From an optimization exercise on the open Yosys and OpenROAD flow, aimed at small area and a short achievable clock period; shortcuts taken in it are not production practice. RTL that was checked went through simulation tests only; none was proved equivalent to the original. The series may have gaps, and a smaller design here may also do less where the tests do not look. For run 2, only the layout was checked, not whether the RTL still works.

### run.sh
#!/bin/bash
# synth_recipe.tcl (not shown) runs the flow's synth.tcl, then flattens the netlist and writes it again
# the make line also repeats each setting of config.mk as NAME=value (left out here)
make -C /OpenROAD-flow-scripts/flow DESIGN_CONFIG=/design/flow/config.mk WORK_HOME=/design/flow/orfs CLKGATE_MAP_FILE= SYNTH_SCRIPT=/design/flow/synth_recipe.tcl finish
### config.mk
export PLATFORM = sky130hd
export DESIGN_NAME = sym4_dec_fir_fp32
export DESIGN_NICKNAME = sym4_dec_fir_fp32
export VERILOG_FILES = /design/flow/design.v
export SDC_FILE = /design/flow/constraint.sdc
export NUM_CORES = 4
export LEC_CHECK = 0
export CAP_MARGIN = 20
export CORE_MARGIN = 2
export CORE_UTILIZATION = 30
export PLACE_DENSITY = 0.42
export SLEW_MARGIN = 20
### constraint.sdc
create_clock -name core_clock -period 10.0 [get_ports {clk}]
set_input_delay 2.0000 -clock core_clock [delete_from_list [all_inputs] [get_ports {clk}]]
set_output_delay 2.0000 -clock core_clock [all_outputs]
set_load 0.01 [all_outputs]
### design.v
module fp32_mult(
    input clk,
    input rstn,
    input [31:0] dina,
    input [31:0] dinb,
    input valid_din,
    output [31:0] result,
    output valid_out
);
    reg [31:0] dina_r1, dinb_r1;
    reg valid_r1;
    reg sign_a1, sign_b1;
    reg signed [8:0] exp_a1, exp_b1;
    reg [23:0] man_a1, man_b1;
    always @(posedge clk or negedge rstn) begin
        if (!rstn) begin
            valid_r1 <= 1'b0;
        end else begin
            valid_r1 <= valid_din;
            dina_r1 <= dina; dinb_r1 <= dinb;
            sign_a1 <= dina[31]; sign_b1 <= dinb[31];
            exp_a1  <= {1'b0,dina[30:23]}; exp_b1  <= {1'b0,dinb[30:23]};
            man_a1  <= (dina[30:23] == 8'h0) ? {1'b0,dina[22:0]} : {1'b1, dina[22:0]};
            man_b1  <= (dinb[30:23] == 8'h0) ? {1'b0,dinb[22:0]} : {1'b1, dinb[22:0]};
        end
    end
    reg valid_r2;
    reg sign_r2;
    reg signed [9:0] exp_sum2;
    reg [47:0] man_prod2;
    reg [31:0] dina_r2, dinb_r2;
    always @(posedge clk or negedge rstn) begin
        if (!rstn) valid_r2 <= 1'b0;
        else begin
            valid_r2  <= valid_r1;
            sign_r2   <= sign_a1 ^ sign_b1;
            exp_sum2  <= exp_a1 + exp_b1 - 8'd127;
            man_prod2 <= man_a1 * man_b1;
            dina_r2   <= dina_r1; dinb_r2 <= dinb_r1;
        end
    end
    reg valid_r3;
    reg sign_r3;
    reg signed[9:0] exp_norm3;
    reg [23:0] man_norm3;  
    reg sticky3;
    reg round3;
    reg [31:0] dina_r3, dinb_r3;
    always @(posedge clk or negedge rstn) begin
        if (!rstn) valid_r3 <= 1'b0;
        else begin
            valid_r3 <= valid_r2;
            sign_r3  <= sign_r2;
            dina_r3  <= dina_r2; dinb_r3 <= dinb_r2;
            if (man_prod2[47]) begin
                exp_norm3 <= exp_sum2 + 1'b1;
                man_norm3 <= man_prod2[47:24];
                round3    <= man_prod2[23];
                sticky3   <= |man_prod2[22:0];
            end else begin
                exp_norm3 <= exp_sum2;
                man_norm3 <= man_prod2[46:23];
                round3    <= man_prod2[22];
                sticky3   <= |man_prod2[21:0];
            end
        end
    end
    reg valid_r4;
    reg [31:0] result_pre4;
    reg signed [9:0] exp_final4;
    reg sign_r4;
    reg [31:0] dina_r4, dinb_r4;
    wire round_en = sticky3 && (round3);  
    always @(posedge clk or negedge rstn) begin
        if (!rstn) valid_r4 <= 1'b0;
        else begin
            valid_r4 <= valid_r3;
            sign_r4  <= sign_r3;
            dina_r4  <= dina_r3; dinb_r4 <= dinb_r3;
            if (round_en) begin
                if (man_norm3 == 24'hFFFFFF) begin  
                    result_pre4[22:0] <= 23'h0; 
                    exp_final4 <= exp_norm3 + 1'b1;
                end else begin
                    result_pre4[22:0] <= man_norm3[22:0] + 1'b1;
                    exp_final4 <= exp_norm3;
                end
            end else begin
                result_pre4[22:0] <= man_norm3[22:0];
                exp_final4 <= exp_norm3;
            end
        end
    end
    reg [31:0] final_result;
    reg final_valid;
    wire is_zero=(~|dina_r4[30:0]) || (~|dinb_r4[30:0]);
    wire is_inf=(&dina_r4[30:23] && ~|dina_r4[22:0]) || (&dinb_r4[30:23] && ~|dinb_r4[22:0]);
    wire is_nan=(&dina_r4[30:23] && |dina_r4[22:0]) || (&dinb_r4[30:23] && |dinb_r4[22:0]);
    always @(posedge clk or negedge rstn) 
        if (!rstn) begin
            final_result <= 32'h0;
            final_valid  <= 1'b0;
        end else begin
            final_valid <= valid_r4;
            if(is_nan) begin
                final_result <= 32'h7fc00000;  
            end else if(is_inf) begin
                if(is_zero)  
                    final_result <= 32'h7fc00000;  
                else
                    final_result <= {sign_r4, 8'hff, 23'h0};  
            end
            else if(is_zero) begin
                final_result <= {sign_r4, 31'h0};  
            end
            else if (exp_final4>= 255) begin
                final_result <= {sign_r4, 8'hFF, 23'h0};  
            end else if(exp_final4 <= 0) begin
                final_result <= {sign_r4, 31'h0};  
            end else
            begin
                final_result <= {sign_r4, exp_final4[7:0], result_pre4[22:0]};
            end
        end
    assign result = final_result;
    assign valid_out = final_valid;
endmodule
module fp32_add_sub (
    input clk,
    input rstn,
    input [31:0]dina,
    input [31:0]dinb,
    input op,          
    input valid_in,
    output [31:0]result,
    output valid_out
);
    reg [31:0] dina_r1, dinb_r1;
    reg op_r1, valid_r1;
    reg sign_a1, sign_b1;
    reg [7:0] exp_a1, exp_b1;
    reg [23:0] man_a1, man_b1;   
    reg is_zero_a1, is_zero_b1;
    reg is_inf_a1, is_inf_b1;
    reg is_nan_a1, is_nan_b1;
    always @(posedge clk or negedge rstn) begin
        if (!rstn) begin
            is_zero_a1 <= 1'b0;
            is_zero_b1 <= 1'b0;
            is_inf_a1 <= 1'b0;
            is_inf_b1 <= 1'b0;
            is_nan_a1 <= 1'b0;
            is_nan_b1 <= 1'b0;
            dina_r1 <= 32'h0;
            dinb_r1 <= 32'h0;
            op_r1 <= 1'b0;
            valid_r1 <= 1'b0;
            sign_a1 <= 1'b0;
            exp_a1 <= 8'h0;
            man_a1 <= 24'h0;
            sign_b1 <= 1'b0;
            exp_b1 <= 8'h0;
            man_b1 <= 24'h0;
        end else begin
            dina_r1 <= dina;
            dinb_r1 <= dinb;
            op_r1 <= op;
            valid_r1 <= valid_in;
            sign_a1 <= dina[31];
            exp_a1 <= dina[30:23];
            man_a1 <= {(dina[30:23] != 8'h0), dina[22:0]};   
            sign_b1 <= dinb[31];
            exp_b1 <= dinb[30:23];
            man_b1 <= {(dinb[30:23] != 8'h0), dinb[22:0]};   
            is_zero_a1 <= (dina[30:0] == 31'h0);
            is_zero_b1 <= (dinb[30:0] == 31'h0);
            is_inf_a1 <= (dina[30:23] == 8'hFF) && (dina[22:0] == 23'h0);
            is_inf_b1 <= (dinb[30:23] == 8'hFF) && (dinb[22:0] == 23'h0);
            is_nan_a1 <= (dina[30:23] == 8'hFF) && (dina[22:0] != 23'h0);
            is_nan_b1 <= (dinb[30:23] == 8'hFF) && (dinb[22:0] != 23'h0);
        end
    end
    reg [7:0] exp_aligned2;
    reg [47:0] man_a2, man_b2;
    reg sign_a2, sign_b2_adj;
    reg [31:0] dina_r2, dinb_r2;
    reg valid_r2;
    reg is_zero_a2, is_zero_b2;
    reg is_inf_a2, is_inf_b2;
    reg is_nan_a2,is_nan_b2;
    always @(posedge clk or negedge rstn) begin
        if (!rstn) begin
            exp_aligned2 <= 8'h0;
            man_a2 <= 48'h0;
            man_b2 <= 48'h0;
            sign_a2 <= 1'b0;
            sign_b2_adj <= 1'b0;
            dina_r2 <= 32'h0;
            dinb_r2 <= 32'h0;
            valid_r2 <= 1'b0;
            is_zero_a2 <= 1'b0;
            is_zero_b2 <= 1'b0;
            is_inf_a2 <= 1'b0;
            is_inf_b2 <= 1'b0;
            is_nan_a2 <= 1'b0;
            is_nan_b2 <= 1'b0;
        end else begin
            is_zero_a2 <= is_zero_a1;
            is_zero_b2 <= is_zero_b1;
            is_inf_a2 <= is_inf_a1;
            is_inf_b2 <= is_inf_b1;
            is_nan_a2 <= is_nan_a1;
            is_nan_b2 <= is_nan_b1;
            dina_r2 <= dina_r1;
            dinb_r2 <= dinb_r1;
            valid_r2 <= valid_r1;
            sign_b2_adj <= (op_r1) ? ~sign_b1 : sign_b1;
            sign_a2 <= sign_a1;
            if (exp_a1 >= exp_b1) begin
                exp_aligned2 <= exp_a1;
                man_a2 <= {man_a1, 24'h0};
                man_b2 <= {man_b1, 24'h0} >> (exp_a1 - exp_b1);
            end else begin
                exp_aligned2 <= exp_b1;
                man_b2 <= {man_b1, 24'h0};
                man_a2 <= {man_a1, 24'h0} >> (exp_b1 - exp_a1);
            end
        end
    end
    reg [48:0] man_result3;
    reg [7:0] exp_result3;
    reg sign_result3;
    reg valid_r3;
    reg sign_a3, sign_b3_adj;
    reg is_zero_a3, is_zero_b3;
    reg is_inf_a3, is_inf_b3;
    reg is_nan_a3, is_nan_b3;
        always @(posedge clk or negedge rstn) begin
            if (!rstn) begin
                is_zero_a3 <= 1'b0;
                is_zero_b3 <= 1'b0;
                is_inf_a3 <= 1'b0;
                is_inf_b3 <= 1'b0;
                is_nan_a3 <= 1'b0;
                is_nan_b3 <= 1'b0;
                sign_a3 <= 1'b0;
                sign_b3_adj <= 1'b0;
            end else begin
                is_zero_a3 <= is_zero_a2;
                is_zero_b3 <= is_zero_b2;
                is_inf_a3 <= is_inf_a2;
                is_inf_b3 <= is_inf_b2;
                is_nan_a3 <= is_nan_a2;
                is_nan_b3 <= is_nan_b2;
                sign_a3 <= sign_a2;
                sign_b3_adj <= sign_b2_adj;
            end
        end
    always @(posedge clk or negedge rstn) begin
        if (!rstn) begin
            man_result3 <= 49'h0;
            exp_result3 <= 8'h0;
            sign_result3 <= 1'b0;
            valid_r3 <= 1'b0;
        end else begin
            exp_result3 <= exp_aligned2;
            valid_r3 <= valid_r2;
            if (sign_a2 == sign_b2_adj) begin
                man_result3 <= {1'b0, man_a2} + {1'b0, man_b2};
                sign_result3 <= sign_a2;
            end else begin
                if (man_a2 >= man_b2) begin
                    man_result3 <= {1'b0, man_a2} - {1'b0, man_b2};
                    sign_result3 <= sign_a2;
                end else begin
                    man_result3 <= {1'b0, man_b2} - {1'b0, man_a2};
                    sign_result3 <= sign_b2_adj;
                end
            end
        end
    end
    wire [5:0] clz;   
    assign clz = 
        (man_result3[48]) ? 6'd0  :
        (man_result3[47]) ? 6'd1  :
        (man_result3[46]) ? 6'd2  :
        (man_result3[45]) ? 6'd3  :
        (man_result3[44]) ? 6'd4  :
        (man_result3[43]) ? 6'd5  :
        (man_result3[42]) ? 6'd6  :
        (man_result3[41]) ? 6'd7  :
        (man_result3[40]) ? 6'd8  :
        (man_result3[39]) ? 6'd9  :
        (man_result3[38]) ? 6'd10 :
        (man_result3[37]) ? 6'd11 :
        (man_result3[36]) ? 6'd12 :
        (man_result3[35]) ? 6'd13 :
        (man_result3[34]) ? 6'd14 :
        (man_result3[33]) ? 6'd15 :
        (man_result3[32]) ? 6'd16 :
        (man_result3[31]) ? 6'd17 :
        (man_result3[30]) ? 6'd18 :
        (man_result3[29]) ? 6'd19 :
        (man_result3[28]) ? 6'd20 :
        (man_result3[27]) ? 6'd21 :
        (man_result3[26]) ? 6'd22 :
        (man_result3[25]) ? 6'd23 :
        (man_result3[24]) ? 6'd24 :
        (man_result3[23]) ? 6'd25 :
        (man_result3[22]) ? 6'd26 :
        (man_result3[21]) ? 6'd27 :
        (man_result3[20]) ? 6'd28 :
        (man_result3[19]) ? 6'd29 :
        (man_result3[18]) ? 6'd30 :
        (man_result3[17]) ? 6'd31 :
        (man_result3[16]) ? 6'd32 :
        (man_result3[15]) ? 6'd33 :
        (man_result3[14]) ? 6'd34 :
        (man_result3[13]) ? 6'd35 :
        (man_result3[12]) ? 6'd36 :
        (man_result3[11]) ? 6'd37 :
        (man_result3[10]) ? 6'd38 :
        (man_result3[9])  ? 6'd39 :
        (man_result3[8])  ? 6'd40 :
        (man_result3[7])  ? 6'd41 :
        (man_result3[6])  ? 6'd42 :
        (man_result3[5])  ? 6'd43 :
        (man_result3[4])  ? 6'd44 :
        (man_result3[3])  ? 6'd45 :
        (man_result3[2])  ? 6'd46 :
        (man_result3[1])  ? 6'd47 :
        (man_result3[0])  ? 6'd48 :
        6'd49;   
    wire [7:0] shift_amount;
    wire signed [8:0] exp_adjusted;
    wire [23:0] mantissa_normalized;
    assign shift_amount = (clz == 6'd0) ? 6'd0 : (clz - 6'd1);
    assign exp_adjusted = (clz == 6'd0) ? (exp_result3 + 8'd1) : (exp_result3 - {{2{shift_amount[5]}},shift_amount[5:0]});
    assign mantissa_normalized =
        (clz == 6'd0)  ? man_result3[47:25] :    
        (clz == 6'd1)  ? man_result3[46:24] :    
        (clz == 6'd2)  ? man_result3[45:23] :    
        (clz == 6'd3)  ? man_result3[44:22] :    
        (clz == 6'd4)  ? man_result3[43:21] :    
        (clz == 6'd5)  ? man_result3[42:20] :    
        (clz == 6'd6)  ? man_result3[41:19] :    
        (clz == 6'd7)  ? man_result3[40:18] :
        (clz == 6'd8)  ? man_result3[39:17] :
        (clz == 6'd9)  ? man_result3[38:16] :
        (clz == 6'd10) ? man_result3[37:15] :
        (clz == 6'd11) ? man_result3[36:14] :
        (clz == 6'd12) ? man_result3[35:13] :
        (clz == 6'd13) ? man_result3[34:12] :
        (clz == 6'd14) ? man_result3[33:11] :
        (clz == 6'd15) ? man_result3[32:10] :
        (clz == 6'd16) ? man_result3[31:9]  :
        (clz == 6'd17) ? man_result3[30:8]  :
        (clz == 6'd18) ? man_result3[29:7]  :
        (clz == 6'd19) ? man_result3[28:6]  :
        (clz == 6'd20) ? man_result3[27:5]  :
        (clz == 6'd21) ? man_result3[26:4]  :
        (clz == 6'd22) ? man_result3[25:3]  :
        (clz == 6'd23) ? man_result3[24:2]  :
        (clz == 6'd24) ? man_result3[23:1]  :
        24'h0;   
    reg [31:0] result_r4;
    reg valid_r4;
always @(posedge clk or negedge rstn) begin
        if (!rstn) begin
            result_r4 <= 32'h0;
            valid_r4 <= 1'b0;
        end else begin
            valid_r4 <= valid_r3;
            if(is_nan_a3 || is_nan_b3) begin
                result_r4 <= 32'h7FC00000;
            end 
            else if (is_inf_a3 || is_inf_b3) begin
                if (is_inf_a3 && is_inf_b3) begin
                    result_r4 <= (sign_a3 == sign_b3_adj) ? {sign_a3, 8'hFF, 23'h0} : 32'h7FC00000;
                end else if (is_inf_a3) begin
                    result_r4 <= {sign_a3, 8'hFF, 23'h0};
                end else begin
                    result_r4 <= {sign_b3_adj, 8'hFF, 23'h0};
                end
            end
            else if (is_zero_a3 && is_zero_b3) begin
                result_r4 <= (op_r1) ? {sign_a3 & sign_b3_adj, 31'h0} : {sign_a3 | sign_b3_adj, 31'h0};
            end 
            else begin
                if (man_result3 == 49'h0 || clz > 6'd24) begin
                    result_r4 <= 32'h0;  
                end else if (exp_adjusted <= 8'd0) begin
                    result_r4 <= 32'h0;  
                end else if (exp_adjusted >= 9'd255) begin
                    result_r4 <= {sign_result3, 8'hFF, 23'h0};  
                end else begin
                    result_r4 <= {sign_result3, exp_adjusted[7:0], mantissa_normalized[22:0]};
                end
            end
        end
    end
    assign result = result_r4;
    assign valid_out = valid_r4;
endmodule
module sym4_dec_fir_fp32 #(
    parameter [31:0] DEC_H0 = 32'hbd9b2b0e,  
    parameter [31:0] DEC_H1 = 32'hbcf2c635,  
    parameter [31:0] DEC_H2 = 32'h3efec7e0,  
    parameter [31:0] DEC_H3 = 32'h3f4dc1d3,  
    parameter [31:0] DEC_H4 = 32'h3e9880d1,  
    parameter [31:0] DEC_H5 = 32'hbdcb339e,  
    parameter [31:0] DEC_H6 = 32'hbc4e80df,  
    parameter [31:0] DEC_H7 = 32'h3d03fc5f   
)(
    input             clk,
    input             rstn,
    input             din_valid,
    input      [31:0] din,
    output reg        dout_valid,
    output reg [31:0] dout
);
reg [31:0] x_hist_temp [0:6];
reg        phase;
always @(posedge clk or negedge rstn) begin
    if (!rstn) begin
        x_hist_temp[0] <= 32'h0; x_hist_temp[1] <= 32'h0;
        x_hist_temp[2] <= 32'h0; x_hist_temp[3] <= 32'h0;
        x_hist_temp[4] <= 32'h0; x_hist_temp[5] <= 32'h0;
        x_hist_temp[6] <= 32'h0;
        phase <= 1'b0;
    end else if (din_valid) begin
        x_hist_temp[0] <= din;
        x_hist_temp[1] <= x_hist_temp[0];
        x_hist_temp[2] <= x_hist_temp[1];
        x_hist_temp[3] <= x_hist_temp[2];
        x_hist_temp[4] <= x_hist_temp[3];
        x_hist_temp[5] <= x_hist_temp[4];
        x_hist_temp[6] <= x_hist_temp[5];
        phase <= ~phase;
    end
end
reg        mult_valid_in;
reg [31:0] curr_din;
reg [31:0] x_hist [0:6];
integer i, j;
always @(posedge clk or negedge rstn) begin
    if (!rstn)
        mult_valid_in <= 1'b0;
    else
        mult_valid_in <= din_valid & phase;
end
always @(posedge clk) begin
    curr_din <= din;
    for (i = 0; i < 7; i = i + 1)
        x_hist[i] <= x_hist_temp[i];
end
wire [31:0] product [0:7];
wire mult_valid_out;
fp32_mult fp32_mult_0(clk, rstn, curr_din,  DEC_H0, mult_valid_in, product[0], mult_valid_out);
fp32_mult fp32_mult_1(clk, rstn, x_hist[0], DEC_H1, mult_valid_in, product[1], );
fp32_mult fp32_mult_2(clk, rstn, x_hist[1], DEC_H2, mult_valid_in, product[2], );
fp32_mult fp32_mult_3(clk, rstn, x_hist[2], DEC_H3, mult_valid_in, product[3], );
fp32_mult fp32_mult_4(clk, rstn, x_hist[3], DEC_H4, mult_valid_in, product[4], );
fp32_mult fp32_mult_5(clk, rstn, x_hist[4], DEC_H5, mult_valid_in, product[5], );
fp32_mult fp32_mult_6(clk, rstn, x_hist[5], DEC_H6, mult_valid_in, product[6], );
fp32_mult fp32_mult_7(clk, rstn, x_hist[6], DEC_H7, mult_valid_in, product[7], );
reg        mult_valid_out_d1;
reg [31:0] product_d1 [0:7];
always @(posedge clk or negedge rstn) begin
    if (!rstn) mult_valid_out_d1 <= 1'b0;
    else       mult_valid_out_d1 <= mult_valid_out;
end
always @(posedge clk)
    for (j = 0; j < 8; j = j + 1)
        product_d1[j] <= product[j];
wire        add_valid_out_0;
wire [31:0] sum0 [0:3];
fp32_add_sub fp32_add_0_0(clk, rstn, product_d1[0], product_d1[1], 1'b0, mult_valid_out_d1, sum0[0], add_valid_out_0);
fp32_add_sub fp32_add_0_1(clk, rstn, product_d1[2], product_d1[3], 1'b0, mult_valid_out_d1, sum0[1], );
fp32_add_sub fp32_add_0_2(clk, rstn, product_d1[4], product_d1[5], 1'b0, mult_valid_out_d1, sum0[2], );
fp32_add_sub fp32_add_0_3(clk, rstn, product_d1[6], product_d1[7], 1'b0, mult_valid_out_d1, sum0[3], );
reg        add_valid_out_0_d1;
reg [31:0] sum0_d1 [0:3];
always @(posedge clk or negedge rstn) begin
    if (!rstn) add_valid_out_0_d1 <= 1'b0;
    else       add_valid_out_0_d1 <= add_valid_out_0;
end
always @(posedge clk)
    for (j = 0; j < 4; j = j + 1)
        sum0_d1[j] <= sum0[j];
wire        add_valid_out_1;
wire [31:0] sum1 [0:1];
fp32_add_sub fp32_add_1_0(clk, rstn, sum0_d1[0], sum0_d1[1], 1'b0, add_valid_out_0_d1, sum1[0], add_valid_out_1);
fp32_add_sub fp32_add_1_1(clk, rstn, sum0_d1[2], sum0_d1[3], 1'b0, add_valid_out_0_d1, sum1[1], );
reg        add_valid_out_1_d1;
reg [31:0] sum1_d1 [0:1];
always @(posedge clk or negedge rstn) begin
    if (!rstn) add_valid_out_1_d1 <= 1'b0;
    else       add_valid_out_1_d1 <= add_valid_out_1;
end
always @(posedge clk) begin
    sum1_d1[0] <= sum1[0];
    sum1_d1[1] <= sum1[1];
end
wire        add_valid_out_2;
wire [31:0] sum2;
fp32_add_sub fp32_add_2_0(clk, rstn, sum1_d1[0], sum1_d1[1], 1'b0, add_valid_out_1_d1, sum2, add_valid_out_2);
always @(posedge clk or negedge rstn) begin
    if (!rstn) dout_valid <= 1'b0;
    else       dout_valid <= add_valid_out_2;
end
always @(posedge clk)
    dout <= sum2;
endmodule
Fig. 1: run 1, close-up of the layout
Region (544, 766) to (564, 786) um. Cells in gray, sequential cells in the stronger gray; small squares are vias.
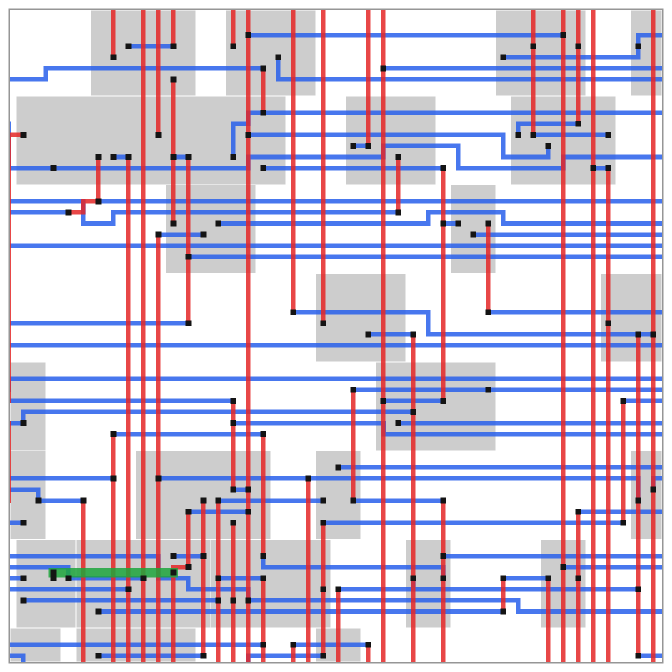
layer	color
met3	green
met1	blue
met2	red
most frequent	buf_4 (5), nand2_1 (4)
sequential cells in the window	0
cells with their middle in the window	20

Fig. 2: run 1, wires after detailed routing
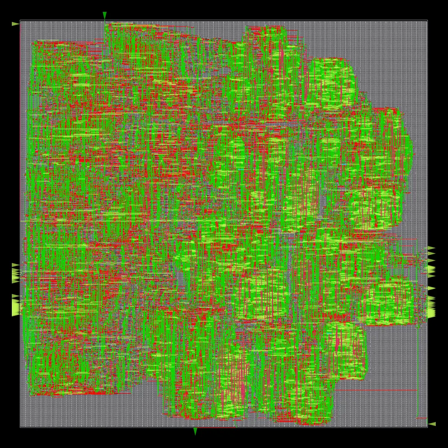
highest routed layer: met5
met3 routed WL: 70800 um
final WL: 1310000 um

Fig. 3: run 1, cells colored by class
Fill, decap, tap and diode cells in gray.
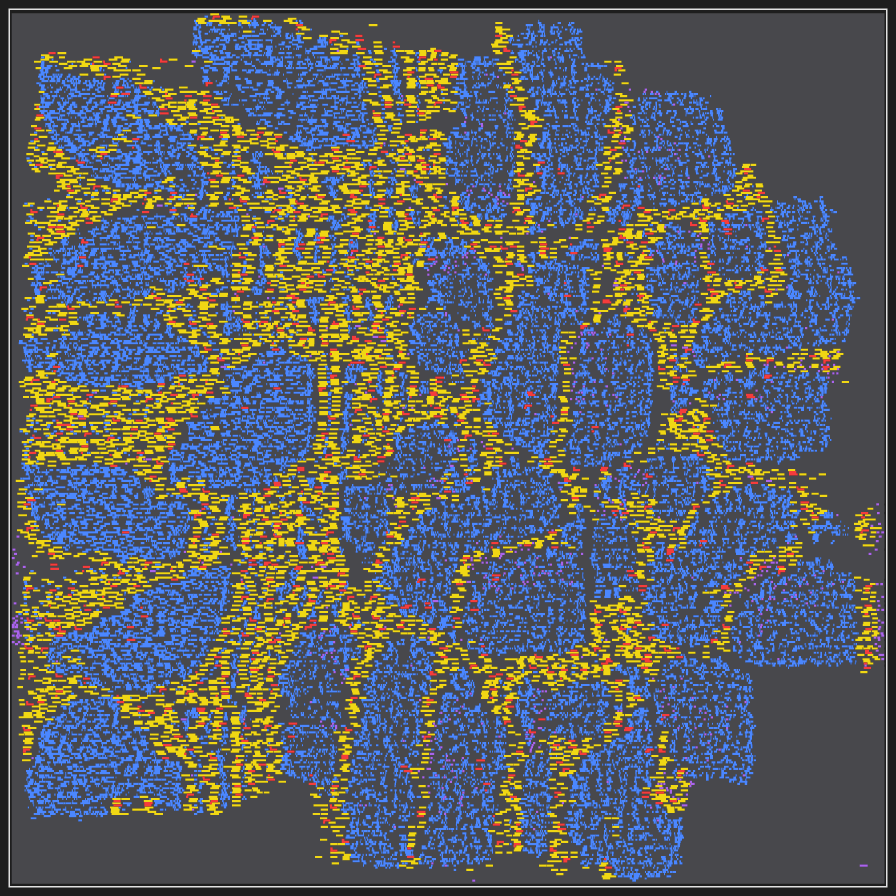
class	color	cells	share of their area
flip-flops	yellow	5237	36%
other buffers and delay cells	purple	720	1.5%
clock drivers and dummy loads	red	1163	5.6%
all other logic	blue	30721	57%
row cnt: 405
final core occ: 33.5%

==> impl_metrics.json, run 1 <==
{
  "ys_seq_area_share_pct": 37.6,
  "regArea_mm2": 0.137,
  "grt_pass1_wl_um": 1960000,
  "seq_share_pct": 33.8,
  "rr_startpoint": "fp32_mult_5.dina_r1[6]",
  "nNonClkBuffers": 720,
  "cp_max_fo": 5,
  "status": "timing/DRC/antenna clean",
  "worstHoldEndpoint": "product_d1[3][11]",
  "multi_input_area_share_pct": 50.9,
  "layout-drive-gt1-share_pct": 7.29,
  "cts_tree": "done",
  "antenna_found_initial": 79,
  "wire_per_inst_um": 24.3,
  "hold_ws_ps": 294,
  "yosys.area_share.simple_pct": 12.1,
  "worst-setup-path-type": "flop to flop",
  "grt_util_met3_pct": 2.23,
  "avgSynthCellArea_um2": 9.63,
  "viasPerCell": 5.38,
  "n_sequential_cell": 5237,
  "synth_edf_count": 2024,
  "fillers": 124000,
  "setup_viol": 0
}
Fig. 4: run 1, ports around the boundary
Pins as bars across the die edge, other pins in gray.
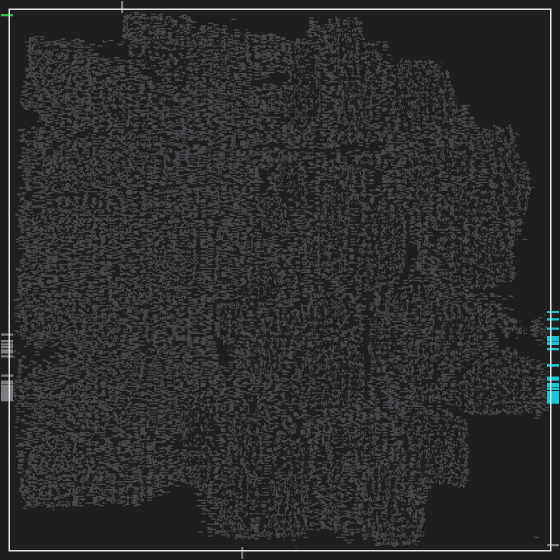

==> run 2: a larger rewrite; changed files in full <==
==> design.v <==
module mulc0 #(parameter R1 = 1, parameter R2 = 1) (
    input         clk,
    input  [31:0] x,
    input         sel,
    output [31:0] y
);
    wire [23:0] m  = {(x[30:23] != 8'h0), x[22:0]};
    wire [23:0] mn = ~m;
    wire [23:0] z  = 24'h0;
    wire [47:0] r0 = {24'h0, (mn & {24{~sel}})} << 0;
    wire [47:0] r1 = {24'h0, m} << 1;
    wire [47:0] r2 = {24'h0, (sel ? mn : m)} << 2;
    wire [47:0] r3 = {24'h0, m} << 4;
    wire [47:0] r4 = {24'h0, (m & {24{~sel}})} << 5;
    wire [47:0] r5 = {24'h0, (m & {24{sel}})} << 8;
    wire [47:0] r6 = {24'h0, (sel ? m : mn)} << 9;
    wire [47:0] r7 = {24'h0, m} << 11;
    wire [47:0] r8 = {24'h0, (m & {24{sel}})} << 13;
    wire [47:0] r9 = {24'h0, (mn & {24{~sel}})} << 14;
    wire [47:0] r10 = {24'h0, m} << 16;
    wire [47:0] r11 = {24'h0, m} << 17;
    wire [47:0] r12 = {24'h0, (m & {24{sel}})} << 19;
    wire [47:0] r13 = {24'h0, (sel ? m : mn)} << 20;
    wire [47:0] r14 = {24'h0, (mn & {24{sel}})} << 23;
    wire [47:0] r15 = {24'h0, m} << 24;
    wire [47:0] kc = {~sel, 1'b1, 1'b1, sel, 1'b1, 1'b1, 1'b1, 1'b1, 1'b1, sel, 1'b1, 1'b1, 1'b1, 1'b1, sel, 1'b1, 1'b1, 1'b1, 1'b1, 1'b1, 1'b1, 1'b1, ~sel, ~sel, sel, 1'b0, 1'b0, ~sel, 1'b0, 1'b0, 1'b0, 1'b0, 1'b0, ~sel, 1'b0, 1'b0, 1'b0, 1'b0, ~sel, 1'b0, 1'b0, 1'b0, 1'b0, 1'b0, 1'b0, sel, 1'b0, ~sel};
    wire [47:0] p = r0 + r1 + r2 + r3 + r4 + r5 + r6 + r7 + r8 + r9 + r10 + r11 + r12 + r13 + r14 + r15 + kc;
    wire st47 = sel ? (|m[21:0]) : (|m[22:0]);
    wire st46 = sel ? (|m[20:0]) : (|m[21:0]);
    wire [9:0] eh = sel ? 10'd123 : 10'd121;
    wire sgn = x[31] ^ (sel ? 1'b1 : 1'b1);
    wire nan  = (&x[30:23]) & (|x[22:0]);
    wire inf  = (&x[30:23]) & ~(|x[22:0]);
    wire zero = ~(|x[30:0]);
    wire [9:0] es = {2'b0, x[30:23]} + eh - 10'd127;
    wire [25:0] p1; wire s47_1, s46_1, sgn1, nan1, inf1, zero1; wire [9:0] es1;
    pipe #(.W(26+6+10), .EN(R1)) u_p1(clk, {p[47:22], st47, st46, sgn, nan, inf, zero, es},
                                        {p1, s47_1, s46_1, sgn1, nan1, inf1, zero1, es1});
    wire        hi  = p1[25];
    wire [23:0] mn3 = hi ? p1[25:2] : p1[24:1];
    wire        rnd = hi ? (p1[1] & s47_1) : (p1[0] & s46_1);
    wire [24:0] mr  = {1'b0, mn3} + rnd;
    wire [9:0]  ef  = es1 + hi + mr[24];
    wire [31:0] res = nan1 ? 32'h7fc00000 :
                      inf1 ? {sgn1, 8'hff, 23'h0} :
                      zero1 ? {sgn1, 31'h0} :
                      ($signed(ef) >= 255) ? {sgn1, 8'hff, 23'h0} :
                      ($signed(ef) <= 0) ? {sgn1, 31'h0} :
                      {sgn1, ef[7:0], mr[22:0]};
    pipe #(.W(32), .EN(R2)) u_p2(clk, res, y);
endmodule
module mulc1 #(parameter R1 = 1, parameter R2 = 1) (
    input         clk,
    input  [31:0] x,
    input         sel,
    output [31:0] y
);
    wire [23:0] m  = {(x[30:23] != 8'h0), x[22:0]};
    wire [23:0] mn = ~m;
    wire [23:0] z  = 24'h0;
    wire [47:0] r0 = {24'h0, (m & {24{~sel}})} << 0;
    wire [47:0] r1 = {24'h0, (m & {24{~sel}})} << 1;
    wire [47:0] r2 = {24'h0, (mn & {24{~sel}})} << 4;
    wire [47:0] r3 = {24'h0, mn} << 5;
    wire [47:0] r4 = {24'h0, (m & {24{~sel}})} << 9;
    wire [47:0] r5 = {24'h0, (m & {24{sel}})} << 11;
    wire [47:0] r6 = {24'h0, m} << 14;
    wire [47:0] r7 = {24'h0, (sel ? m : mn)} << 15;
    wire [47:0] r8 = {24'h0, mn} << 17;
    wire [47:0] r9 = {24'h0, (m & {24{~sel}})} << 20;
    wire [47:0] r10 = {24'h0, (mn & {24{~sel}})} << 22;
    wire [47:0] r11 = {24'h0, m} << 24;
    wire [47:0] kc = {1'b1, sel, 1'b1, 1'b1, 1'b1, 1'b1, 1'b0, 1'b1, sel, 1'b1, 1'b1, 1'b1, 1'b1, 1'b1, 1'b1, 1'b1, 1'b1, 1'b1, sel, ~sel, 1'b0, 1'b0, 1'b0, 1'b0, 1'b0, ~sel, 1'b0, 1'b0, 1'b0, 1'b0, 1'b1, 1'b0, ~sel, 1'b0, 1'b0, 1'b0, 1'b0, 1'b0, 1'b0, 1'b0, 1'b0, 1'b0, 1'b1, ~sel, 1'b0, 1'b0, 1'b0, 1'b0};
    wire [47:0] p = r0 + r1 + r2 + r3 + r4 + r5 + r6 + r7 + r8 + r9 + r10 + r11 + kc;
    wire st47 = sel ? (|m[17:0]) : (|m[22:0]);
    wire st46 = sel ? (|m[16:0]) : (|m[21:0]);
    wire [9:0] eh = sel ? 10'd125 : 10'd126;
    wire sgn = x[31] ^ (sel ? 1'b0 : 1'b0);
    wire nan  = (&x[30:23]) & (|x[22:0]);
    wire inf  = (&x[30:23]) & ~(|x[22:0]);
    wire zero = ~(|x[30:0]);
    wire [9:0] es = {2'b0, x[30:23]} + eh - 10'd127;
    wire [25:0] p1; wire s47_1, s46_1, sgn1, nan1, inf1, zero1; wire [9:0] es1;
    pipe #(.W(26+6+10), .EN(R1)) u_p1(clk, {p[47:22], st47, st46, sgn, nan, inf, zero, es},
                                        {p1, s47_1, s46_1, sgn1, nan1, inf1, zero1, es1});
    wire        hi  = p1[25];
    wire [23:0] mn3 = hi ? p1[25:2] : p1[24:1];
    wire        rnd = hi ? (p1[1] & s47_1) : (p1[0] & s46_1);
    wire [24:0] mr  = {1'b0, mn3} + rnd;
    wire [9:0]  ef  = es1 + hi + mr[24];
    wire [31:0] res = nan1 ? 32'h7fc00000 :
                      inf1 ? {sgn1, 8'hff, 23'h0} :
                      zero1 ? {sgn1, 31'h0} :
                      ($signed(ef) >= 255) ? {sgn1, 8'hff, 23'h0} :
                      ($signed(ef) <= 0) ? {sgn1, 31'h0} :
                      {sgn1, ef[7:0], mr[22:0]};
    pipe #(.W(32), .EN(R2)) u_p2(clk, res, y);
endmodule
module mulc2 #(parameter R1 = 1, parameter R2 = 1) (
    input         clk,
    input  [31:0] x,
    input         sel,
    output [31:0] y
);
    wire [23:0] m  = {(x[30:23] != 8'h0), x[22:0]};
    wire [23:0] mn = ~m;
    wire [23:0] z  = 24'h0;
    wire [47:0] r0 = {24'h0, (m & {24{sel}})} << 0;
    wire [47:0] r1 = {24'h0, (mn & {24{~sel}})} << 1;
    wire [47:0] r2 = {24'h0, (m & {24{sel}})} << 4;
    wire [47:0] r3 = {24'h0, (mn & {24{~sel}})} << 5;
    wire [47:0] r4 = {24'h0, m} << 6;
    wire [47:0] r5 = {24'h0, (sel ? m : mn)} << 7;
    wire [47:0] r6 = {24'h0, (m & {24{~sel}})} << 10;
    wire [47:0] r7 = {24'h0, (mn & {24{~sel}})} << 12;
    wire [47:0] r8 = {24'h0, (mn & {24{~sel}})} << 14;
    wire [47:0] r9 = {24'h0, (sel ? m : mn)} << 15;
    wire [47:0] r10 = {24'h0, (m & {24{~sel}})} << 18;
    wire [47:0] r11 = {24'h0, m} << 19;
    wire [47:0] r12 = {24'h0, (m & {24{sel}})} << 20;
    wire [47:0] r13 = {24'h0, (m & {24{~sel}})} << 22;
    wire [47:0] r14 = {24'h0, m} << 23;
    wire [47:0] kc = {~sel, ~sel, ~sel, ~sel, ~sel, ~sel, ~sel, ~sel, 1'b0, 1'b0, ~sel, 1'b0, ~sel, ~sel, ~sel, ~sel, 1'b0, ~sel, 1'b0, ~sel, ~sel, ~sel, ~sel, 1'b0, 1'b0, 1'b0, 1'b0, 1'b0, 1'b0, 1'b0, 1'b0, 1'b0, ~sel, ~sel, 1'b0, ~sel, 1'b0, 1'b0, 1'b0, 1'b0, ~sel, 1'b0, ~sel, 1'b0, 1'b0, 1'b0, ~sel, 1'b0};
    wire [47:0] p = r0 + r1 + r2 + r3 + r4 + r5 + r6 + r7 + r8 + r9 + r10 + r11 + r12 + r13 + r14 + kc;
    wire st47 = sel ? (|m[22:0]) : (|m[21:0]);
    wire st46 = sel ? (|m[21:0]) : (|m[20:0]);
    wire [9:0] eh = sel ? 10'd125 : 10'd123;
    wire sgn = x[31] ^ (sel ? 1'b0 : 1'b1);
    wire nan  = (&x[30:23]) & (|x[22:0]);
    wire inf  = (&x[30:23]) & ~(|x[22:0]);
    wire zero = ~(|x[30:0]);
    wire [9:0] es = {2'b0, x[30:23]} + eh - 10'd127;
    wire [25:0] p1; wire s47_1, s46_1, sgn1, nan1, inf1, zero1; wire [9:0] es1;
    pipe #(.W(26+6+10), .EN(R1)) u_p1(clk, {p[47:22], st47, st46, sgn, nan, inf, zero, es},
                                        {p1, s47_1, s46_1, sgn1, nan1, inf1, zero1, es1});
    wire        hi  = p1[25];
    wire [23:0] mn3 = hi ? p1[25:2] : p1[24:1];
    wire        rnd = hi ? (p1[1] & s47_1) : (p1[0] & s46_1);
    wire [24:0] mr  = {1'b0, mn3} + rnd;
    wire [9:0]  ef  = es1 + hi + mr[24];
    wire [31:0] res = nan1 ? 32'h7fc00000 :
                      inf1 ? {sgn1, 8'hff, 23'h0} :
                      zero1 ? {sgn1, 31'h0} :
                      ($signed(ef) >= 255) ? {sgn1, 8'hff, 23'h0} :
                      ($signed(ef) <= 0) ? {sgn1, 31'h0} :
                      {sgn1, ef[7:0], mr[22:0]};
    pipe #(.W(32), .EN(R2)) u_p2(clk, res, y);
endmodule
module mulc3 #(parameter R1 = 1, parameter R2 = 1) (
    input         clk,
    input  [31:0] x,
    input         sel,
    output [31:0] y
);
    wire [23:0] m  = {(x[30:23] != 8'h0), x[22:0]};
    wire [23:0] mn = ~m;
    wire [23:0] z  = 24'h0;
    wire [47:0] r0 = {24'h0, mn} << 0;
    wire [47:0] r1 = {24'h0, m} << 5;
    wire [47:0] r2 = {24'h0, m} << 6;
    wire [47:0] r3 = {24'h0, (m & {24{sel}})} << 7;
    wire [47:0] r4 = {24'h0, (mn & {24{~sel}})} << 10;
    wire [47:0] r5 = {24'h0, (m & {24{sel}})} << 15;
    wire [47:0] r6 = {24'h0, (m & {24{sel}})} << 17;
    wire [47:0] r7 = {24'h0, m} << 18;
    wire [47:0] r8 = {24'h0, (m & {24{sel}})} << 19;
    wire [47:0] r9 = {24'h0, (m & {24{sel}})} << 22;
    wire [47:0] r10 = {24'h0, m} << 23;
    wire [47:0] kc = {1'b1, 1'b1, 1'b1, 1'b1, 1'b1, 1'b1, 1'b1, 1'b1, 1'b1, 1'b1, 1'b1, 1'b1, 1'b1, sel, 1'b1, 1'b1, 1'b1, 1'b1, 1'b1, 1'b1, 1'b1, 1'b1, 1'b1, 1'b1, 1'b0, 1'b0, 1'b0, 1'b0, 1'b0, 1'b0, 1'b0, 1'b0, 1'b0, 1'b0, 1'b0, 1'b0, 1'b0, ~sel, 1'b0, 1'b0, 1'b0, 1'b0, 1'b0, 1'b0, 1'b0, 1'b0, 1'b0, 1'b1};
    wire [47:0] p = r0 + r1 + r2 + r3 + r4 + r5 + r6 + r7 + r8 + r9 + r10 + kc;
    wire st47 = sel ? (|m[22:0]) : (|m[22:0]);
    wire st46 = sel ? (|m[21:0]) : (|m[21:0]);
    wire [9:0] eh = sel ? 10'd120 : 10'd122;
    wire sgn = x[31] ^ (sel ? 1'b1 : 1'b0);
    wire nan  = (&x[30:23]) & (|x[22:0]);
    wire inf  = (&x[30:23]) & ~(|x[22:0]);
    wire zero = ~(|x[30:0]);
    wire [9:0] es = {2'b0, x[30:23]} + eh - 10'd127;
    wire [25:0] p1; wire s47_1, s46_1, sgn1, nan1, inf1, zero1; wire [9:0] es1;
    pipe #(.W(26+6+10), .EN(R1)) u_p1(clk, {p[47:22], st47, st46, sgn, nan, inf, zero, es},
                                        {p1, s47_1, s46_1, sgn1, nan1, inf1, zero1, es1});
    wire        hi  = p1[25];
    wire [23:0] mn3 = hi ? p1[25:2] : p1[24:1];
    wire        rnd = hi ? (p1[1] & s47_1) : (p1[0] & s46_1);
    wire [24:0] mr  = {1'b0, mn3} + rnd;
    wire [9:0]  ef  = es1 + hi + mr[24];
    wire [31:0] res = nan1 ? 32'h7fc00000 :
                      inf1 ? {sgn1, 8'hff, 23'h0} :
                      zero1 ? {sgn1, 31'h0} :
                      ($signed(ef) >= 255) ? {sgn1, 8'hff, 23'h0} :
                      ($signed(ef) <= 0) ? {sgn1, 31'h0} :
                      {sgn1, ef[7:0], mr[22:0]};
    pipe #(.W(32), .EN(R2)) u_p2(clk, res, y);
endmodule
module pipe #(parameter W = 1, parameter EN = 1) (
    input          clk,
    input  [W-1:0] d,
    output [W-1:0] q
);
    generate
        if (EN) begin : g_reg
            reg [W-1:0] r;
            always @(posedge clk) r <= d;
            assign q = r;
        end else begin : g_wire
            assign q = d;
        end
    endgenerate
endmodule
module fadd #(parameter R1 = 1, parameter R2 = 1, parameter R3 = 1) (
    input         clk,
    input  [31:0] a,
    input  [31:0] b,
    output [31:0] y
);
    wire        swap = a[30:0] < b[30:0];
    wire [31:0] big  = swap ? b : a;
    wire [31:0] sml  = swap ? a : b;
    wire [7:0]  eb   = big[30:23];
    wire [7:0]  es   = sml[30:23];
    wire [23:0] mb   = {(eb != 8'h0), big[22:0]};
    wire [23:0] ms   = {(es != 8'h0), sml[22:0]};
    wire [7:0]  sh   = eb - es;
    wire [25:0] t    = {ms, 2'b00} >> sh;
    reg st;
    integer j;
    always @* begin
        st = 1'b0;
        for (j = 0; j < 24; j = j + 1)
            if (ms[j] && sh >= j + 3 && sh <= j + 24) st = 1'b1;
    end
    wire        sub  = a[31] ^ b[31];
    wire nan_a = (&a[30:23]) & (|a[22:0]);
    wire nan_b = (&b[30:23]) & (|b[22:0]);
    wire inf_a = (&a[30:23]) & ~(|a[22:0]);
    wire inf_b = (&b[30:23]) & ~(|b[22:0]);
    wire zz    = ~(|a[30:0]) & ~(|b[30:0]);
    wire nanr  = nan_a | nan_b | (inf_a & inf_b & (a[31] ^ b[31]));
    wire infr  = inf_a | inf_b;
    wire sgn   = zz ? (a[31] | b[31]) : big[31];
    wire [23:0] mb1; wire [25:0] t1; wire st1, sub1, sgn1, nan1, inf1, zz1; wire [7:0] eb1;
    pipe #(.W(24+26+6+8), .EN(R1)) u_p1(clk, {mb, t, st, sub, sgn, nanr, infr, zz, eb},
                                        {mb1, t1, st1, sub1, sgn1, nan1, inf1, zz1, eb1});
    wire [26:0] r = sub1 ? ({1'b0, mb1, 2'b00} - {1'b0, t1} - st1)
                         : ({1'b0, mb1, 2'b00} + {1'b0, t1});
    wire [26:0] r2; wire sgn2, nan2, inf2, zz2; wire [7:0] eb2;
    pipe #(.W(27+4+8), .EN(R2)) u_p2(clk, {r, sgn1, nan1, inf1, zz1, eb1}, {r2, sgn2, nan2, inf2, zz2, eb2});
    reg [4:0] lz;
    integer i;
    always @* begin
        lz = 5'd26;
        for (i = 0; i <= 26; i = i + 1)
            if (r2[i]) lz = 26 - i;
    end
    wire [26:0] rn   = r2 << lz;
    wire        zr   = (r2[26:2] == 25'h0);             
    wire [8:0]  e9   = {1'b0, eb2} + 9'd1 - {4'h0, lz};    
    wire [31:0] res  = nan2 ? 32'h7fc00000 :
                       inf2 ? {sgn2, 8'hff, 23'h0} :
                       zz2 ? {sgn2, 31'h0} :
                       zr ? 32'h0 :
                       (e9 == 9'd0) ? 32'h0 :
                       (e9 >= 9'd255) ? {sgn2, 8'hff, 23'h0} :
                       {sgn2, e9[7:0], rn[25:3]};
    pipe #(.W(32), .EN(R3)) u_p3(clk, res, y);
endmodule
module sym4_dec_fir_fp32 #(
    parameter [31:0] DEC_H0 = 32'hbd9b2b0e,  
    parameter [31:0] DEC_H1 = 32'hbcf2c635,  
    parameter [31:0] DEC_H2 = 32'h3efec7e0,  
    parameter [31:0] DEC_H3 = 32'h3f4dc1d3,  
    parameter [31:0] DEC_H4 = 32'h3e9880d1,  
    parameter [31:0] DEC_H5 = 32'hbdcb339e,  
    parameter [31:0] DEC_H6 = 32'hbc4e80df,  
    parameter [31:0] DEC_H7 = 32'h3d03fc5f   
)(
    input         clk,
    input         rstn,
    input         din_valid,
    input  [31:0] din,
    output        dout_valid,
    output [31:0] dout
);
localparam M1 = 1, M2 = 1;                
localparam A1 = 1, A2 = 1, A3 = 1;        
localparam LM = M1 + M2;
localparam LA = A1 + A2 + A3;
localparam [31:0] P1_INIT  = 32'h00000000;    
localparam [31:0] P3_INIT  = 32'h80000000;    
localparam [31:0] S23_INIT = 32'h80000000;    
reg        phase;
reg        v0;
reg        par0;
reg [31:0] x0;
always @(posedge clk or negedge rstn) begin
    if (!rstn) begin
        phase <= 1'b0;
        v0    <= 1'b0;
    end else begin
        v0 <= din_valid;
        if (din_valid) phase <= ~phase;
    end
end
always @(posedge clk) begin
    x0   <= din;
    par0 <= phase;
end
wire [31:0] q0, q1, q2, q3;
mulc0 #(.R1(M1), .R2(M2)) u_m0(clk, x0, par0, q0);
mulc1 #(.R1(M1), .R2(M2)) u_m1(clk, x0, par0, q1);
mulc2 #(.R1(M1), .R2(M2)) u_m2(clk, x0, par0, q2);
mulc3 #(.R1(M1), .R2(M2)) u_m3(clk, x0, par0, q3);
wire vm, pm;
vdelay #(.N(LM)) u_vm(clk, rstn, v0 & par0, vm);       
wire ve;
vdelay #(.N(LM)) u_ve(clk, rstn, v0 & ~par0, ve);      
reg [31:0] e0, e1, e2, e3;
always @(posedge clk)
    if (ve) begin
        e0 <= q0; e1 <= q1; e2 <= q2; e3 <= q3;
    end
wire [31:0] pr0, pr1, pr2, pr3;
fadd #(.R1(A1), .R2(A2), .R3(A3)) u_a0(clk, q0, e0, pr0);
fadd #(.R1(A1), .R2(A2), .R3(A3)) u_a1(clk, q1, e1, pr1);
fadd #(.R1(A1), .R2(A2), .R3(A3)) u_a2(clk, q2, e2, pr2);
fadd #(.R1(A1), .R2(A2), .R3(A3)) u_a3(clk, q3, e3, pr3);
wire va;
vdelay #(.N(LA)) u_va(clk, rstn, vm, va);
reg [31:0] p1h, p3h;
always @(posedge clk or negedge rstn)
    if (!rstn) begin
        p1h <= P1_INIT;
        p3h <= P3_INIT;
    end else if (va) begin
        p1h <= pr1;
        p3h <= pr3;
    end
wire [31:0] s01, s23;
fadd #(.R1(A1), .R2(A2), .R3(A3)) u_b0(clk, pr0, p1h, s01);
fadd #(.R1(A1), .R2(A2), .R3(A3)) u_b1(clk, pr2, p3h, s23);
wire vb;
vdelay #(.N(LA)) u_vb(clk, rstn, va, vb);
reg [31:0] s23a, s23b;
always @(posedge clk or negedge rstn)
    if (!rstn) begin
        s23a <= S23_INIT;
        s23b <= S23_INIT;
    end else if (vb) begin
        s23a <= s23;
        s23b <= s23a;
    end
fadd #(.R1(A1), .R2(A2), .R3(A3)) u_c0(clk, s01, s23b, dout);
vdelay #(.N(LA)) u_vc(clk, rstn, vb, dout_valid);
endmodule
module vdelay #(parameter N = 1) (
    input  clk,
    input  rstn,
    input  d,
    output q
);
    generate
        if (N == 0) begin : g_wire
            assign q = d;
        end else begin : g_reg
            reg [N-1:0] r;
            always @(posedge clk or negedge rstn)
                if (!rstn) r <= {N{1'b0}};
                else       r <= (r << 1) | d;
            assign q = r[N-1];
        end
    endgenerate
endmodule
Fig. 5: run 2, ports around the boundary
Pins as bars across the die edge, other pins in gray.
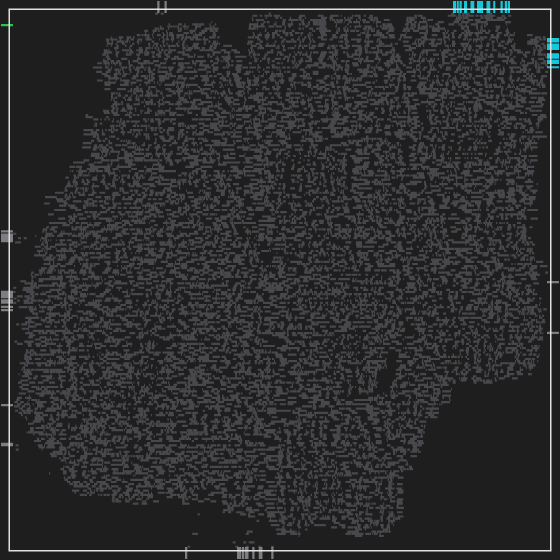
port	color	pins	direction	edge
`dout`	cyan	32	output	18 north, 14 east
`clk`	green	1	input	west
PortBufs: 67
die height: 680 um

Fig. 6: run 2, close-up of the layout
Region (330, 466) to (350, 486) um. Cells in gray, sequential cells in the stronger gray; small squares are vias.
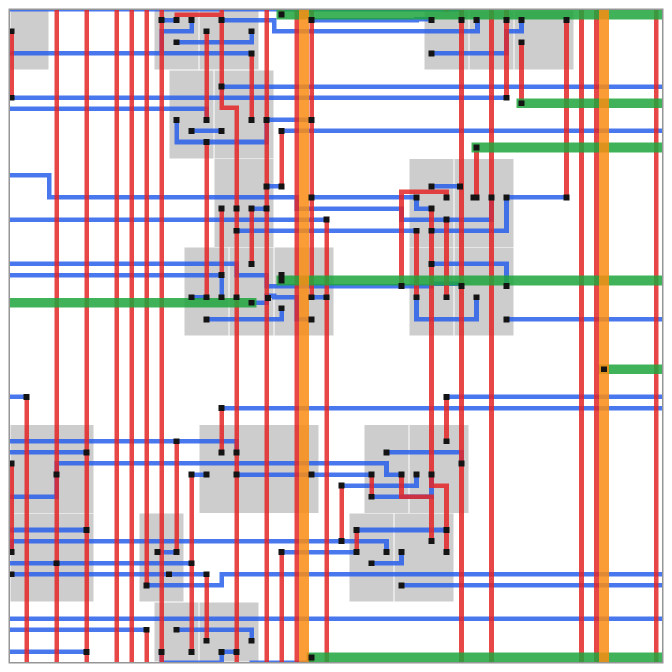
layer	color
met1	blue
met3	green
met4	orange
met2	red
most frequent	nand2_1 (6)
cells with their middle in the window	25
sequential cells in the window	0

==> run 2 against run 1 <==
Net effect: die area shrank 62%; fmax down 13%; via count shrank 61%; critical endpoint is now u_m1.u_p1.g_reg.r[39].
==> impl_metrics.json, run 2 <==
{
  "status": "timing/DRC/antenna clean",
  "routed_wl_um": 488000,
  "setup_slack_ps": 243,
  "preCtsSetupSlack_ps": 90.6,
  "worst-setup-path-type": "flop to flop",
  "grt_pass1_vias": 113000,
  "viasPerCell": 5.06,
  "yosysUniqueCellTypes": 113,
  "n_sequential_cell": 1535,
  "drc": 0,
  "hold_ws_ps": 307,
  "muxShareOfSynthArea_pct": 6.99,
  "wl_met2_um": 226000,
  "grt_pass1_wl_um": 736000,
  "cp_max_fo": 7,
  "ys_seq_area_share_pct": 23.8,
  "path_clk_slew_ps": 70,
  "yosys.area_share.simple_pct": 14.3,
  "multi_input_area_share_pct": 62.3,
  "arrival_ps": 10570,
  "seq_share_pct": 21.3,
  "wire_per_inst_um": 22.0,
  "final_common_cell": "inv_1",
  "ys.flop_type": "dfxtp_1",
  "rr_startpoint": "par0",
  "synth.most_common_cell": "inv_1",
  "synthCells": 15800,
  "cp_num_buf_inv": 4,
  "grt_util_met3_pct": 2.18,
  "worstHoldEndpoint": "u_ve.g_reg.r[1]",
  "layout-drive-gt1-share_pct": 7.43,
  "avgSynthCellArea_um2": 8.67,
  "post_cts_buffers": 0,
  "synth_xor_xnor_area_share_pct": 4.51,
  "slew_violations": 0,
  "rows": 248,
  "synth_edf_count": 128,
  "setup_viol": 0,
  "post_cts_resized": 0,
  "regArea_mm2": 0.0328,
  "nNonClkBuffers": 440,
  "fillers": 47700,
  "dpl.cell_count": 21700,
  "met3_length_um": 21200,
  "r2r_end": "u_m1.u_p1.g_reg.r[39]",
  "highest_layer": "met5",
  "cts_tree": "done",
  "finalCritPeriodShare_pct": 97.6,
  "antenna_found_initial": 14,
  "path_depth": 38
}
Fig. 7: run 2, congestion heat map
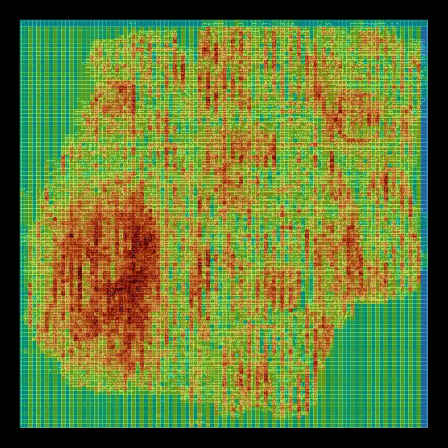
final core occ: 33.8%
GR peak layer: met2
GRT Resource Usage Total: 20.7%
met2 usage: 34.6%

Fig. 8: run 2, wires after detailed routing
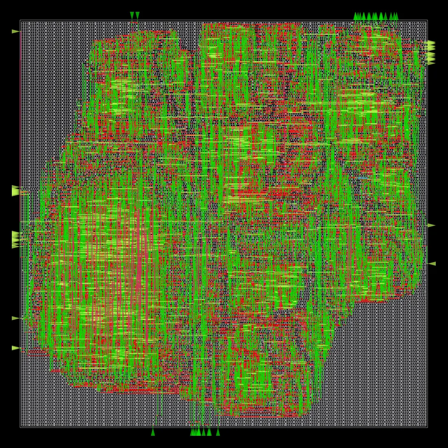
Post-Route M1 WL: 222000 um
via count: 112000

Fig. 9: run 2, cells colored by class
(1 px per um) Fill, decap, tap and diode cells in gray.
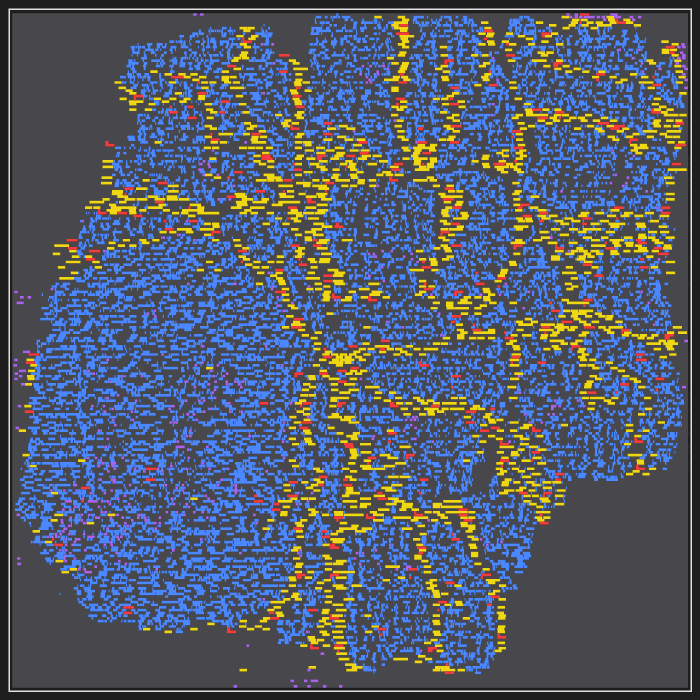

==> run 3: too many edits to list; what changed since run 2 <==
design.v: 372 -> 1463 lines; modules unchanged: 2
  mulc0: edited, 51 -> 375 lines
  mulc1: edited, 47 -> 341 lines
  mulc2: edited, 50 -> 257 lines
  mulc3: edited, 46 -> 285 lines
  fadd: edited, 57 -> 66 lines
  sym4_dec_fir_fp32: edited, 88 -> 106 lines
==> module fadd as of run 3 <==
module fadd #(parameter R1 = 1, parameter R2 = 1, parameter R3 = 1) (
    input         clk,
    input  [31:0] a,
    input  [31:0] b,
    output [31:0] y
);
    wire        swap = a[30:0] < b[30:0];
    wire [7:0]  dab  = a[30:23] - b[30:23];
    wire [7:0]  dba  = b[30:23] - a[30:23];
    wire [31:0] big  = swap ? b : a;
    wire [31:0] sml  = swap ? a : b;
    wire [7:0]  sh   = swap ? dba : dab;
    wire [7:0]  eb   = big[30:23];
    wire [23:0] mb   = {(eb != 8'h0), big[22:0]};
    wire [23:0] ms   = {(sml[30:23] != 8'h0), sml[22:0]};
    wire [25:0] t    = {ms, 2'b00} >> sh;
    reg st;
    integer j;
    always @* begin
        st = 1'b0;
        for (j = 0; j < 24; j = j + 1)
            if (ms[j] && sh >= j + 3 && sh <= j + 24) st = 1'b1;
    end
    wire        sub  = a[31] ^ b[31];
    wire nan_a = (&a[30:23]) & (|a[22:0]);
    wire nan_b = (&b[30:23]) & (|b[22:0]);
    wire inf_a = (&a[30:23]) & ~(|a[22:0]);
    wire inf_b = (&b[30:23]) & ~(|b[22:0]);
    wire zz    = ~(|a[30:0]) & ~(|b[30:0]);
    wire nanr  = nan_a | nan_b | (inf_a & inf_b & (a[31] ^ b[31]));
    wire infr  = inf_a | inf_b;
    wire sgn   = zz ? (a[31] | b[31]) : big[31];
    wire [25:0] tt   = sub ? ~t : t;
    wire        ci   = sub & ~st;
    wire [23:0] mb1; wire [25:0] tt1; wire ci1, sub1, sgn1, nan1, inf1, zz1; wire [7:0] eb1;
    pipe #(.W(24+26+6+8), .EN(R1)) u_p1(clk, {mb, tt, ci, sub, sgn, nanr, infr, zz, eb},
                                        {mb1, tt1, ci1, sub1, sgn1, nan1, inf1, zz1, eb1});
    wire [27:0] rs = {1'b0, mb1, 2'b00, ci1} + {1'b0, {1'b0, tt1} | {sub1, 26'h0}, ci1};
    wire [26:0] r  = rs[27:1];
    wire [8:0]  ep = {1'b0, eb1} + 9'd1;
    wire [26:0] r2; wire sgn2, nan2, inf2, zz2; wire [8:0] ep2;
    pipe #(.W(27+4+9), .EN(R2)) u_p2(clk, {r, sgn1, nan1, inf1, zz1, ep}, {r2, sgn2, nan2, inf2, zz2, ep2});
    wire        z4 = ~(|r2[26:11]);
    wire [26:0] n4 = z4 ? {r2[10:0], 16'h0} : r2;
    wire        z3 = ~(|n4[26:19]);
    wire [26:0] n3 = z3 ? {n4[18:0], 8'h0} : n4;
    wire        z2 = ~(|n3[26:23]);
    wire [26:0] n2 = z2 ? {n3[22:0], 4'h0} : n3;
    wire        z1 = ~(|n2[26:25]);
    wire [26:0] n1 = z1 ? {n2[24:0], 2'h0} : n2;
    wire        z0 = ~n1[26];
    wire [26:0] rn = z0 ? {n1[25:0], 1'h0} : n1;
    wire [4:0]  lz = {z4, z3, z2, z1, z0};
    wire        zr = (r2[26:2] == 25'h0);               
    wire [7:0]  e8   = ep2[7:0] - {3'h0, lz};
    wire        ez   = (ep2 == {4'h0, lz});
    wire        eo   = ({4'h0, lz} > ep2) | ((ep2 == 9'd255) & (lz == 5'd0));
    wire [31:0] res  = nan2 ? 32'h7fc00000 :
                       inf2 ? {sgn2, 8'hff, 23'h0} :
                       zz2 ? {sgn2, 31'h0} :
                       zr ? 32'h0 :
                       ez ? 32'h0 :
                       eo ? {sgn2, 8'hff, 23'h0} :
                       {sgn2, e8, rn[25:3]};
    pipe #(.W(32), .EN(R3)) u_p3(clk, res, y);
endmodule
==> module sym4_dec_fir_fp32 as of run 3 <==
module sym4_dec_fir_fp32 #(
    parameter [31:0] DEC_H0 = 32'hbd9b2b0e,  
    parameter [31:0] DEC_H1 = 32'hbcf2c635,  
    parameter [31:0] DEC_H2 = 32'h3efec7e0,  
    parameter [31:0] DEC_H3 = 32'h3f4dc1d3,  
    parameter [31:0] DEC_H4 = 32'h3e9880d1,  
    parameter [31:0] DEC_H5 = 32'hbdcb339e,  
    parameter [31:0] DEC_H6 = 32'hbc4e80df,  
    parameter [31:0] DEC_H7 = 32'h3d03fc5f   
)(
    input         clk,
    input         rstn,
    input         din_valid,
    input  [31:0] din,
    output        dout_valid,
    output [31:0] dout
);
localparam M0 = 1, M1 = 1, M2 = 1;        
localparam A1 = 1, A2 = 1, A3 = 1;        
localparam LM = M0 + M1 + M2;
localparam LA = A1 + A2 + A3;
localparam [31:0] P1_INIT  = 32'h00000000;    
localparam [31:0] P2_INIT  = 32'h80000000;    
localparam [31:0] P3_INIT  = 32'h80000000;    
localparam [31:0] S23_INIT = 32'h80000000;    
reg        phase;
reg        v0;
reg        par0;
reg [31:0] x0;
reg [25:0] m30;                            
wire [23:0] din_m = {(din[30:23] != 8'h0), din[22:0]};
always @(posedge clk or negedge rstn) begin
    if (!rstn) begin
        phase <= 1'b0;
        v0    <= 1'b0;
    end else begin
        v0 <= din_valid;
        if (din_valid) phase <= ~phase;
    end
end
reg [3:0] sel0;                            
always @(posedge clk) begin
    sel0 <= {4{phase}};
    x0   <= din;
    m30  <= {2'b00, din_m} + {1'b0, din_m, 1'b0};
    par0 <= phase;
end
wire [31:0] q0, q1, q2, q3;
mulc0 #(.R0(M0), .R1(M1), .R2(M2)) u_m0(clk, x0, m30, sel0[0], q0);
mulc1 #(.R0(M0), .R1(M1), .R2(M2)) u_m1(clk, x0, m30, sel0[1], q1);
mulc2 #(.R0(M0), .R1(M1), .R2(M2)) u_m2(clk, x0, m30, sel0[2], q2);
mulc3 #(.R0(M0), .R1(M1), .R2(M2)) u_m3(clk, x0, m30, sel0[3], q3);
wire vm, pm;
vdelay #(.N(LM)) u_vm(clk, rstn, v0 & par0, vm);       
wire ve;
vdelay #(.N(LM)) u_ve(clk, rstn, v0 & ~par0, ve);      
reg [31:0] e0, e1, e2, e3;
always @(posedge clk)
    if (ve) begin
        e0 <= q0; e1 <= q1; e2 <= q2; e3 <= q3;
    end
wire [31:0] pr0, pr1, pr2, pr3;
fadd #(.R1(A1), .R2(A2), .R3(A3)) u_a0(clk, q0, e0, pr0);
fadd #(.R1(A1), .R2(A2), .R3(A3)) u_a1(clk, q1, e1, pr1);
fadd #(.R1(A1), .R2(A2), .R3(0))  u_a2(clk, q2, e2, pr2);
fadd #(.R1(A1), .R2(A2), .R3(0))  u_a3(clk, q3, e3, pr3);
wire va, vap;
vdelay #(.N(LA)) u_va(clk, rstn, vm, va);
vdelay #(.N(LA-A3)) u_vap(clk, rstn, vm, vap);
reg [31:0] p1h, p2h, p3h, p3hh;
always @(posedge clk or negedge rstn)
    if (!rstn)
        p1h <= P1_INIT;
    else if (va)
        p1h <= pr1;
always @(posedge clk or negedge rstn)
    if (!rstn) begin
        p2h  <= P2_INIT;
        p3h  <= P3_INIT;
        p3hh <= P3_INIT;
    end else if (vap) begin
        p2h  <= pr2;
        p3h  <= pr3;
        p3hh <= p3h;
    end
wire vs;                                      
vdelay #(.N(LA-1)) u_vs(clk, rstn, vm, vs);
wire [31:0] b_a = vs ? p2h  : pr0;
wire [31:0] b_b = vs ? p3hh : p1h;
wire [31:0] bs;
fadd #(.R1(A1), .R2(A2), .R3(A3)) u_b0(clk, b_a, b_b, bs);
wire vs23, vb;
vdelay #(.N(LA)) u_vs23(clk, rstn, vs, vs23);    
vdelay #(.N(LA)) u_vb(clk, rstn, va, vb);        
reg [31:0] s23a, s23b;
always @(posedge clk or negedge rstn)
    if (!rstn) begin
        s23a <= S23_INIT;
        s23b <= S23_INIT;
    end else if (vs23) begin
        s23a <= bs;
        s23b <= s23a;
    end
fadd #(.R1(A1), .R2(A2), .R3(A3)) u_c0(clk, bs, s23b, dout);
vdelay #(.N(LA)) u_vc(clk, rstn, vb, dout_valid);
endmodule
--- a/config.mk
+++ b/config.mk
@@ -8,5 +8,6 @@
 export CAP_MARGIN = 20
 export CORE_MARGIN = 2
-export CORE_UTILIZATION = 30
-export PLACE_DENSITY = 0.42
+export CORE_UTILIZATION = 40
+export PLACE_DENSITY = 0.55
+export SETUP_SLACK_MARGIN = 5
 export SLEW_MARGIN = 20
Fig. 10: run 3, cells colored by class
(1 px per um) Fill, decap, tap and diode cells in gray.
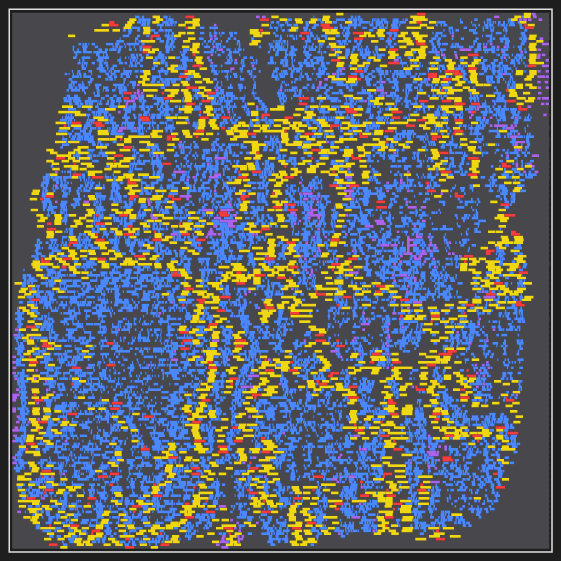
class	color	cells	share of their area
flip-flops	yellow	1878	31%
other buffers and delay cells	purple	431	3.5%
all other logic	blue	10538	60%
clock drivers and dummy loads	red	392	5.7%
Core Area: 0.288 mm2
row cnt: 197
final core occ: 46.1%
design area: 0.133 mm2
Seq area share: 30.1%

Fig. 11: run 3, wires after detailed routing
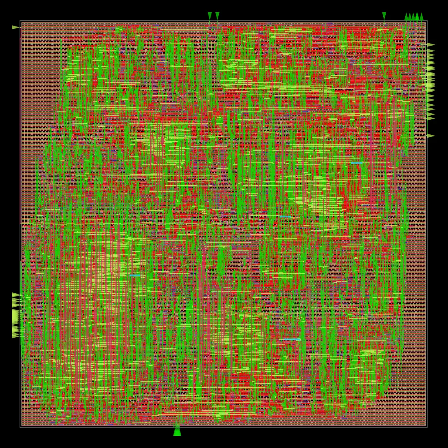
via count: 96900
met2 wire len: 185000 um
final WL: 416000 um
GRT Resource Usage Total: 27.3%
met3 routed WL: 26100 um

Fig. 12: run 3, congestion heat map
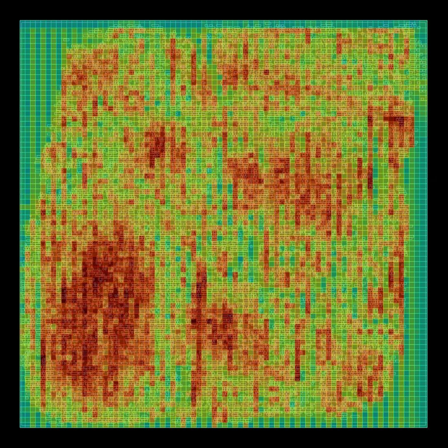
met2 usage: 43.5%
WL/cell: 24.4 um
met1 GRT Util: 36.7%
met3 GRT Util: 3.73%

Fig. 13: run 3, routed clock nets over the placement
(1 px per um)
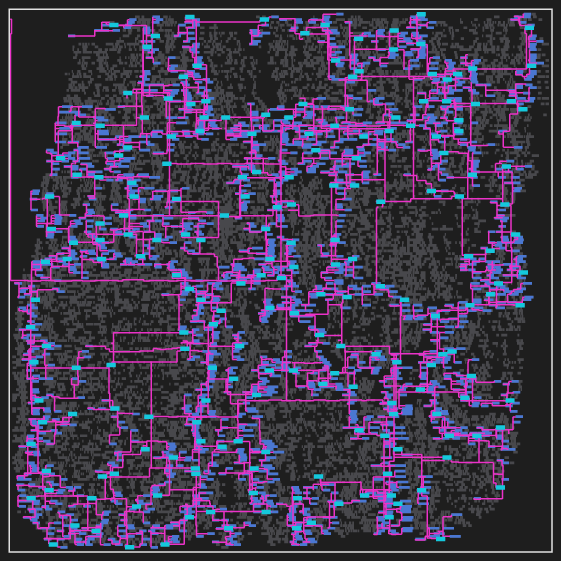
[clock wires] magenta | length: 25.4 mm
[flip-flops] blue | count: 1878
[cells driving clock nets] cyan | count: 210
routed clock nets	211
flops lie	spread over the die

==> run 3 against run 2 <==
Net effect: sequential share of layout area is 8.9 points higher; non-clock buffer count shrank 9; critical path type unchanged; still clean.
==> impl_metrics.json, run 3 <==
{
  "nNonClkBuffers": 431,
  "multi_input_area_share_pct": 54.0,
  "yosysUniqueCellTypes": 101,
  "cp_num_buf_inv": 2,
  "slew_violations": 0,
  "status": "timing/DRC/antenna clean",
  "synthCells": 12900,
  "ys.flop_type": "dfxtp_1",
  "post_cts_resized": 336,
  "n_sequential_cell": 1878,
  "preCtsSetupSlack_ps": 2020,
  "drc": 0,
  "hold_ws_ps": 315,
  "r2r_end": "u_a2.u_p1.g_reg.r[13]",
  "finalCritPeriodShare_pct": 49.8,
  "synth.most_common_cell": "dfxtp_1",
  "synth_xor_xnor_area_share_pct": 5.16,
  "regArea_mm2": 0.0400,
  "path_depth": 16,
  "fp.dieH_um": 541,
  "muxShareOfSynthArea_pct": 7.90,
  "grt_pass1_wl_um": 615000,
  "cts_tree": "done",
  "worstHoldEndpoint": "u_m1.u_p1.g_reg.r[3]",
  "setup_slack_ps": 5020,
  "final_common_cell": "dfxtp_1",
  "arrival_ps": 5740,
  "synth_edf_count": 128
}
Fig. 14: run 3, ports around the boundary
Pins as bars across the die edge, other pins in gray.
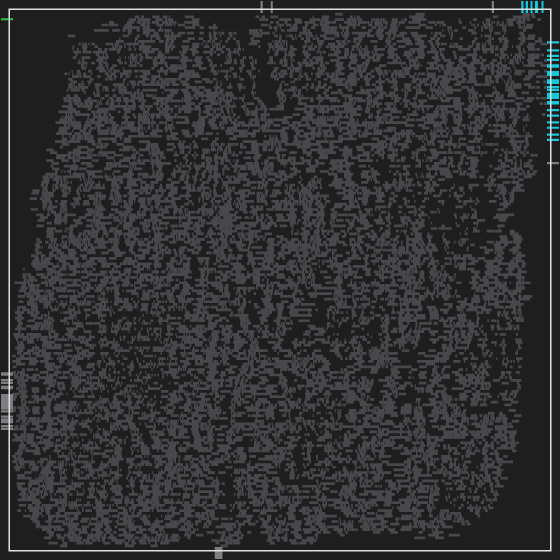

==> run 4: changes to the inputs <==
--- a/design.v
+++ b/design.v
@@ -2,9 +2,13 @@
     input         clk,
     input  [31:0] x,
+    input         xh,        
+    input         xnan,      
+    input         xinf,      
+    input         xzero,     
     input  [25:0] m3,
     input         sel,
     output [31:0] y
 );
-    wire [23:0] m = {(x[30:23] != 8'h0), x[22:0]};
+    wire [23:0] m = {xh, x[22:0]};
     wire t1 = (sel ? m[14] : m[15]) ^ (sel ? m3[13] : m[13]);
     wire t2 = (sel ? m[14] : m[15]) & (sel ? m3[13] : m[13]);
@@ -339,7 +343,7 @@
     wire [9:0] eh = sel ? 10'd1020 : 10'd1018;    
     wire sgn = x[31] ^ (sel ? 1'b1 : 1'b1);
-    wire nan  = (&x[30:23]) & (|x[22:0]);
-    wire inf  = (&x[30:23]) & ~(|x[22:0]);
-    wire zero = ~(|x[30:0]);
+    wire nan  = xnan;
+    wire inf  = xinf;
+    wire zero = xzero;
     wire [9:0] es  = {2'b0, x[30:23]} + eh;
     wire [9:0] es1 = es + 10'd1;
@@ -350,9 +354,10 @@
     localparam FW = 6 + 8 + 6;
     wire [FW-1:0] fl = {st47, st46, sgn, nan, inf, zero, es[7:0], rng};
-    wire [47:0] px0, py0; wire [FW-1:0] fl0;
-    pipe #(.W(96+FW), .EN(R0)) u_p0(clk, {px, py, fl}, {px0, py0, fl0});
-    wire [47:0] p = px0 + py0;
+    wire [22:0] lo = {1'b0, px[21:0]} + {1'b0, py[21:0]};
+    wire [25:0] px0, py0; wire c0; wire [FW-1:0] fl0;
+    pipe #(.W(53+FW), .EN(R0)) u_p0(clk, {px[47:22], py[47:22], lo[22], fl}, {px0, py0, c0, fl0});
+    wire [26:0] ps = {px0, c0} + {py0, c0};
     wire [25:0] p1; wire [FW-1:0] fl1;
-    pipe #(.W(26+FW), .EN(R1)) u_p1(clk, {p[47:22], fl0}, {p1, fl1});
+    pipe #(.W(26+FW), .EN(R1)) u_p1(clk, {ps[26:1], fl0}, {p1, fl1});
     wire s47_1 = fl1[19], s46_1 = fl1[18], sgn1 = fl1[17], nan1 = fl1[16], inf1 = fl1[15], zero1 = fl1[14];
     wire [7:0] e8 = fl1[13:6];
@@ -377,9 +382,13 @@
     input         clk,
     input  [31:0] x,
+    input         xh,        
+    input         xnan,      
+    input         xinf,      
+    input         xzero,     
     input  [25:0] m3,
     input         sel,
     output [31:0] y
 );
-    wire [23:0] m = {(x[30:23] != 8'h0), x[22:0]};
+    wire [23:0] m = {xh, x[22:0]};
     wire t1 = (sel ? ~m[17] : m3[22]) ^ (sel ? m[11] : ~m3[18]);
     wire t2 = (sel ? ~m[17] : m3[22]) & (sel ? m[11] : ~m3[18]);
@@ -680,7 +689,7 @@
     wire [9:0] eh = sel ? 10'd1022 : 10'd1023;    
     wire sgn = x[31] ^ (sel ? 1'b0 : 1'b0);
-    wire nan  = (&x[30:23]) & (|x[22:0]);
-    wire inf  = (&x[30:23]) & ~(|x[22:0]);
-    wire zero = ~(|x[30:0]);
+    wire nan  = xnan;
+    wire inf  = xinf;
+    wire zero = xzero;
     wire [9:0] es  = {2'b0, x[30:23]} + eh;
     wire [9:0] es1 = es + 10'd1;
@@ -691,9 +700,10 @@
     localparam FW = 6 + 8 + 6;
     wire [FW-1:0] fl = {st47, st46, sgn, nan, inf, zero, es[7:0], rng};
-    wire [47:0] px0, py0; wire [FW-1:0] fl0;
-    pipe #(.W(96+FW), .EN(R0)) u_p0(clk, {px, py, fl}, {px0, py0, fl0});
-    wire [47:0] p = px0 + py0;
+    wire [22:0] lo = {1'b0, px[21:0]} + {1'b0, py[21:0]};
+    wire [25:0] px0, py0; wire c0; wire [FW-1:0] fl0;
+    pipe #(.W(53+FW), .EN(R0)) u_p0(clk, {px[47:22], py[47:22], lo[22], fl}, {px0, py0, c0, fl0});
+    wire [26:0] ps = {px0, c0} + {py0, c0};
     wire [25:0] p1; wire [FW-1:0] fl1;
-    pipe #(.W(26+FW), .EN(R1)) u_p1(clk, {p[47:22], fl0}, {p1, fl1});
+    pipe #(.W(26+FW), .EN(R1)) u_p1(clk, {ps[26:1], fl0}, {p1, fl1});
     wire s47_1 = fl1[19], s46_1 = fl1[18], sgn1 = fl1[17], nan1 = fl1[16], inf1 = fl1[15], zero1 = fl1[14];
     wire [7:0] e8 = fl1[13:6];
@@ -718,9 +728,13 @@
     input         clk,
     input  [31:0] x,
+    input         xh,        
+    input         xnan,      
+    input         xinf,      
+    input         xzero,     
     input  [25:0] m3,
     input         sel,
     output [31:0] y
 );
-    wire [23:0] m = {(x[30:23] != 8'h0), x[22:0]};
+    wire [23:0] m = {xh, x[22:0]};
     wire t1 = (sel ? m[14] : ~m[13]) ^ (sel ? m[10] : ~m3[9]);
     wire t2 = (sel ? m[14] : ~m[13]) & (sel ? m[10] : ~m3[9]);
@@ -937,7 +951,7 @@
     wire [9:0] eh = sel ? 10'd1022 : 10'd1020;    
     wire sgn = x[31] ^ (sel ? 1'b0 : 1'b1);
-    wire nan  = (&x[30:23]) & (|x[22:0]);
-    wire inf  = (&x[30:23]) & ~(|x[22:0]);
-    wire zero = ~(|x[30:0]);
+    wire nan  = xnan;
+    wire inf  = xinf;
+    wire zero = xzero;
     wire [9:0] es  = {2'b0, x[30:23]} + eh;
     wire [9:0] es1 = es + 10'd1;
@@ -948,9 +962,10 @@
     localparam FW = 6 + 8 + 6;
     wire [FW-1:0] fl = {st47, st46, sgn, nan, inf, zero, es[7:0], rng};
-    wire [47:0] px0, py0; wire [FW-1:0] fl0;
-    pipe #(.W(96+FW), .EN(R0)) u_p0(clk, {px, py, fl}, {px0, py0, fl0});
-    wire [47:0] p = px0 + py0;
+    wire [22:0] lo = {1'b0, px[21:0]} + {1'b0, py[21:0]};
+    wire [25:0] px0, py0; wire c0; wire [FW-1:0] fl0;
+    pipe #(.W(53+FW), .EN(R0)) u_p0(clk, {px[47:22], py[47:22], lo[22], fl}, {px0, py0, c0, fl0});
+    wire [26:0] ps = {px0, c0} + {py0, c0};
     wire [25:0] p1; wire [FW-1:0] fl1;
-    pipe #(.W(26+FW), .EN(R1)) u_p1(clk, {p[47:22], fl0}, {p1, fl1});
+    pipe #(.W(26+FW), .EN(R1)) u_p1(clk, {ps[26:1], fl0}, {p1, fl1});
     wire s47_1 = fl1[19], s46_1 = fl1[18], sgn1 = fl1[17], nan1 = fl1[16], inf1 = fl1[15], zero1 = fl1[14];
     wire [7:0] e8 = fl1[13:6];
@@ -975,9 +990,13 @@
     input         clk,
     input  [31:0] x,
+    input         xh,        
+    input         xnan,      
+    input         xinf,      
+    input         xzero,     
     input  [25:0] m3,
     input         sel,
     output [31:0] y
 );
-    wire [23:0] m = {(x[30:23] != 8'h0), x[22:0]};
+    wire [23:0] m = {xh, x[22:0]};
     wire t1 = ~m[15] ^ (sel ? m[10] : m3[10]);
     wire t2 = ~m[15] & (sel ? m[10] : m3[10]);
@@ -1222,7 +1241,7 @@
     wire [9:0] eh = sel ? 10'd1017 : 10'd1019;    
     wire sgn = x[31] ^ (sel ? 1'b1 : 1'b0);
-    wire nan  = (&x[30:23]) & (|x[22:0]);
-    wire inf  = (&x[30:23]) & ~(|x[22:0]);
-    wire zero = ~(|x[30:0]);
+    wire nan  = xnan;
+    wire inf  = xinf;
+    wire zero = xzero;
     wire [9:0] es  = {2'b0, x[30:23]} + eh;
     wire [9:0] es1 = es + 10'd1;
@@ -1233,9 +1252,10 @@
     localparam FW = 6 + 8 + 6;
     wire [FW-1:0] fl = {st47, st46, sgn, nan, inf, zero, es[7:0], rng};
-    wire [47:0] px0, py0; wire [FW-1:0] fl0;
-    pipe #(.W(96+FW), .EN(R0)) u_p0(clk, {px, py, fl}, {px0, py0, fl0});
-    wire [47:0] p = px0 + py0;
+    wire [22:0] lo = {1'b0, px[21:0]} + {1'b0, py[21:0]};
+    wire [25:0] px0, py0; wire c0; wire [FW-1:0] fl0;
+    pipe #(.W(53+FW), .EN(R0)) u_p0(clk, {px[47:22], py[47:22], lo[22], fl}, {px0, py0, c0, fl0});
+    wire [26:0] ps = {px0, c0} + {py0, c0};
     wire [25:0] p1; wire [FW-1:0] fl1;
-    pipe #(.W(26+FW), .EN(R1)) u_p1(clk, {p[47:22], fl0}, {p1, fl1});
+    pipe #(.W(26+FW), .EN(R1)) u_p1(clk, {ps[26:1], fl0}, {p1, fl1});
     wire s47_1 = fl1[19], s46_1 = fl1[18], sgn1 = fl1[17], nan1 = fl1[16], inf1 = fl1[15], zero1 = fl1[14];
     wire [7:0] e8 = fl1[13:6];
@@ -1368,4 +1388,5 @@
 reg [31:0] x0;
 reg [25:0] m30;                            
+reg        xh0, xnan0, xinf0, xzero0;      
 wire [23:0] din_m = {(din[30:23] != 8'h0), din[22:0]};
 always @(posedge clk or negedge rstn) begin
@@ -1383,11 +1404,15 @@
     x0   <= din;
     m30  <= {2'b00, din_m} + {1'b0, din_m, 1'b0};
+    xh0    <= din_m[23];
+    xnan0  <= (&din[30:23]) & (|din[22:0]);
+    xinf0  <= (&din[30:23]) & ~(|din[22:0]);
+    xzero0 <= ~(|din[30:0]);
     par0 <= phase;
 end
 wire [31:0] q0, q1, q2, q3;
-mulc0 #(.R0(M0), .R1(M1), .R2(M2)) u_m0(clk, x0, m30, sel0[0], q0);
-mulc1 #(.R0(M0), .R1(M1), .R2(M2)) u_m1(clk, x0, m30, sel0[1], q1);
-mulc2 #(.R0(M0), .R1(M1), .R2(M2)) u_m2(clk, x0, m30, sel0[2], q2);
-mulc3 #(.R0(M0), .R1(M1), .R2(M2)) u_m3(clk, x0, m30, sel0[3], q3);
+mulc0 #(.R0(M0), .R1(M1), .R2(M2)) u_m0(clk, x0, xh0, xnan0, xinf0, xzero0, m30, sel0[0], q0);
+mulc1 #(.R0(M0), .R1(M1), .R2(M2)) u_m1(clk, x0, xh0, xnan0, xinf0, xzero0, m30, sel0[1], q1);
+mulc2 #(.R0(M0), .R1(M1), .R2(M2)) u_m2(clk, x0, xh0, xnan0, xinf0, xzero0, m30, sel0[2], q2);
+mulc3 #(.R0(M0), .R1(M1), .R2(M2)) u_m3(clk, x0, xh0, xnan0, xinf0, xzero0, m30, sel0[3], q3);
 wire vm, pm;
 vdelay #(.N(LM)) u_vm(clk, rstn, v0 & par0, vm);       
Fig. 15: run 4, ports around the boundary
(1 px per um) Pins as bars across the die edge, other pins in gray.
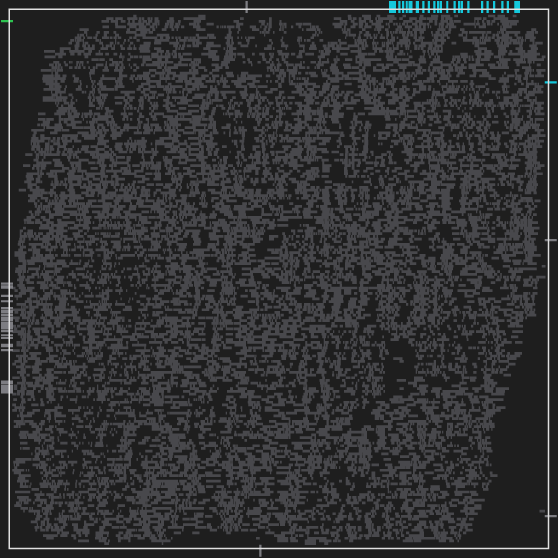
port	color	pins	direction	edge
`clk`	green	1	input	west
`dout`	cyan	32	output	31 north, 1 east
all pins by edge	32 west, 32 north, 3 east, 1 south
DIE WIDTH: 538 um
die height: 538 um

Fig. 16: run 4, routed clock nets over the placement
(1 px per um)
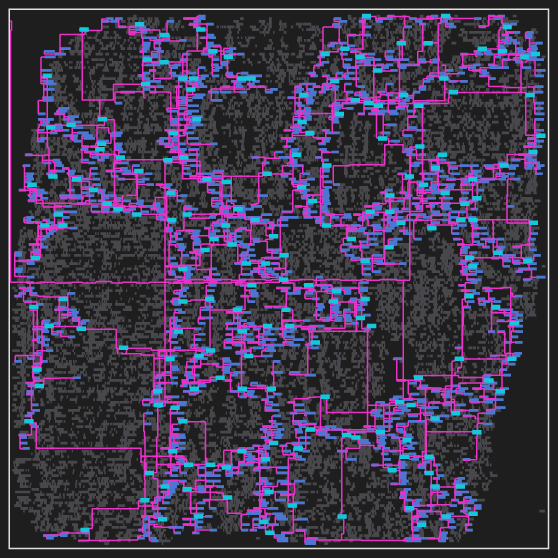
[cells driving clock nets] cyan | count: 200
[clock wires] magenta | length: 24.2 mm
[flip-flops] blue | count: 1735
routed clock nets	201
Setup Skew: 80.3 ps
clk latency of the worst-skew pair: 930 ps

==> run 4 against run 3 <==
Net effect: still clean on timing, DRC and antenna; via count shrank 0.17%; flip-flop and latch count shrank 143; fmax shrank 2.0%; area after synthesis shrank 1.3%; register-to-register slack lost 100 ps; cell area shrank 1.0%; core utilization grew 0.31 points; largest cell class unchanged.
==> impl_metrics.json, run 4 <==
{
  "drc": 0,
  "status": "timing/DRC/antenna clean",
  "synth_xor_xnor_area_share_pct": 5.25,
  "rows": 195,
  "coreArea_mm2": 0.283,
  "regArea_mm2": 0.0371,
  "finalCritPeriodShare_pct": 50.8,
  "grt_util_met3_pct": 3.74,
  "r2r_end": "u_m0.u_p0.g_reg.r[20]",
  "seq_share_pct": 28.2,
  "setup_slack_ps": 4920,
  "dpl.cell_count": 16400,
  "synth.most_common_cell": "dfxtp_1",
  "use_met1_pct": 36.5,
  "ys.flop_type": "dfxtp_1",
  "hold_ws_ps": 262,
  "synth_edf_count": 128,
  "synthCells": 12900,
  "post_cts_resized": 325,
  "final_common_cell": "dfxtp_1",
  "hp-class": "flop to flop",
  "clock_buffers": 257,
  "period_minus_slack_ps": 5080,
  "final_util_pct": 46.5,
  "path_depth": 11,
  "preCtsSetupSlack_ps": 2470,
  "cts_tree": "done",
  "worst_pin_slew_ps": 1190,
  "muxShareOfSynthArea_pct": 8.09,
  "fillers": 27100,
  "wl_met2_um": 188000,
  "worstHoldEndpoint": "u_m2.u_p1.g_reg.r[17]",
  "grt_use_total_pct": 28.0,
  "final_nets": 14400,
  "arrival_ps": 5820,
  "slew_violations": 0,
  "multi_input_area_share_pct": 55.6,
  "buf_share_pct": 3.60,
  "yosysUniqueCellTypes": 112,
  "cp_slowest_stage_delay_ps": 970,
  "grt_pass1_wl_um": 617000,
  "nNonClkBuffers": 467,
  "wire_per_inst_um": 24.7,
  "final_cell_area_mm2": 0.131
}
Fig. 17: run 4, close-up of the layout
Region (259, 366) to (279, 386) um. Cells in gray, sequential cells in the stronger gray; small squares are vias.
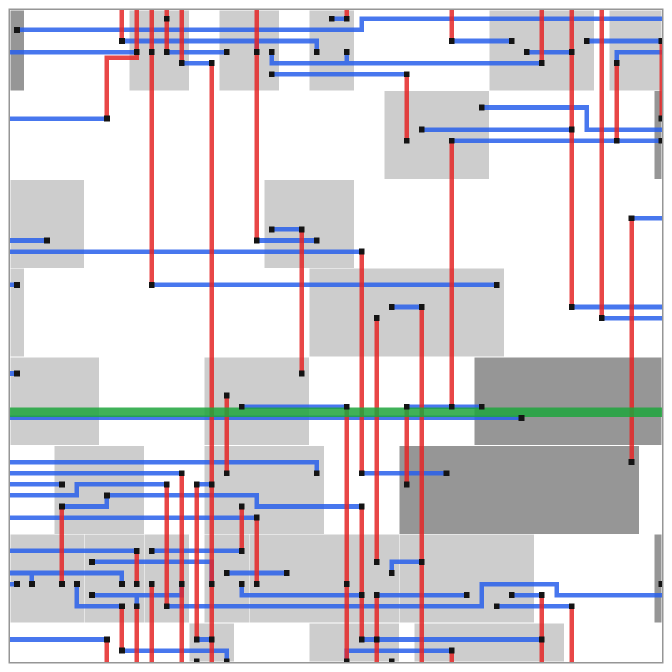
layer	color
met2	red
met1	blue
met3	green
cells with their middle in the window	20
most frequent	buf_4 (3)
sequential cells in the window	2
netlist names of flops here include	`u_a1.u_p1.g_reg.r` (2)

Fig. 18: run 4, wires after detailed routing
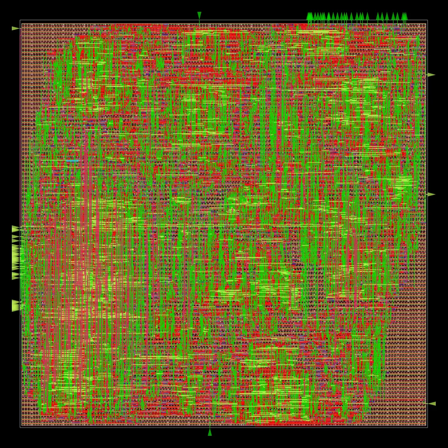
Post-Route M1 WL: 181000 um
met3 routed WL: 23900 um
final WL: 420000 um
via count: 96700

Fig. 19: run 4, congestion heat map
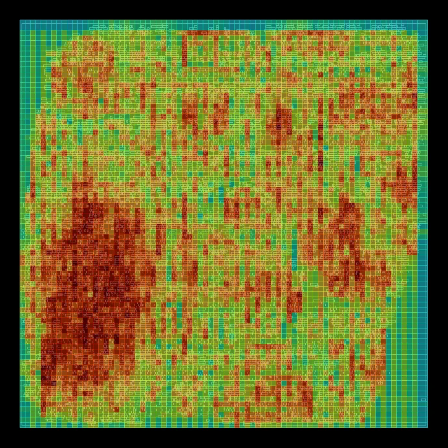

==> run 5: changes to the inputs <==
--- a/design.v
+++ b/design.v
@@ -3,7 +3,6 @@
     input  [31:0] x,
     input         xh,        
-    input         xnan,      
-    input         xinf,      
-    input         xzero,     
+    input  [8:0]  md,        
+    input  [4:0]  lt,        
     input  [25:0] m3,
     input         sel,
@@ -341,10 +340,10 @@
     wire st47 = sel ? (|m[21:0]) : (|m[22:0]);
     wire st46 = sel ? (|m[20:0]) : (|m[21:0]);
-    wire [9:0] eh = sel ? 10'd1020 : 10'd1018;    
-    wire sgn = x[31] ^ (sel ? 1'b1 : 1'b1);
-    wire nan  = xnan;
-    wire inf  = xinf;
-    wire zero = xzero;
-    wire [9:0] es  = {2'b0, x[30:23]} + eh;
+    wire [22:0] lo = {1'b0, px[21:0]} + {1'b0, py[21:0]};
+    wire [25:0] px0, py0; wire c0, s47_0, s46_0;
+    pipe #(.W(55), .EN(R0)) u_p0(clk, {px[47:22], py[47:22], lo[22], st47, st46}, {px0, py0, c0, s47_0, s46_0});
+    wire [26:0] ps = {px0, c0} + {py0, c0};
+    wire [9:0] eh = md[0] ? 10'd1020 : 10'd1018;    
+    wire [9:0] es  = {2'b0, md[8:1]} + eh;
     wire [9:0] es1 = es + 10'd1;
     wire [9:0] es2 = es + 10'd2;
@@ -352,15 +351,8 @@
                       (~es1[9] & (es1[8:0] >= 9'd255)), (es1[9] | (es1 == 10'd0)),
                       (~es[9]  & (es[8:0]  >= 9'd255)), (es[9]  | (es  == 10'd0))};
-    localparam FW = 6 + 8 + 6;
-    wire [FW-1:0] fl = {st47, st46, sgn, nan, inf, zero, es[7:0], rng};
-    wire [22:0] lo = {1'b0, px[21:0]} + {1'b0, py[21:0]};
-    wire [25:0] px0, py0; wire c0; wire [FW-1:0] fl0;
-    pipe #(.W(53+FW), .EN(R0)) u_p0(clk, {px[47:22], py[47:22], lo[22], fl}, {px0, py0, c0, fl0});
-    wire [26:0] ps = {px0, c0} + {py0, c0};
-    wire [25:0] p1; wire [FW-1:0] fl1;
-    pipe #(.W(26+FW), .EN(R1)) u_p1(clk, {ps[26:1], fl0}, {p1, fl1});
-    wire s47_1 = fl1[19], s46_1 = fl1[18], sgn1 = fl1[17], nan1 = fl1[16], inf1 = fl1[15], zero1 = fl1[14];
-    wire [7:0] e8 = fl1[13:6];
-    wire [5:0] rg = fl1[5:0];
+    wire [25:0] p1; wire s47_1, s46_1; wire [7:0] e8; wire [5:0] rg;
+    pipe #(.W(26+2+8+6), .EN(R1)) u_p1(clk, {ps[26:1], s47_0, s46_0, es[7:0], rng}, {p1, s47_1, s46_1, e8, rg});
+    wire sgn1 = lt[4] ^ (lt[0] ? 1'b1 : 1'b1);
+    wire nan1 = lt[3], inf1 = lt[2], zero1 = lt[1];
     wire        hi  = p1[25];
     wire [23:0] mn3 = hi ? p1[25:2] : p1[24:1];
@@ -383,7 +375,6 @@
     input  [31:0] x,
     input         xh,        
-    input         xnan,      
-    input         xinf,      
-    input         xzero,     
+    input  [8:0]  md,        
+    input  [4:0]  lt,        
     input  [25:0] m3,
     input         sel,
@@ -687,10 +678,10 @@
     wire st47 = sel ? (|m[17:0]) : (|m[22:0]);
     wire st46 = sel ? (|m[16:0]) : (|m[21:0]);
-    wire [9:0] eh = sel ? 10'd1022 : 10'd1023;    
-    wire sgn = x[31] ^ (sel ? 1'b0 : 1'b0);
-    wire nan  = xnan;
-    wire inf  = xinf;
-    wire zero = xzero;
-    wire [9:0] es  = {2'b0, x[30:23]} + eh;
+    wire [22:0] lo = {1'b0, px[21:0]} + {1'b0, py[21:0]};
+    wire [25:0] px0, py0; wire c0, s47_0, s46_0;
+    pipe #(.W(55), .EN(R0)) u_p0(clk, {px[47:22], py[47:22], lo[22], st47, st46}, {px0, py0, c0, s47_0, s46_0});
+    wire [26:0] ps = {px0, c0} + {py0, c0};
+    wire [9:0] eh = md[0] ? 10'd1022 : 10'd1023;    
+    wire [9:0] es  = {2'b0, md[8:1]} + eh;
     wire [9:0] es1 = es + 10'd1;
     wire [9:0] es2 = es + 10'd2;
@@ -698,15 +689,8 @@
                       (~es1[9] & (es1[8:0] >= 9'd255)), (es1[9] | (es1 == 10'd0)),
                       (~es[9]  & (es[8:0]  >= 9'd255)), (es[9]  | (es  == 10'd0))};
-    localparam FW = 6 + 8 + 6;
-    wire [FW-1:0] fl = {st47, st46, sgn, nan, inf, zero, es[7:0], rng};
-    wire [22:0] lo = {1'b0, px[21:0]} + {1'b0, py[21:0]};
-    wire [25:0] px0, py0; wire c0; wire [FW-1:0] fl0;
-    pipe #(.W(53+FW), .EN(R0)) u_p0(clk, {px[47:22], py[47:22], lo[22], fl}, {px0, py0, c0, fl0});
-    wire [26:0] ps = {px0, c0} + {py0, c0};
-    wire [25:0] p1; wire [FW-1:0] fl1;
-    pipe #(.W(26+FW), .EN(R1)) u_p1(clk, {ps[26:1], fl0}, {p1, fl1});
-    wire s47_1 = fl1[19], s46_1 = fl1[18], sgn1 = fl1[17], nan1 = fl1[16], inf1 = fl1[15], zero1 = fl1[14];
-    wire [7:0] e8 = fl1[13:6];
-    wire [5:0] rg = fl1[5:0];
+    wire [25:0] p1; wire s47_1, s46_1; wire [7:0] e8; wire [5:0] rg;
+    pipe #(.W(26+2+8+6), .EN(R1)) u_p1(clk, {ps[26:1], s47_0, s46_0, es[7:0], rng}, {p1, s47_1, s46_1, e8, rg});
+    wire sgn1 = lt[4] ^ (lt[0] ? 1'b0 : 1'b0);
+    wire nan1 = lt[3], inf1 = lt[2], zero1 = lt[1];
     wire        hi  = p1[25];
     wire [23:0] mn3 = hi ? p1[25:2] : p1[24:1];
@@ -729,7 +713,6 @@
     input  [31:0] x,
     input         xh,        
-    input         xnan,      
-    input         xinf,      
-    input         xzero,     
+    input  [8:0]  md,        
+    input  [4:0]  lt,        
     input  [25:0] m3,
     input         sel,
@@ -949,10 +932,10 @@
     wire st47 = sel ? (|m[22:0]) : (|m[21:0]);
     wire st46 = sel ? (|m[21:0]) : (|m[20:0]);
-    wire [9:0] eh = sel ? 10'd1022 : 10'd1020;    
-    wire sgn = x[31] ^ (sel ? 1'b0 : 1'b1);
-    wire nan  = xnan;
-    wire inf  = xinf;
-    wire zero = xzero;
-    wire [9:0] es  = {2'b0, x[30:23]} + eh;
+    wire [22:0] lo = {1'b0, px[21:0]} + {1'b0, py[21:0]};
+    wire [25:0] px0, py0; wire c0, s47_0, s46_0;
+    pipe #(.W(55), .EN(R0)) u_p0(clk, {px[47:22], py[47:22], lo[22], st47, st46}, {px0, py0, c0, s47_0, s46_0});
+    wire [26:0] ps = {px0, c0} + {py0, c0};
+    wire [9:0] eh = md[0] ? 10'd1022 : 10'd1020;    
+    wire [9:0] es  = {2'b0, md[8:1]} + eh;
     wire [9:0] es1 = es + 10'd1;
     wire [9:0] es2 = es + 10'd2;
@@ -960,15 +943,8 @@
                       (~es1[9] & (es1[8:0] >= 9'd255)), (es1[9] | (es1 == 10'd0)),
                       (~es[9]  & (es[8:0]  >= 9'd255)), (es[9]  | (es  == 10'd0))};
-    localparam FW = 6 + 8 + 6;
-    wire [FW-1:0] fl = {st47, st46, sgn, nan, inf, zero, es[7:0], rng};
-    wire [22:0] lo = {1'b0, px[21:0]} + {1'b0, py[21:0]};
-    wire [25:0] px0, py0; wire c0; wire [FW-1:0] fl0;
-    pipe #(.W(53+FW), .EN(R0)) u_p0(clk, {px[47:22], py[47:22], lo[22], fl}, {px0, py0, c0, fl0});
-    wire [26:0] ps = {px0, c0} + {py0, c0};
-    wire [25:0] p1; wire [FW-1:0] fl1;
-    pipe #(.W(26+FW), .EN(R1)) u_p1(clk, {ps[26:1], fl0}, {p1, fl1});
-    wire s47_1 = fl1[19], s46_1 = fl1[18], sgn1 = fl1[17], nan1 = fl1[16], inf1 = fl1[15], zero1 = fl1[14];
-    wire [7:0] e8 = fl1[13:6];
-    wire [5:0] rg = fl1[5:0];
+    wire [25:0] p1; wire s47_1, s46_1; wire [7:0] e8; wire [5:0] rg;
+    pipe #(.W(26+2+8+6), .EN(R1)) u_p1(clk, {ps[26:1], s47_0, s46_0, es[7:0], rng}, {p1, s47_1, s46_1, e8, rg});
+    wire sgn1 = lt[4] ^ (lt[0] ? 1'b0 : 1'b1);
+    wire nan1 = lt[3], inf1 = lt[2], zero1 = lt[1];
     wire        hi  = p1[25];
     wire [23:0] mn3 = hi ? p1[25:2] : p1[24:1];
@@ -991,7 +967,6 @@
     input  [31:0] x,
     input         xh,        
-    input         xnan,      
-    input         xinf,      
-    input         xzero,     
+    input  [8:0]  md,        
+    input  [4:0]  lt,        
     input  [25:0] m3,
     input         sel,
@@ -1239,10 +1214,10 @@
     wire st47 = sel ? (|m[22:0]) : (|m[22:0]);
     wire st46 = sel ? (|m[21:0]) : (|m[21:0]);
-    wire [9:0] eh = sel ? 10'd1017 : 10'd1019;    
-    wire sgn = x[31] ^ (sel ? 1'b1 : 1'b0);
-    wire nan  = xnan;
-    wire inf  = xinf;
-    wire zero = xzero;
-    wire [9:0] es  = {2'b0, x[30:23]} + eh;
+    wire [22:0] lo = {1'b0, px[21:0]} + {1'b0, py[21:0]};
+    wire [25:0] px0, py0; wire c0, s47_0, s46_0;
+    pipe #(.W(55), .EN(R0)) u_p0(clk, {px[47:22], py[47:22], lo[22], st47, st46}, {px0, py0, c0, s47_0, s46_0});
+    wire [26:0] ps = {px0, c0} + {py0, c0};
+    wire [9:0] eh = md[0] ? 10'd1017 : 10'd1019;    
+    wire [9:0] es  = {2'b0, md[8:1]} + eh;
     wire [9:0] es1 = es + 10'd1;
     wire [9:0] es2 = es + 10'd2;
@@ -1250,15 +1225,8 @@
                       (~es1[9] & (es1[8:0] >= 9'd255)), (es1[9] | (es1 == 10'd0)),
                       (~es[9]  & (es[8:0]  >= 9'd255)), (es[9]  | (es  == 10'd0))};
-    localparam FW = 6 + 8 + 6;
-    wire [FW-1:0] fl = {st47, st46, sgn, nan, inf, zero, es[7:0], rng};
-    wire [22:0] lo = {1'b0, px[21:0]} + {1'b0, py[21:0]};
-    wire [25:0] px0, py0; wire c0; wire [FW-1:0] fl0;
-    pipe #(.W(53+FW), .EN(R0)) u_p0(clk, {px[47:22], py[47:22], lo[22], fl}, {px0, py0, c0, fl0});
-    wire [26:0] ps = {px0, c0} + {py0, c0};
-    wire [25:0] p1; wire [FW-1:0] fl1;
-    pipe #(.W(26+FW), .EN(R1)) u_p1(clk, {ps[26:1], fl0}, {p1, fl1});
-    wire s47_1 = fl1[19], s46_1 = fl1[18], sgn1 = fl1[17], nan1 = fl1[16], inf1 = fl1[15], zero1 = fl1[14];
-    wire [7:0] e8 = fl1[13:6];
-    wire [5:0] rg = fl1[5:0];
+    wire [25:0] p1; wire s47_1, s46_1; wire [7:0] e8; wire [5:0] rg;
+    pipe #(.W(26+2+8+6), .EN(R1)) u_p1(clk, {ps[26:1], s47_0, s46_0, es[7:0], rng}, {p1, s47_1, s46_1, e8, rg});
+    wire sgn1 = lt[4] ^ (lt[0] ? 1'b1 : 1'b0);
+    wire nan1 = lt[3], inf1 = lt[2], zero1 = lt[1];
     wire        hi  = p1[25];
     wire [23:0] mn3 = hi ? p1[25:2] : p1[24:1];
@@ -1307,12 +1275,4 @@
     wire [23:0] mb   = {(eb != 8'h0), big[22:0]};
     wire [23:0] ms   = {(sml[30:23] != 8'h0), sml[22:0]};
-    wire [25:0] t    = {ms, 2'b00} >> sh;
-    reg st;
-    integer j;
-    always @* begin
-        st = 1'b0;
-        for (j = 0; j < 24; j = j + 1)
-            if (ms[j] && sh >= j + 3 && sh <= j + 24) st = 1'b1;
-    end
     wire        sub  = a[31] ^ b[31];
     wire nan_a = (&a[30:23]) & (|a[22:0]);
@@ -1324,9 +1284,17 @@
     wire infr  = inf_a | inf_b;
     wire sgn   = zz ? (a[31] | b[31]) : big[31];
-    wire [25:0] tt   = sub ? ~t : t;
-    wire        ci   = sub & ~st;
-    wire [23:0] mb1; wire [25:0] tt1; wire ci1, sub1, sgn1, nan1, inf1, zz1; wire [7:0] eb1;
-    pipe #(.W(24+26+6+8), .EN(R1)) u_p1(clk, {mb, tt, ci, sub, sgn, nanr, infr, zz, eb},
-                                        {mb1, tt1, ci1, sub1, sgn1, nan1, inf1, zz1, eb1});
+    wire [23:0] mb1, ms1; wire [7:0] sh1; wire sub1, sgn1, nan1, inf1, zz1; wire [7:0] eb1;
+    pipe #(.W(24+24+8+5+8), .EN(R1)) u_p1(clk, {mb, ms, sh, sub, sgn, nanr, infr, zz, eb},
+                                          {mb1, ms1, sh1, sub1, sgn1, nan1, inf1, zz1, eb1});
+    wire [25:0] t    = {ms1, 2'b00} >> sh1;
+    reg st;
+    integer j;
+    always @* begin
+        st = 1'b0;
+        for (j = 0; j < 24; j = j + 1)
+            if (ms1[j] && sh1 >= j + 3 && sh1 <= j + 24) st = 1'b1;
+    end
+    wire [25:0] tt1  = sub1 ? ~t : t;
+    wire        ci1  = sub1 & ~st;
     wire [27:0] rs = {1'b0, mb1, 2'b00, ci1} + {1'b0, {1'b0, tt1} | {sub1, 26'h0}, ci1};
     wire [26:0] r  = rs[27:1];
@@ -1410,9 +1378,14 @@
     par0 <= phase;
 end
+wire [8:0] md;
+pipe #(.W(9), .EN(M0)) u_md(clk, {x0[30:23], par0}, md);
+wire [4:0] lt1, lt;
+pipe #(.W(5), .EN(M0)) u_lt1(clk, {x0[31], xnan0, xinf0, xzero0, par0}, lt1);
+pipe #(.W(5), .EN(M1)) u_lt(clk, lt1, lt);
 wire [31:0] q0, q1, q2, q3;
-mulc0 #(.R0(M0), .R1(M1), .R2(M2)) u_m0(clk, x0, xh0, xnan0, xinf0, xzero0, m30, sel0[0], q0);
-mulc1 #(.R0(M0), .R1(M1), .R2(M2)) u_m1(clk, x0, xh0, xnan0, xinf0, xzero0, m30, sel0[1], q1);
-mulc2 #(.R0(M0), .R1(M1), .R2(M2)) u_m2(clk, x0, xh0, xnan0, xinf0, xzero0, m30, sel0[2], q2);
-mulc3 #(.R0(M0), .R1(M1), .R2(M2)) u_m3(clk, x0, xh0, xnan0, xinf0, xzero0, m30, sel0[3], q3);
+mulc0 #(.R0(M0), .R1(M1), .R2(M2)) u_m0(clk, x0, xh0, md, lt, m30, sel0[0], q0);
+mulc1 #(.R0(M0), .R1(M1), .R2(M2)) u_m1(clk, x0, xh0, md, lt, m30, sel0[1], q1);
+mulc2 #(.R0(M0), .R1(M1), .R2(M2)) u_m2(clk, x0, xh0, md, lt, m30, sel0[2], q2);
+mulc3 #(.R0(M0), .R1(M1), .R2(M2)) u_m3(clk, x0, xh0, md, lt, m30, sel0[3], q3);
 wire vm, pm;
 vdelay #(.N(LM)) u_vm(clk, rstn, v0 & par0, vm);       
==> flow/run.sh (new file) <==
#!/bin/bash
set -euo pipefail
bash standard.sh SETUP_SLACK_MARGIN=6 finish > flow_make.log 2>&1
==> standard.sh (new file) <==
#!/bin/bash
# synth_recipe.tcl (not shown) runs the flow's synth.tcl, then flattens the netlist and writes it again
# the make line also repeats each setting of config.mk as NAME=value (left out here)
make -C /OpenROAD-flow-scripts/flow DESIGN_CONFIG=/design/flow/config.mk WORK_HOME=/design/flow/orfs CLKGATE_MAP_FILE= SYNTH_SCRIPT=/design/flow/synth_recipe.tcl "${@:-finish}"
--- a/config.mk
+++ b/config.mk
@@ -8,6 +8,7 @@
 export CAP_MARGIN = 20
 export CORE_MARGIN = 2
-export CORE_UTILIZATION = 40
-export PLACE_DENSITY = 0.55
-export SETUP_SLACK_MARGIN = 5
+export CORE_UTILIZATION = 55
+export CTS_CLUSTER_DIAMETER = 100
+export CTS_CLUSTER_SIZE = 20
+export PLACE_DENSITY = 0.7
 export SLEW_MARGIN = 20
removed: run.sh
Fig. 20: run 5, congestion heat map
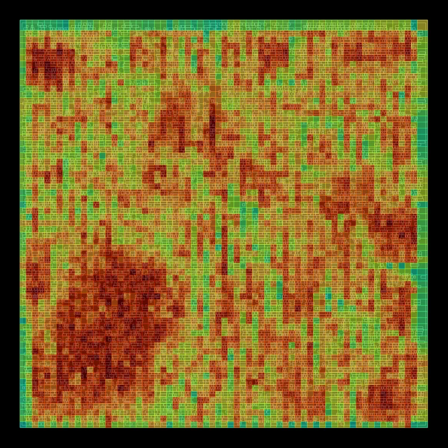
met2 usage: 59.1%
WL/cell: 24.9 um
met3 GRT Util: 6.83%

Fig. 21: run 5, wires after detailed routing
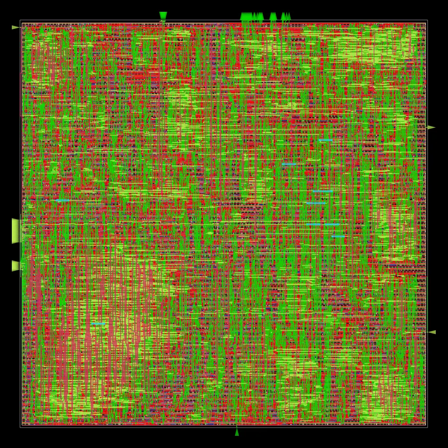
final WL: 405000 um
Post-Route M1 WL: 162000 um
via count: 101000
met2 wire len: 184000 um
GRT Resource Usage Total: 36.7%

Fig. 22: run 5, cells colored by class
(1 px per um) Fill, decap, tap and diode cells in gray.
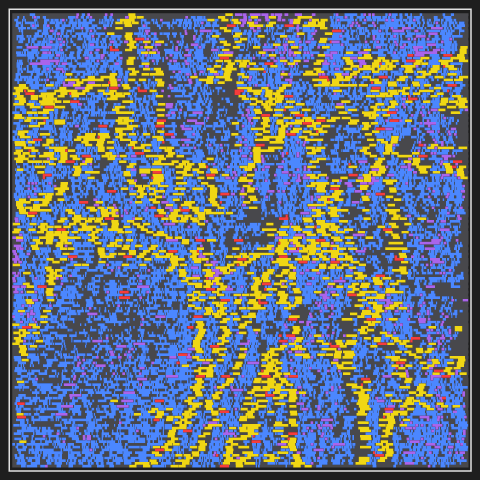
class	color	cells	share of their area
flip-flops	yellow	1714	28%
all other logic	blue	10669	62%
other buffers and delay cells	purple	929	7.5%
clock drivers and dummy loads	red	171	2.3%
row cnt: 167
Seq area share: 27.1%
final core occ: 65.6%

Fig. 23: run 5, ports around the boundary
(1 px per um) Pins as bars across the die edge, other pins in gray.
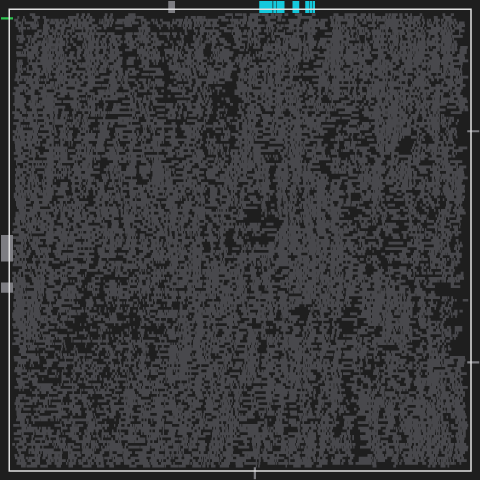
port	color	pins	direction	edge
`dout`	cyan	32	output	north
`clk`	green	1	input	west

==> run 5 against run 4 <==
Net effect: worst setup slack better by 390 ps; hold slack better by 63 ps; non-clock buffer count up 462; via count up 4.5%; first-iteration DRC count up 23%; area after synthesis up 0.46%; highest routed layer unchanged; sequential share of layout area down 1.2 points; critical path type unchanged; cell area up 3.5%.
==> impl_metrics.json, run 5 <==
{
  "r2r_end": "u_a3.u_p2.g_reg.r[39]",
  "clock_skew_ps": 38.5,
  "final_common_cell": "dfxtp_1",
  "use_met1_pct": 47.4,
  "path_depth": 21,
  "period_minus_slack_ps": 4690,
  "ys.flop_type": "dfxtp_1",
  "multi_input_area_share_pct": 57.2,
  "synth.most_common_cell": "dfxtp_1",
  "grt_pass1_wl_um": 601000,
  "synth_edf_count": 128,
  "finalCritPeriodShare_pct": 46.9,
  "hp-class": "flop to flop",
  "cp_slowest_stage_delay_ps": 520,
  "nNonClkBuffers": 929,
  "drc": 0,
  "synthCells": 12900,
  "fp.dieW_um": 460,
  "status": "timing/DRC/antenna clean",
  "regArea_mm2": 0.0368,
  "setup_slack_ps": 5310,
  "met3_length_um": 34700,
  "arrival_ps": 5370,
  "fp.dieH_um": 460,
  "cts_tree": "done",
  "post_cts_resized": 962,
  "final_cell_area_mm2": 0.136,
  "coreArea_mm2": 0.207,
  "hold_ws_ps": 325,
  "yosysUniqueCellTypes": 135
}
Fig. 24: run 5, routed clock nets over the placement
(1 px per um)
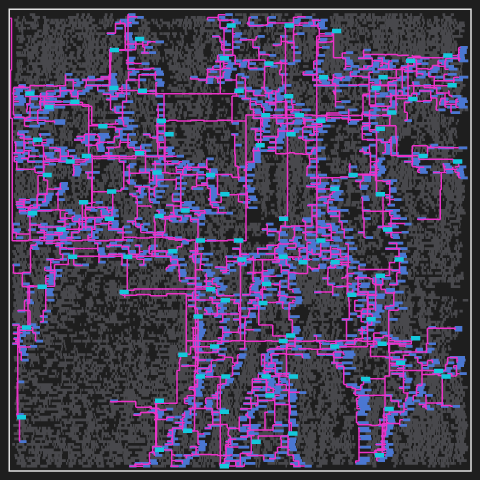

==> run 6: changes to the inputs <==
==> run.sh (new file) <==
#!/bin/bash
# synth_recipe.tcl (not shown) runs the flow's synth.tcl, then flattens the netlist and writes it again
# the make line also repeats each setting of config.mk as NAME=value (left out here)
make -C /OpenROAD-flow-scripts/flow DESIGN_CONFIG=/design/flow/config.mk WORK_HOME=/design/flow/orfs CLKGATE_MAP_FILE= SYNTH_SCRIPT=/design/flow/synth_recipe.tcl finish
--- a/config.mk
+++ b/config.mk
@@ -12,3 +12,4 @@
 export CTS_CLUSTER_SIZE = 20
 export PLACE_DENSITY = 0.7
+export SETUP_SLACK_MARGIN = 5
 export SLEW_MARGIN = 20
removed: flow/run.sh
removed: standard.sh
Fig. 25: run 6, routed clock nets over the placement
(1 px per um)
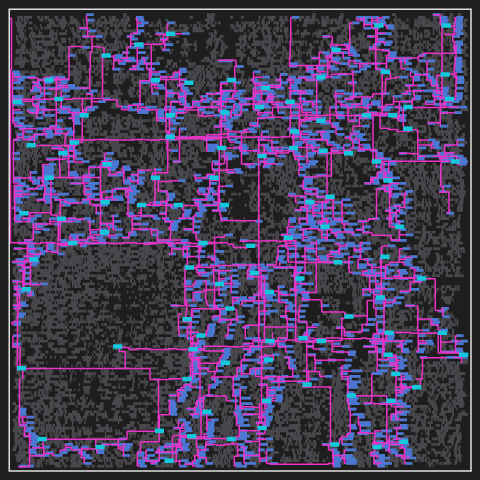
[cells driving clock nets] cyan | count: 104
[clock wires] magenta | length: 19600 um
[flip-flops] blue | count: 1714
routed clock nets	105
flops lie	spread over the die
clk latency of the worst-skew pair: 800 ps
Setup Skew: 50.9 ps

Fig. 26: run 6, wires after detailed routing
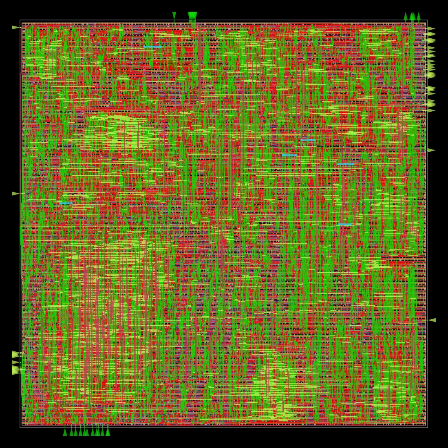
final WL: 370000 um
met3 routed WL: 26900 um
Post-Route M1 WL: 161000 um
met2 wire len: 166000 um

==> run 6 against run 5 <==
Net effect: critical endpoint is now u_m0.u_p0.g_reg.r[2]; final cell count down 4.0%; synthesized cell count unchanged.
==> impl_metrics.json, run 6 <==
{
  "status": "timing/DRC/antenna clean",
  "slowest_stage": "dfxtp_4",
  "yosysTopAreaCell": "dfxtp_1",
  "crit_end": "u_m0.u_p0.g_reg.r[2]",
  "final_cell_area_mm2": 0.124,
  "finalCritPeriodShare_pct": 49.5,
  "r2r_end": "u_m0.u_p0.g_reg.r[2]",
  "cp_slowest_stage_delay_ps": 640,
  "ys.flop_type": "dfxtp_1",
  "synth.most_common_cell": "dfxtp_1",
  "setup_slack_ps": 5050,
  "grt_pass1_wl_um": 559000,
  "rows": 167,
  "seq_share_pct": 29.7,
  "fp.dieW_um": 460,
  "path_depth": 13,
  "grt_most_used_layer": "met2",
  "fp.dieH_um": 460,
  "post_cts_resized": 197,
  "worstHoldEndpoint": "u_lt.g_reg.r[3]",
  "nNonClkBuffers": 313,
  "cts_tree": "done",
  "rr_worst_depth": 13,
  "hp-class": "flop to flop",
  "multi_input_area_share_pct": 58.5,
  "final_cells": 15600,
  "vias": 95000,
  "grt_util_met3_pct": 4.99,
  "synthCells": 12900,
  "antenna_found_initial": 15,
  "drc": 0,
  "yosysUniqueCellTypes": 135,
  "final_common_cell": "dfxtp_1",
  "period_minus_slack_ps": 4950,
  "arrival_ps": 5620,
  "synth_edf_count": 128,
  "cts_hold_buf": 0
}
Fig. 27: run 6, close-up of the layout
Region (220, 312) to (240, 332) um. Cells in gray, sequential cells in the stronger gray; small squares are vias.
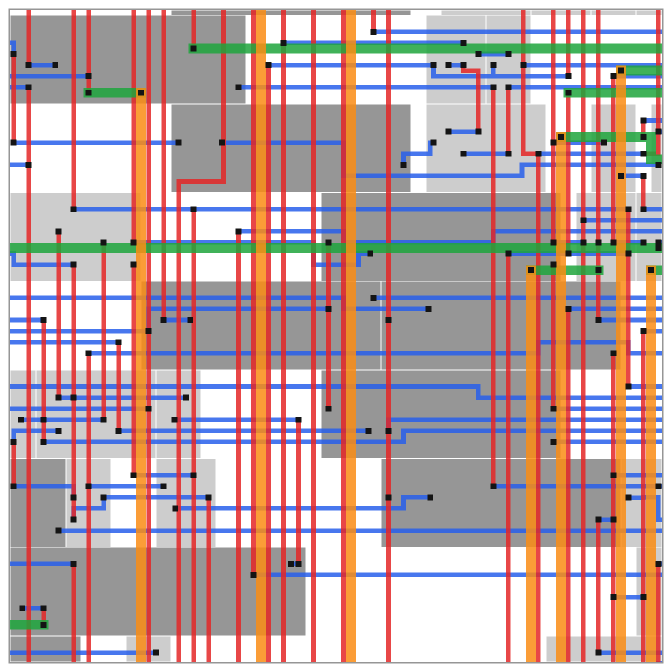
layer	color
met2	red
met4	orange
met3	green
met1	blue
sequential cells in the window	8
netlist names of flops here include	`u_a1.u_p1.g_reg.r` (6)
most frequent	dfxtp_1 (7), inv_1 (3), mux2i_1 (2)
cells with their middle in the window	19

Fig. 28: run 6, congestion heat map
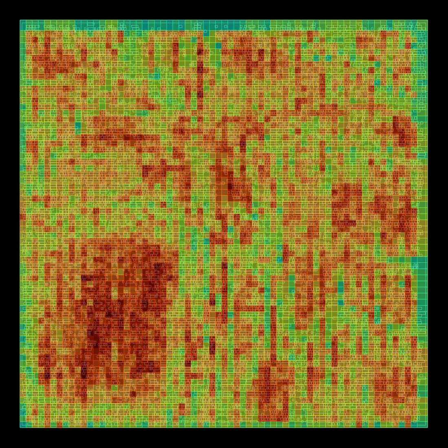
WL/cell: 23.7 um
final core occ: 59.7%
met1 GRT Util: 47.1%
met2 usage: 53.7%
GRT Resource Usage Total: 34.0%

Fig. 29: run 6, ports around the boundary
(1 px per um) Pins as bars across the die edge, other pins in gray.
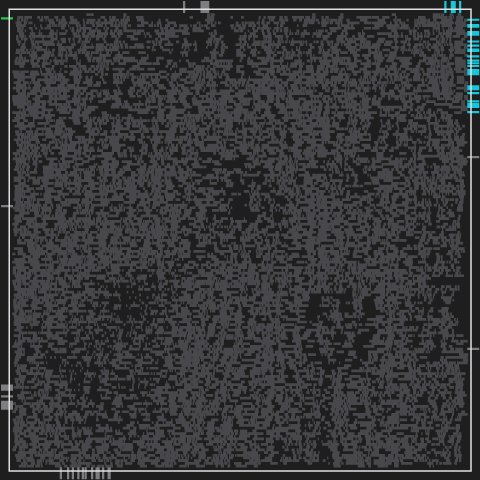

==> run 7: changes to the inputs <==
==> flow/run.sh (new file) <==
#!/bin/bash
set -euo pipefail
bash standard.sh SETUP_SLACK_MARGIN=5.5 finish > flow_make.log 2>&1
==> standard.sh (new file) <==
#!/bin/bash
# synth_recipe.tcl (not shown) runs the flow's synth.tcl, then flattens the netlist and writes it again
# the make line also repeats each setting of config.mk as NAME=value (left out here)
make -C /OpenROAD-flow-scripts/flow DESIGN_CONFIG=/design/flow/config.mk WORK_HOME=/design/flow/orfs CLKGATE_MAP_FILE= SYNTH_SCRIPT=/design/flow/synth_recipe.tcl "${@:-finish}"
--- a/config.mk
+++ b/config.mk
@@ -12,4 +12,3 @@
 export CTS_CLUSTER_SIZE = 20
 export PLACE_DENSITY = 0.7
-export SETUP_SLACK_MARGIN = 5
 export SLEW_MARGIN = 20
removed: run.sh
Fig. 30: run 7, ports around the boundary
(1 px per um) Pins as bars across the die edge, other pins in gray.
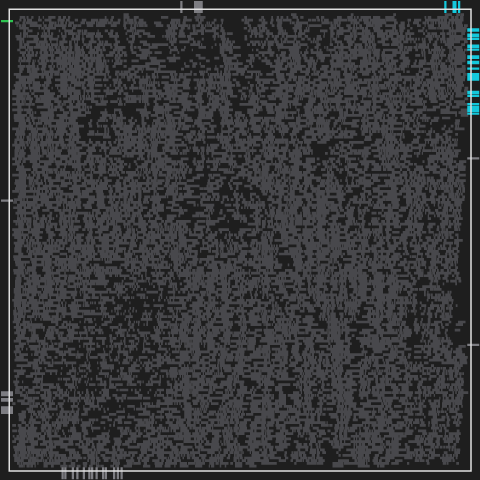
port	color	pins	direction	edge
`clk`	green	1	input	west
`dout`	cyan	32	output	27 east, 5 north
all pins by edge	29 east, 14 north, 13 south, 12 west

Fig. 31: run 7, cells colored by class
(1 px per um) Fill, decap, tap and diode cells in gray.
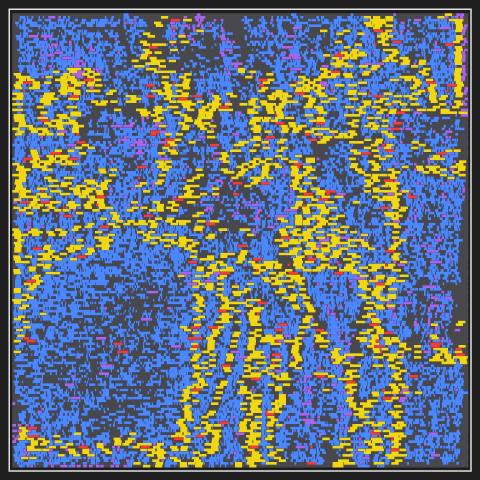
class	color	cells	share of their area
other buffers and delay cells	purple	572	5.0%
all other logic	blue	10652	63%
clock drivers and dummy loads	red	170	2.4%
flip-flops	yellow	1714	29%

Fig. 32: run 7, close-up of the layout
Region (220, 312) to (240, 332) um. Cells in gray, sequential cells in the stronger gray; small squares are vias.
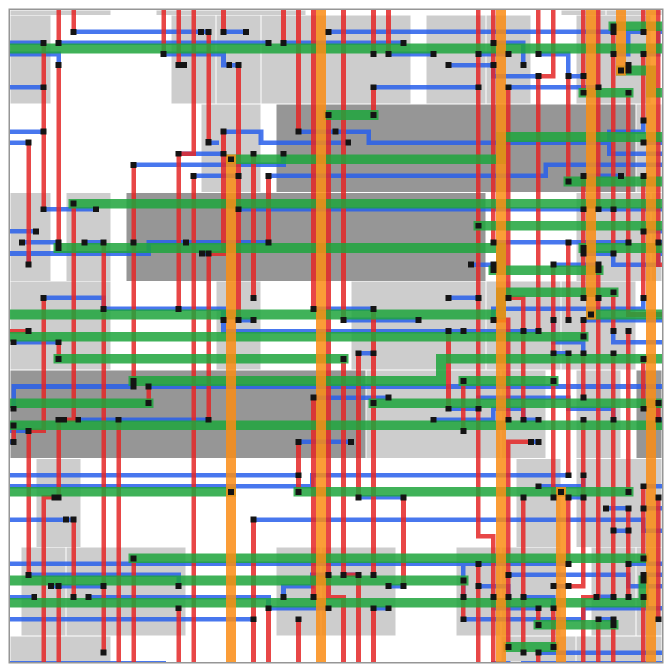
layer	color
met3	green
met2	red
met4	orange
met1	blue
sequential cells in the window	3
most frequent	nand2_1 (7), inv_1 (6)
cells with their middle in the window	32
netlist names of flops here include	`e1` (3)

Fig. 33: run 7, congestion heat map
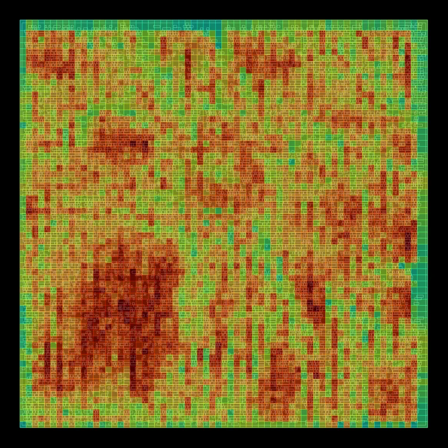
met3 GRT Util: 4.96%
GRT Resource Usage Total: 34.6%
final core occ: 62.1%

==> run 7 against run 6 <==
Net effect: still clean; synthesized cell count stayed put; worst setup slack better by 320 ps; core utilization is 2.4 points higher; critical path type unchanged; flip-flop and latch count stayed put.
==> impl_metrics.json, run 7 <==
{
  "antenna_found_initial": 13,
  "status": "timing/DRC/antenna clean",
  "cts_tree": "done",
  "wl_met1_um": 163000,
  "setup_slack_ps": 5360,
  "slowest_stage": "mux4_1",
  "routed_wl_um": 382000,
  "multi_input_area_share_pct": 57.7,
  "nNonClkBuffers": 572,
  "rows": 167,
  "hp-class": "flop to flop",
  "wire_per_inst_um": 24.0,
  "met3_length_um": 29700,
  "use_met1_pct": 47.9,
  "rr_worst_depth": 18,
  "wl_met2_um": 171000,
  "yosysUniqueCellTypes": 135,
  "vias": 98000,
  "fp.dieH_um": 460,
  "final_cells": 15900,
  "seq_share_pct": 28.6,
  "post_cts_resized": 464,
  "fp.dieW_um": 460,
  "yosysTopAreaCell": "dfxtp_1",
  "drc": 0,
  "arrival_ps": 5300,
  "grt_pass1_wl_um": 570000,
  "synthCells": 12900,
  "r2r_end": "u_a1.u_p2.g_reg.r[39]"
}

==> layout pictures side by side <==
Routed clock nets over the placement.
(a)
(1 px per um)
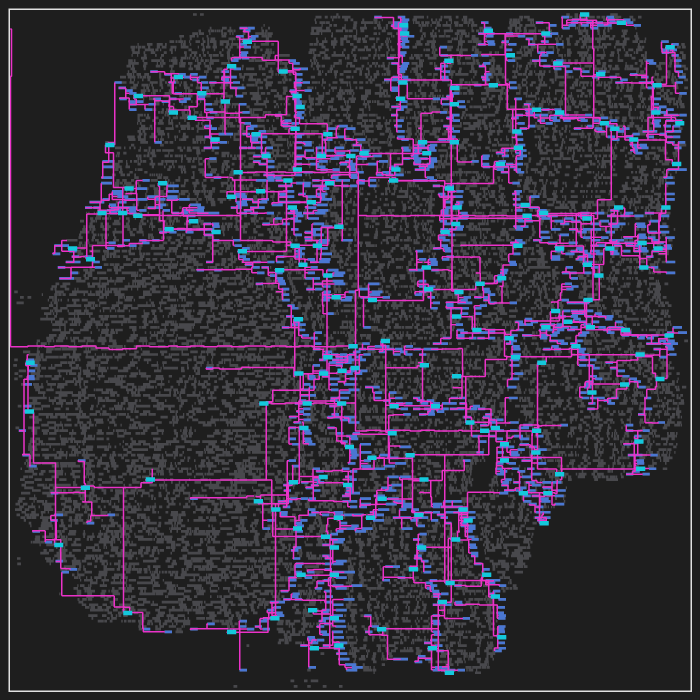
(b)
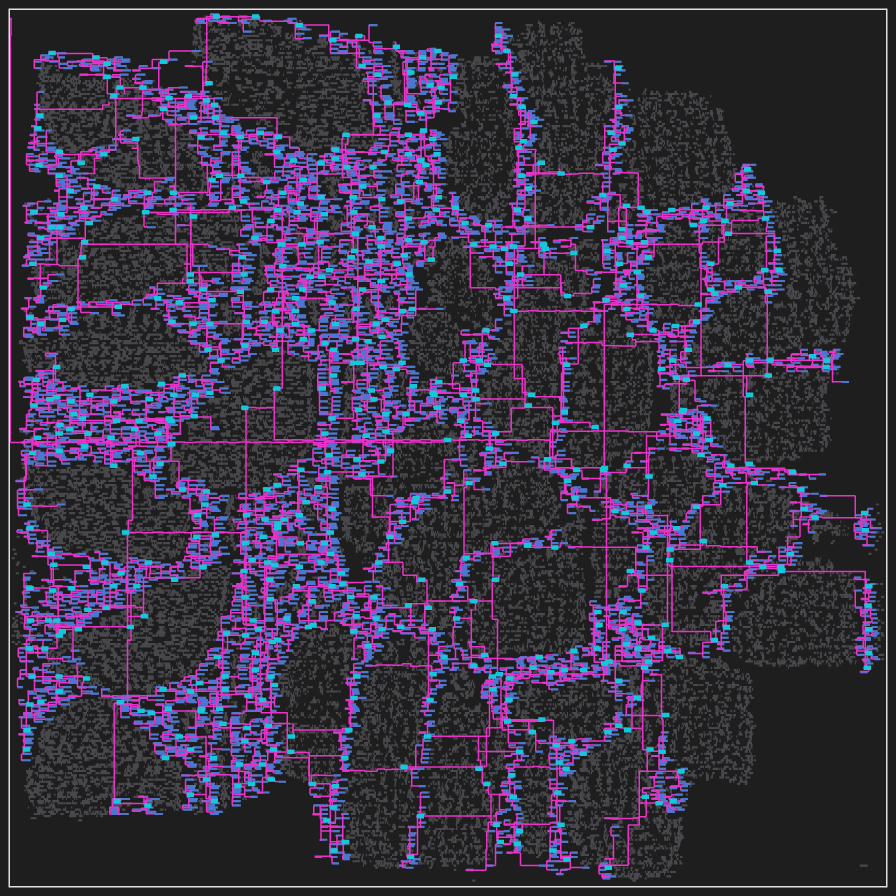
(c)
(1 px per um)
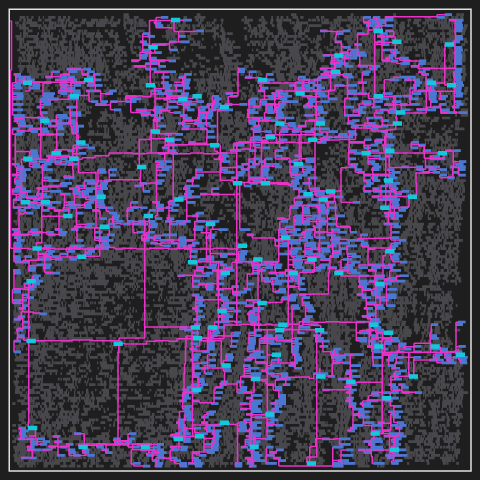
| from | picture |
|---|---|
| run 7 | (c) |
| run 1 | (b) |
| run 2 | (a) |

==> afterwards: timing with drivers on the ports <==
The results above use ideal ports. As a check the final layouts listed here were re-extracted and re-timed, cells and wires unchanged.
Step 1 (the two cells are an assumption about what drives the block):
set clk [get_ports {clk}]
set_driving_cell -lib_cell sky130_fd_sc_hd__clkbuf_16 $clk
set_driving_cell -lib_cell sky130_fd_sc_hd__buf_2 [delete_from_list [all_inputs] $clk]
Step 2 adds t to the input delays and takes it off the output delays; t is the mean of the earliest and latest rising clock arrival at the registers after step 1. Input paths then give back, and output paths get back, about the clock's delay inside the block.
a / b / c = ideal / step 1 / step 2; a / b = the first two.
run | t, ns | slack for setup (ns) | hold WS [ns]
run 1 | 1.235 | 1.488 / 1.488 / 1.488 | 0.294 / 0.294 / 0.294
run 2 | 1.022 | 0.243 / 0.243 / 0.243 | 0.307 / 0.307 / 0.307
run 3 | 0.987 | 5.023 / 5.023 / 4.254 | 0.315 / 0.315 / 0.315
run 4 | 0.991 | 4.920 / 4.920 / 4.216 | 0.262 / 0.262 / 0.262
run 5 | 0.875 | 5.314 / 5.314 / 5.025 | 0.325 / 0.325 / 0.325
run 6 | 0.868 | 5.046 / 5.046 / 4.330 | 0.327 / 0.327 / 0.327
run 7 | 0.873 | 5.365 / 5.365 / 4.792 | 0.324 / 0.324 / 0.324
After both steps every run listed still meets setup and hold. The setup slack of run 3, which loses most, moves by 0.000 ns with the drivers and by -0.769 ns with both steps.
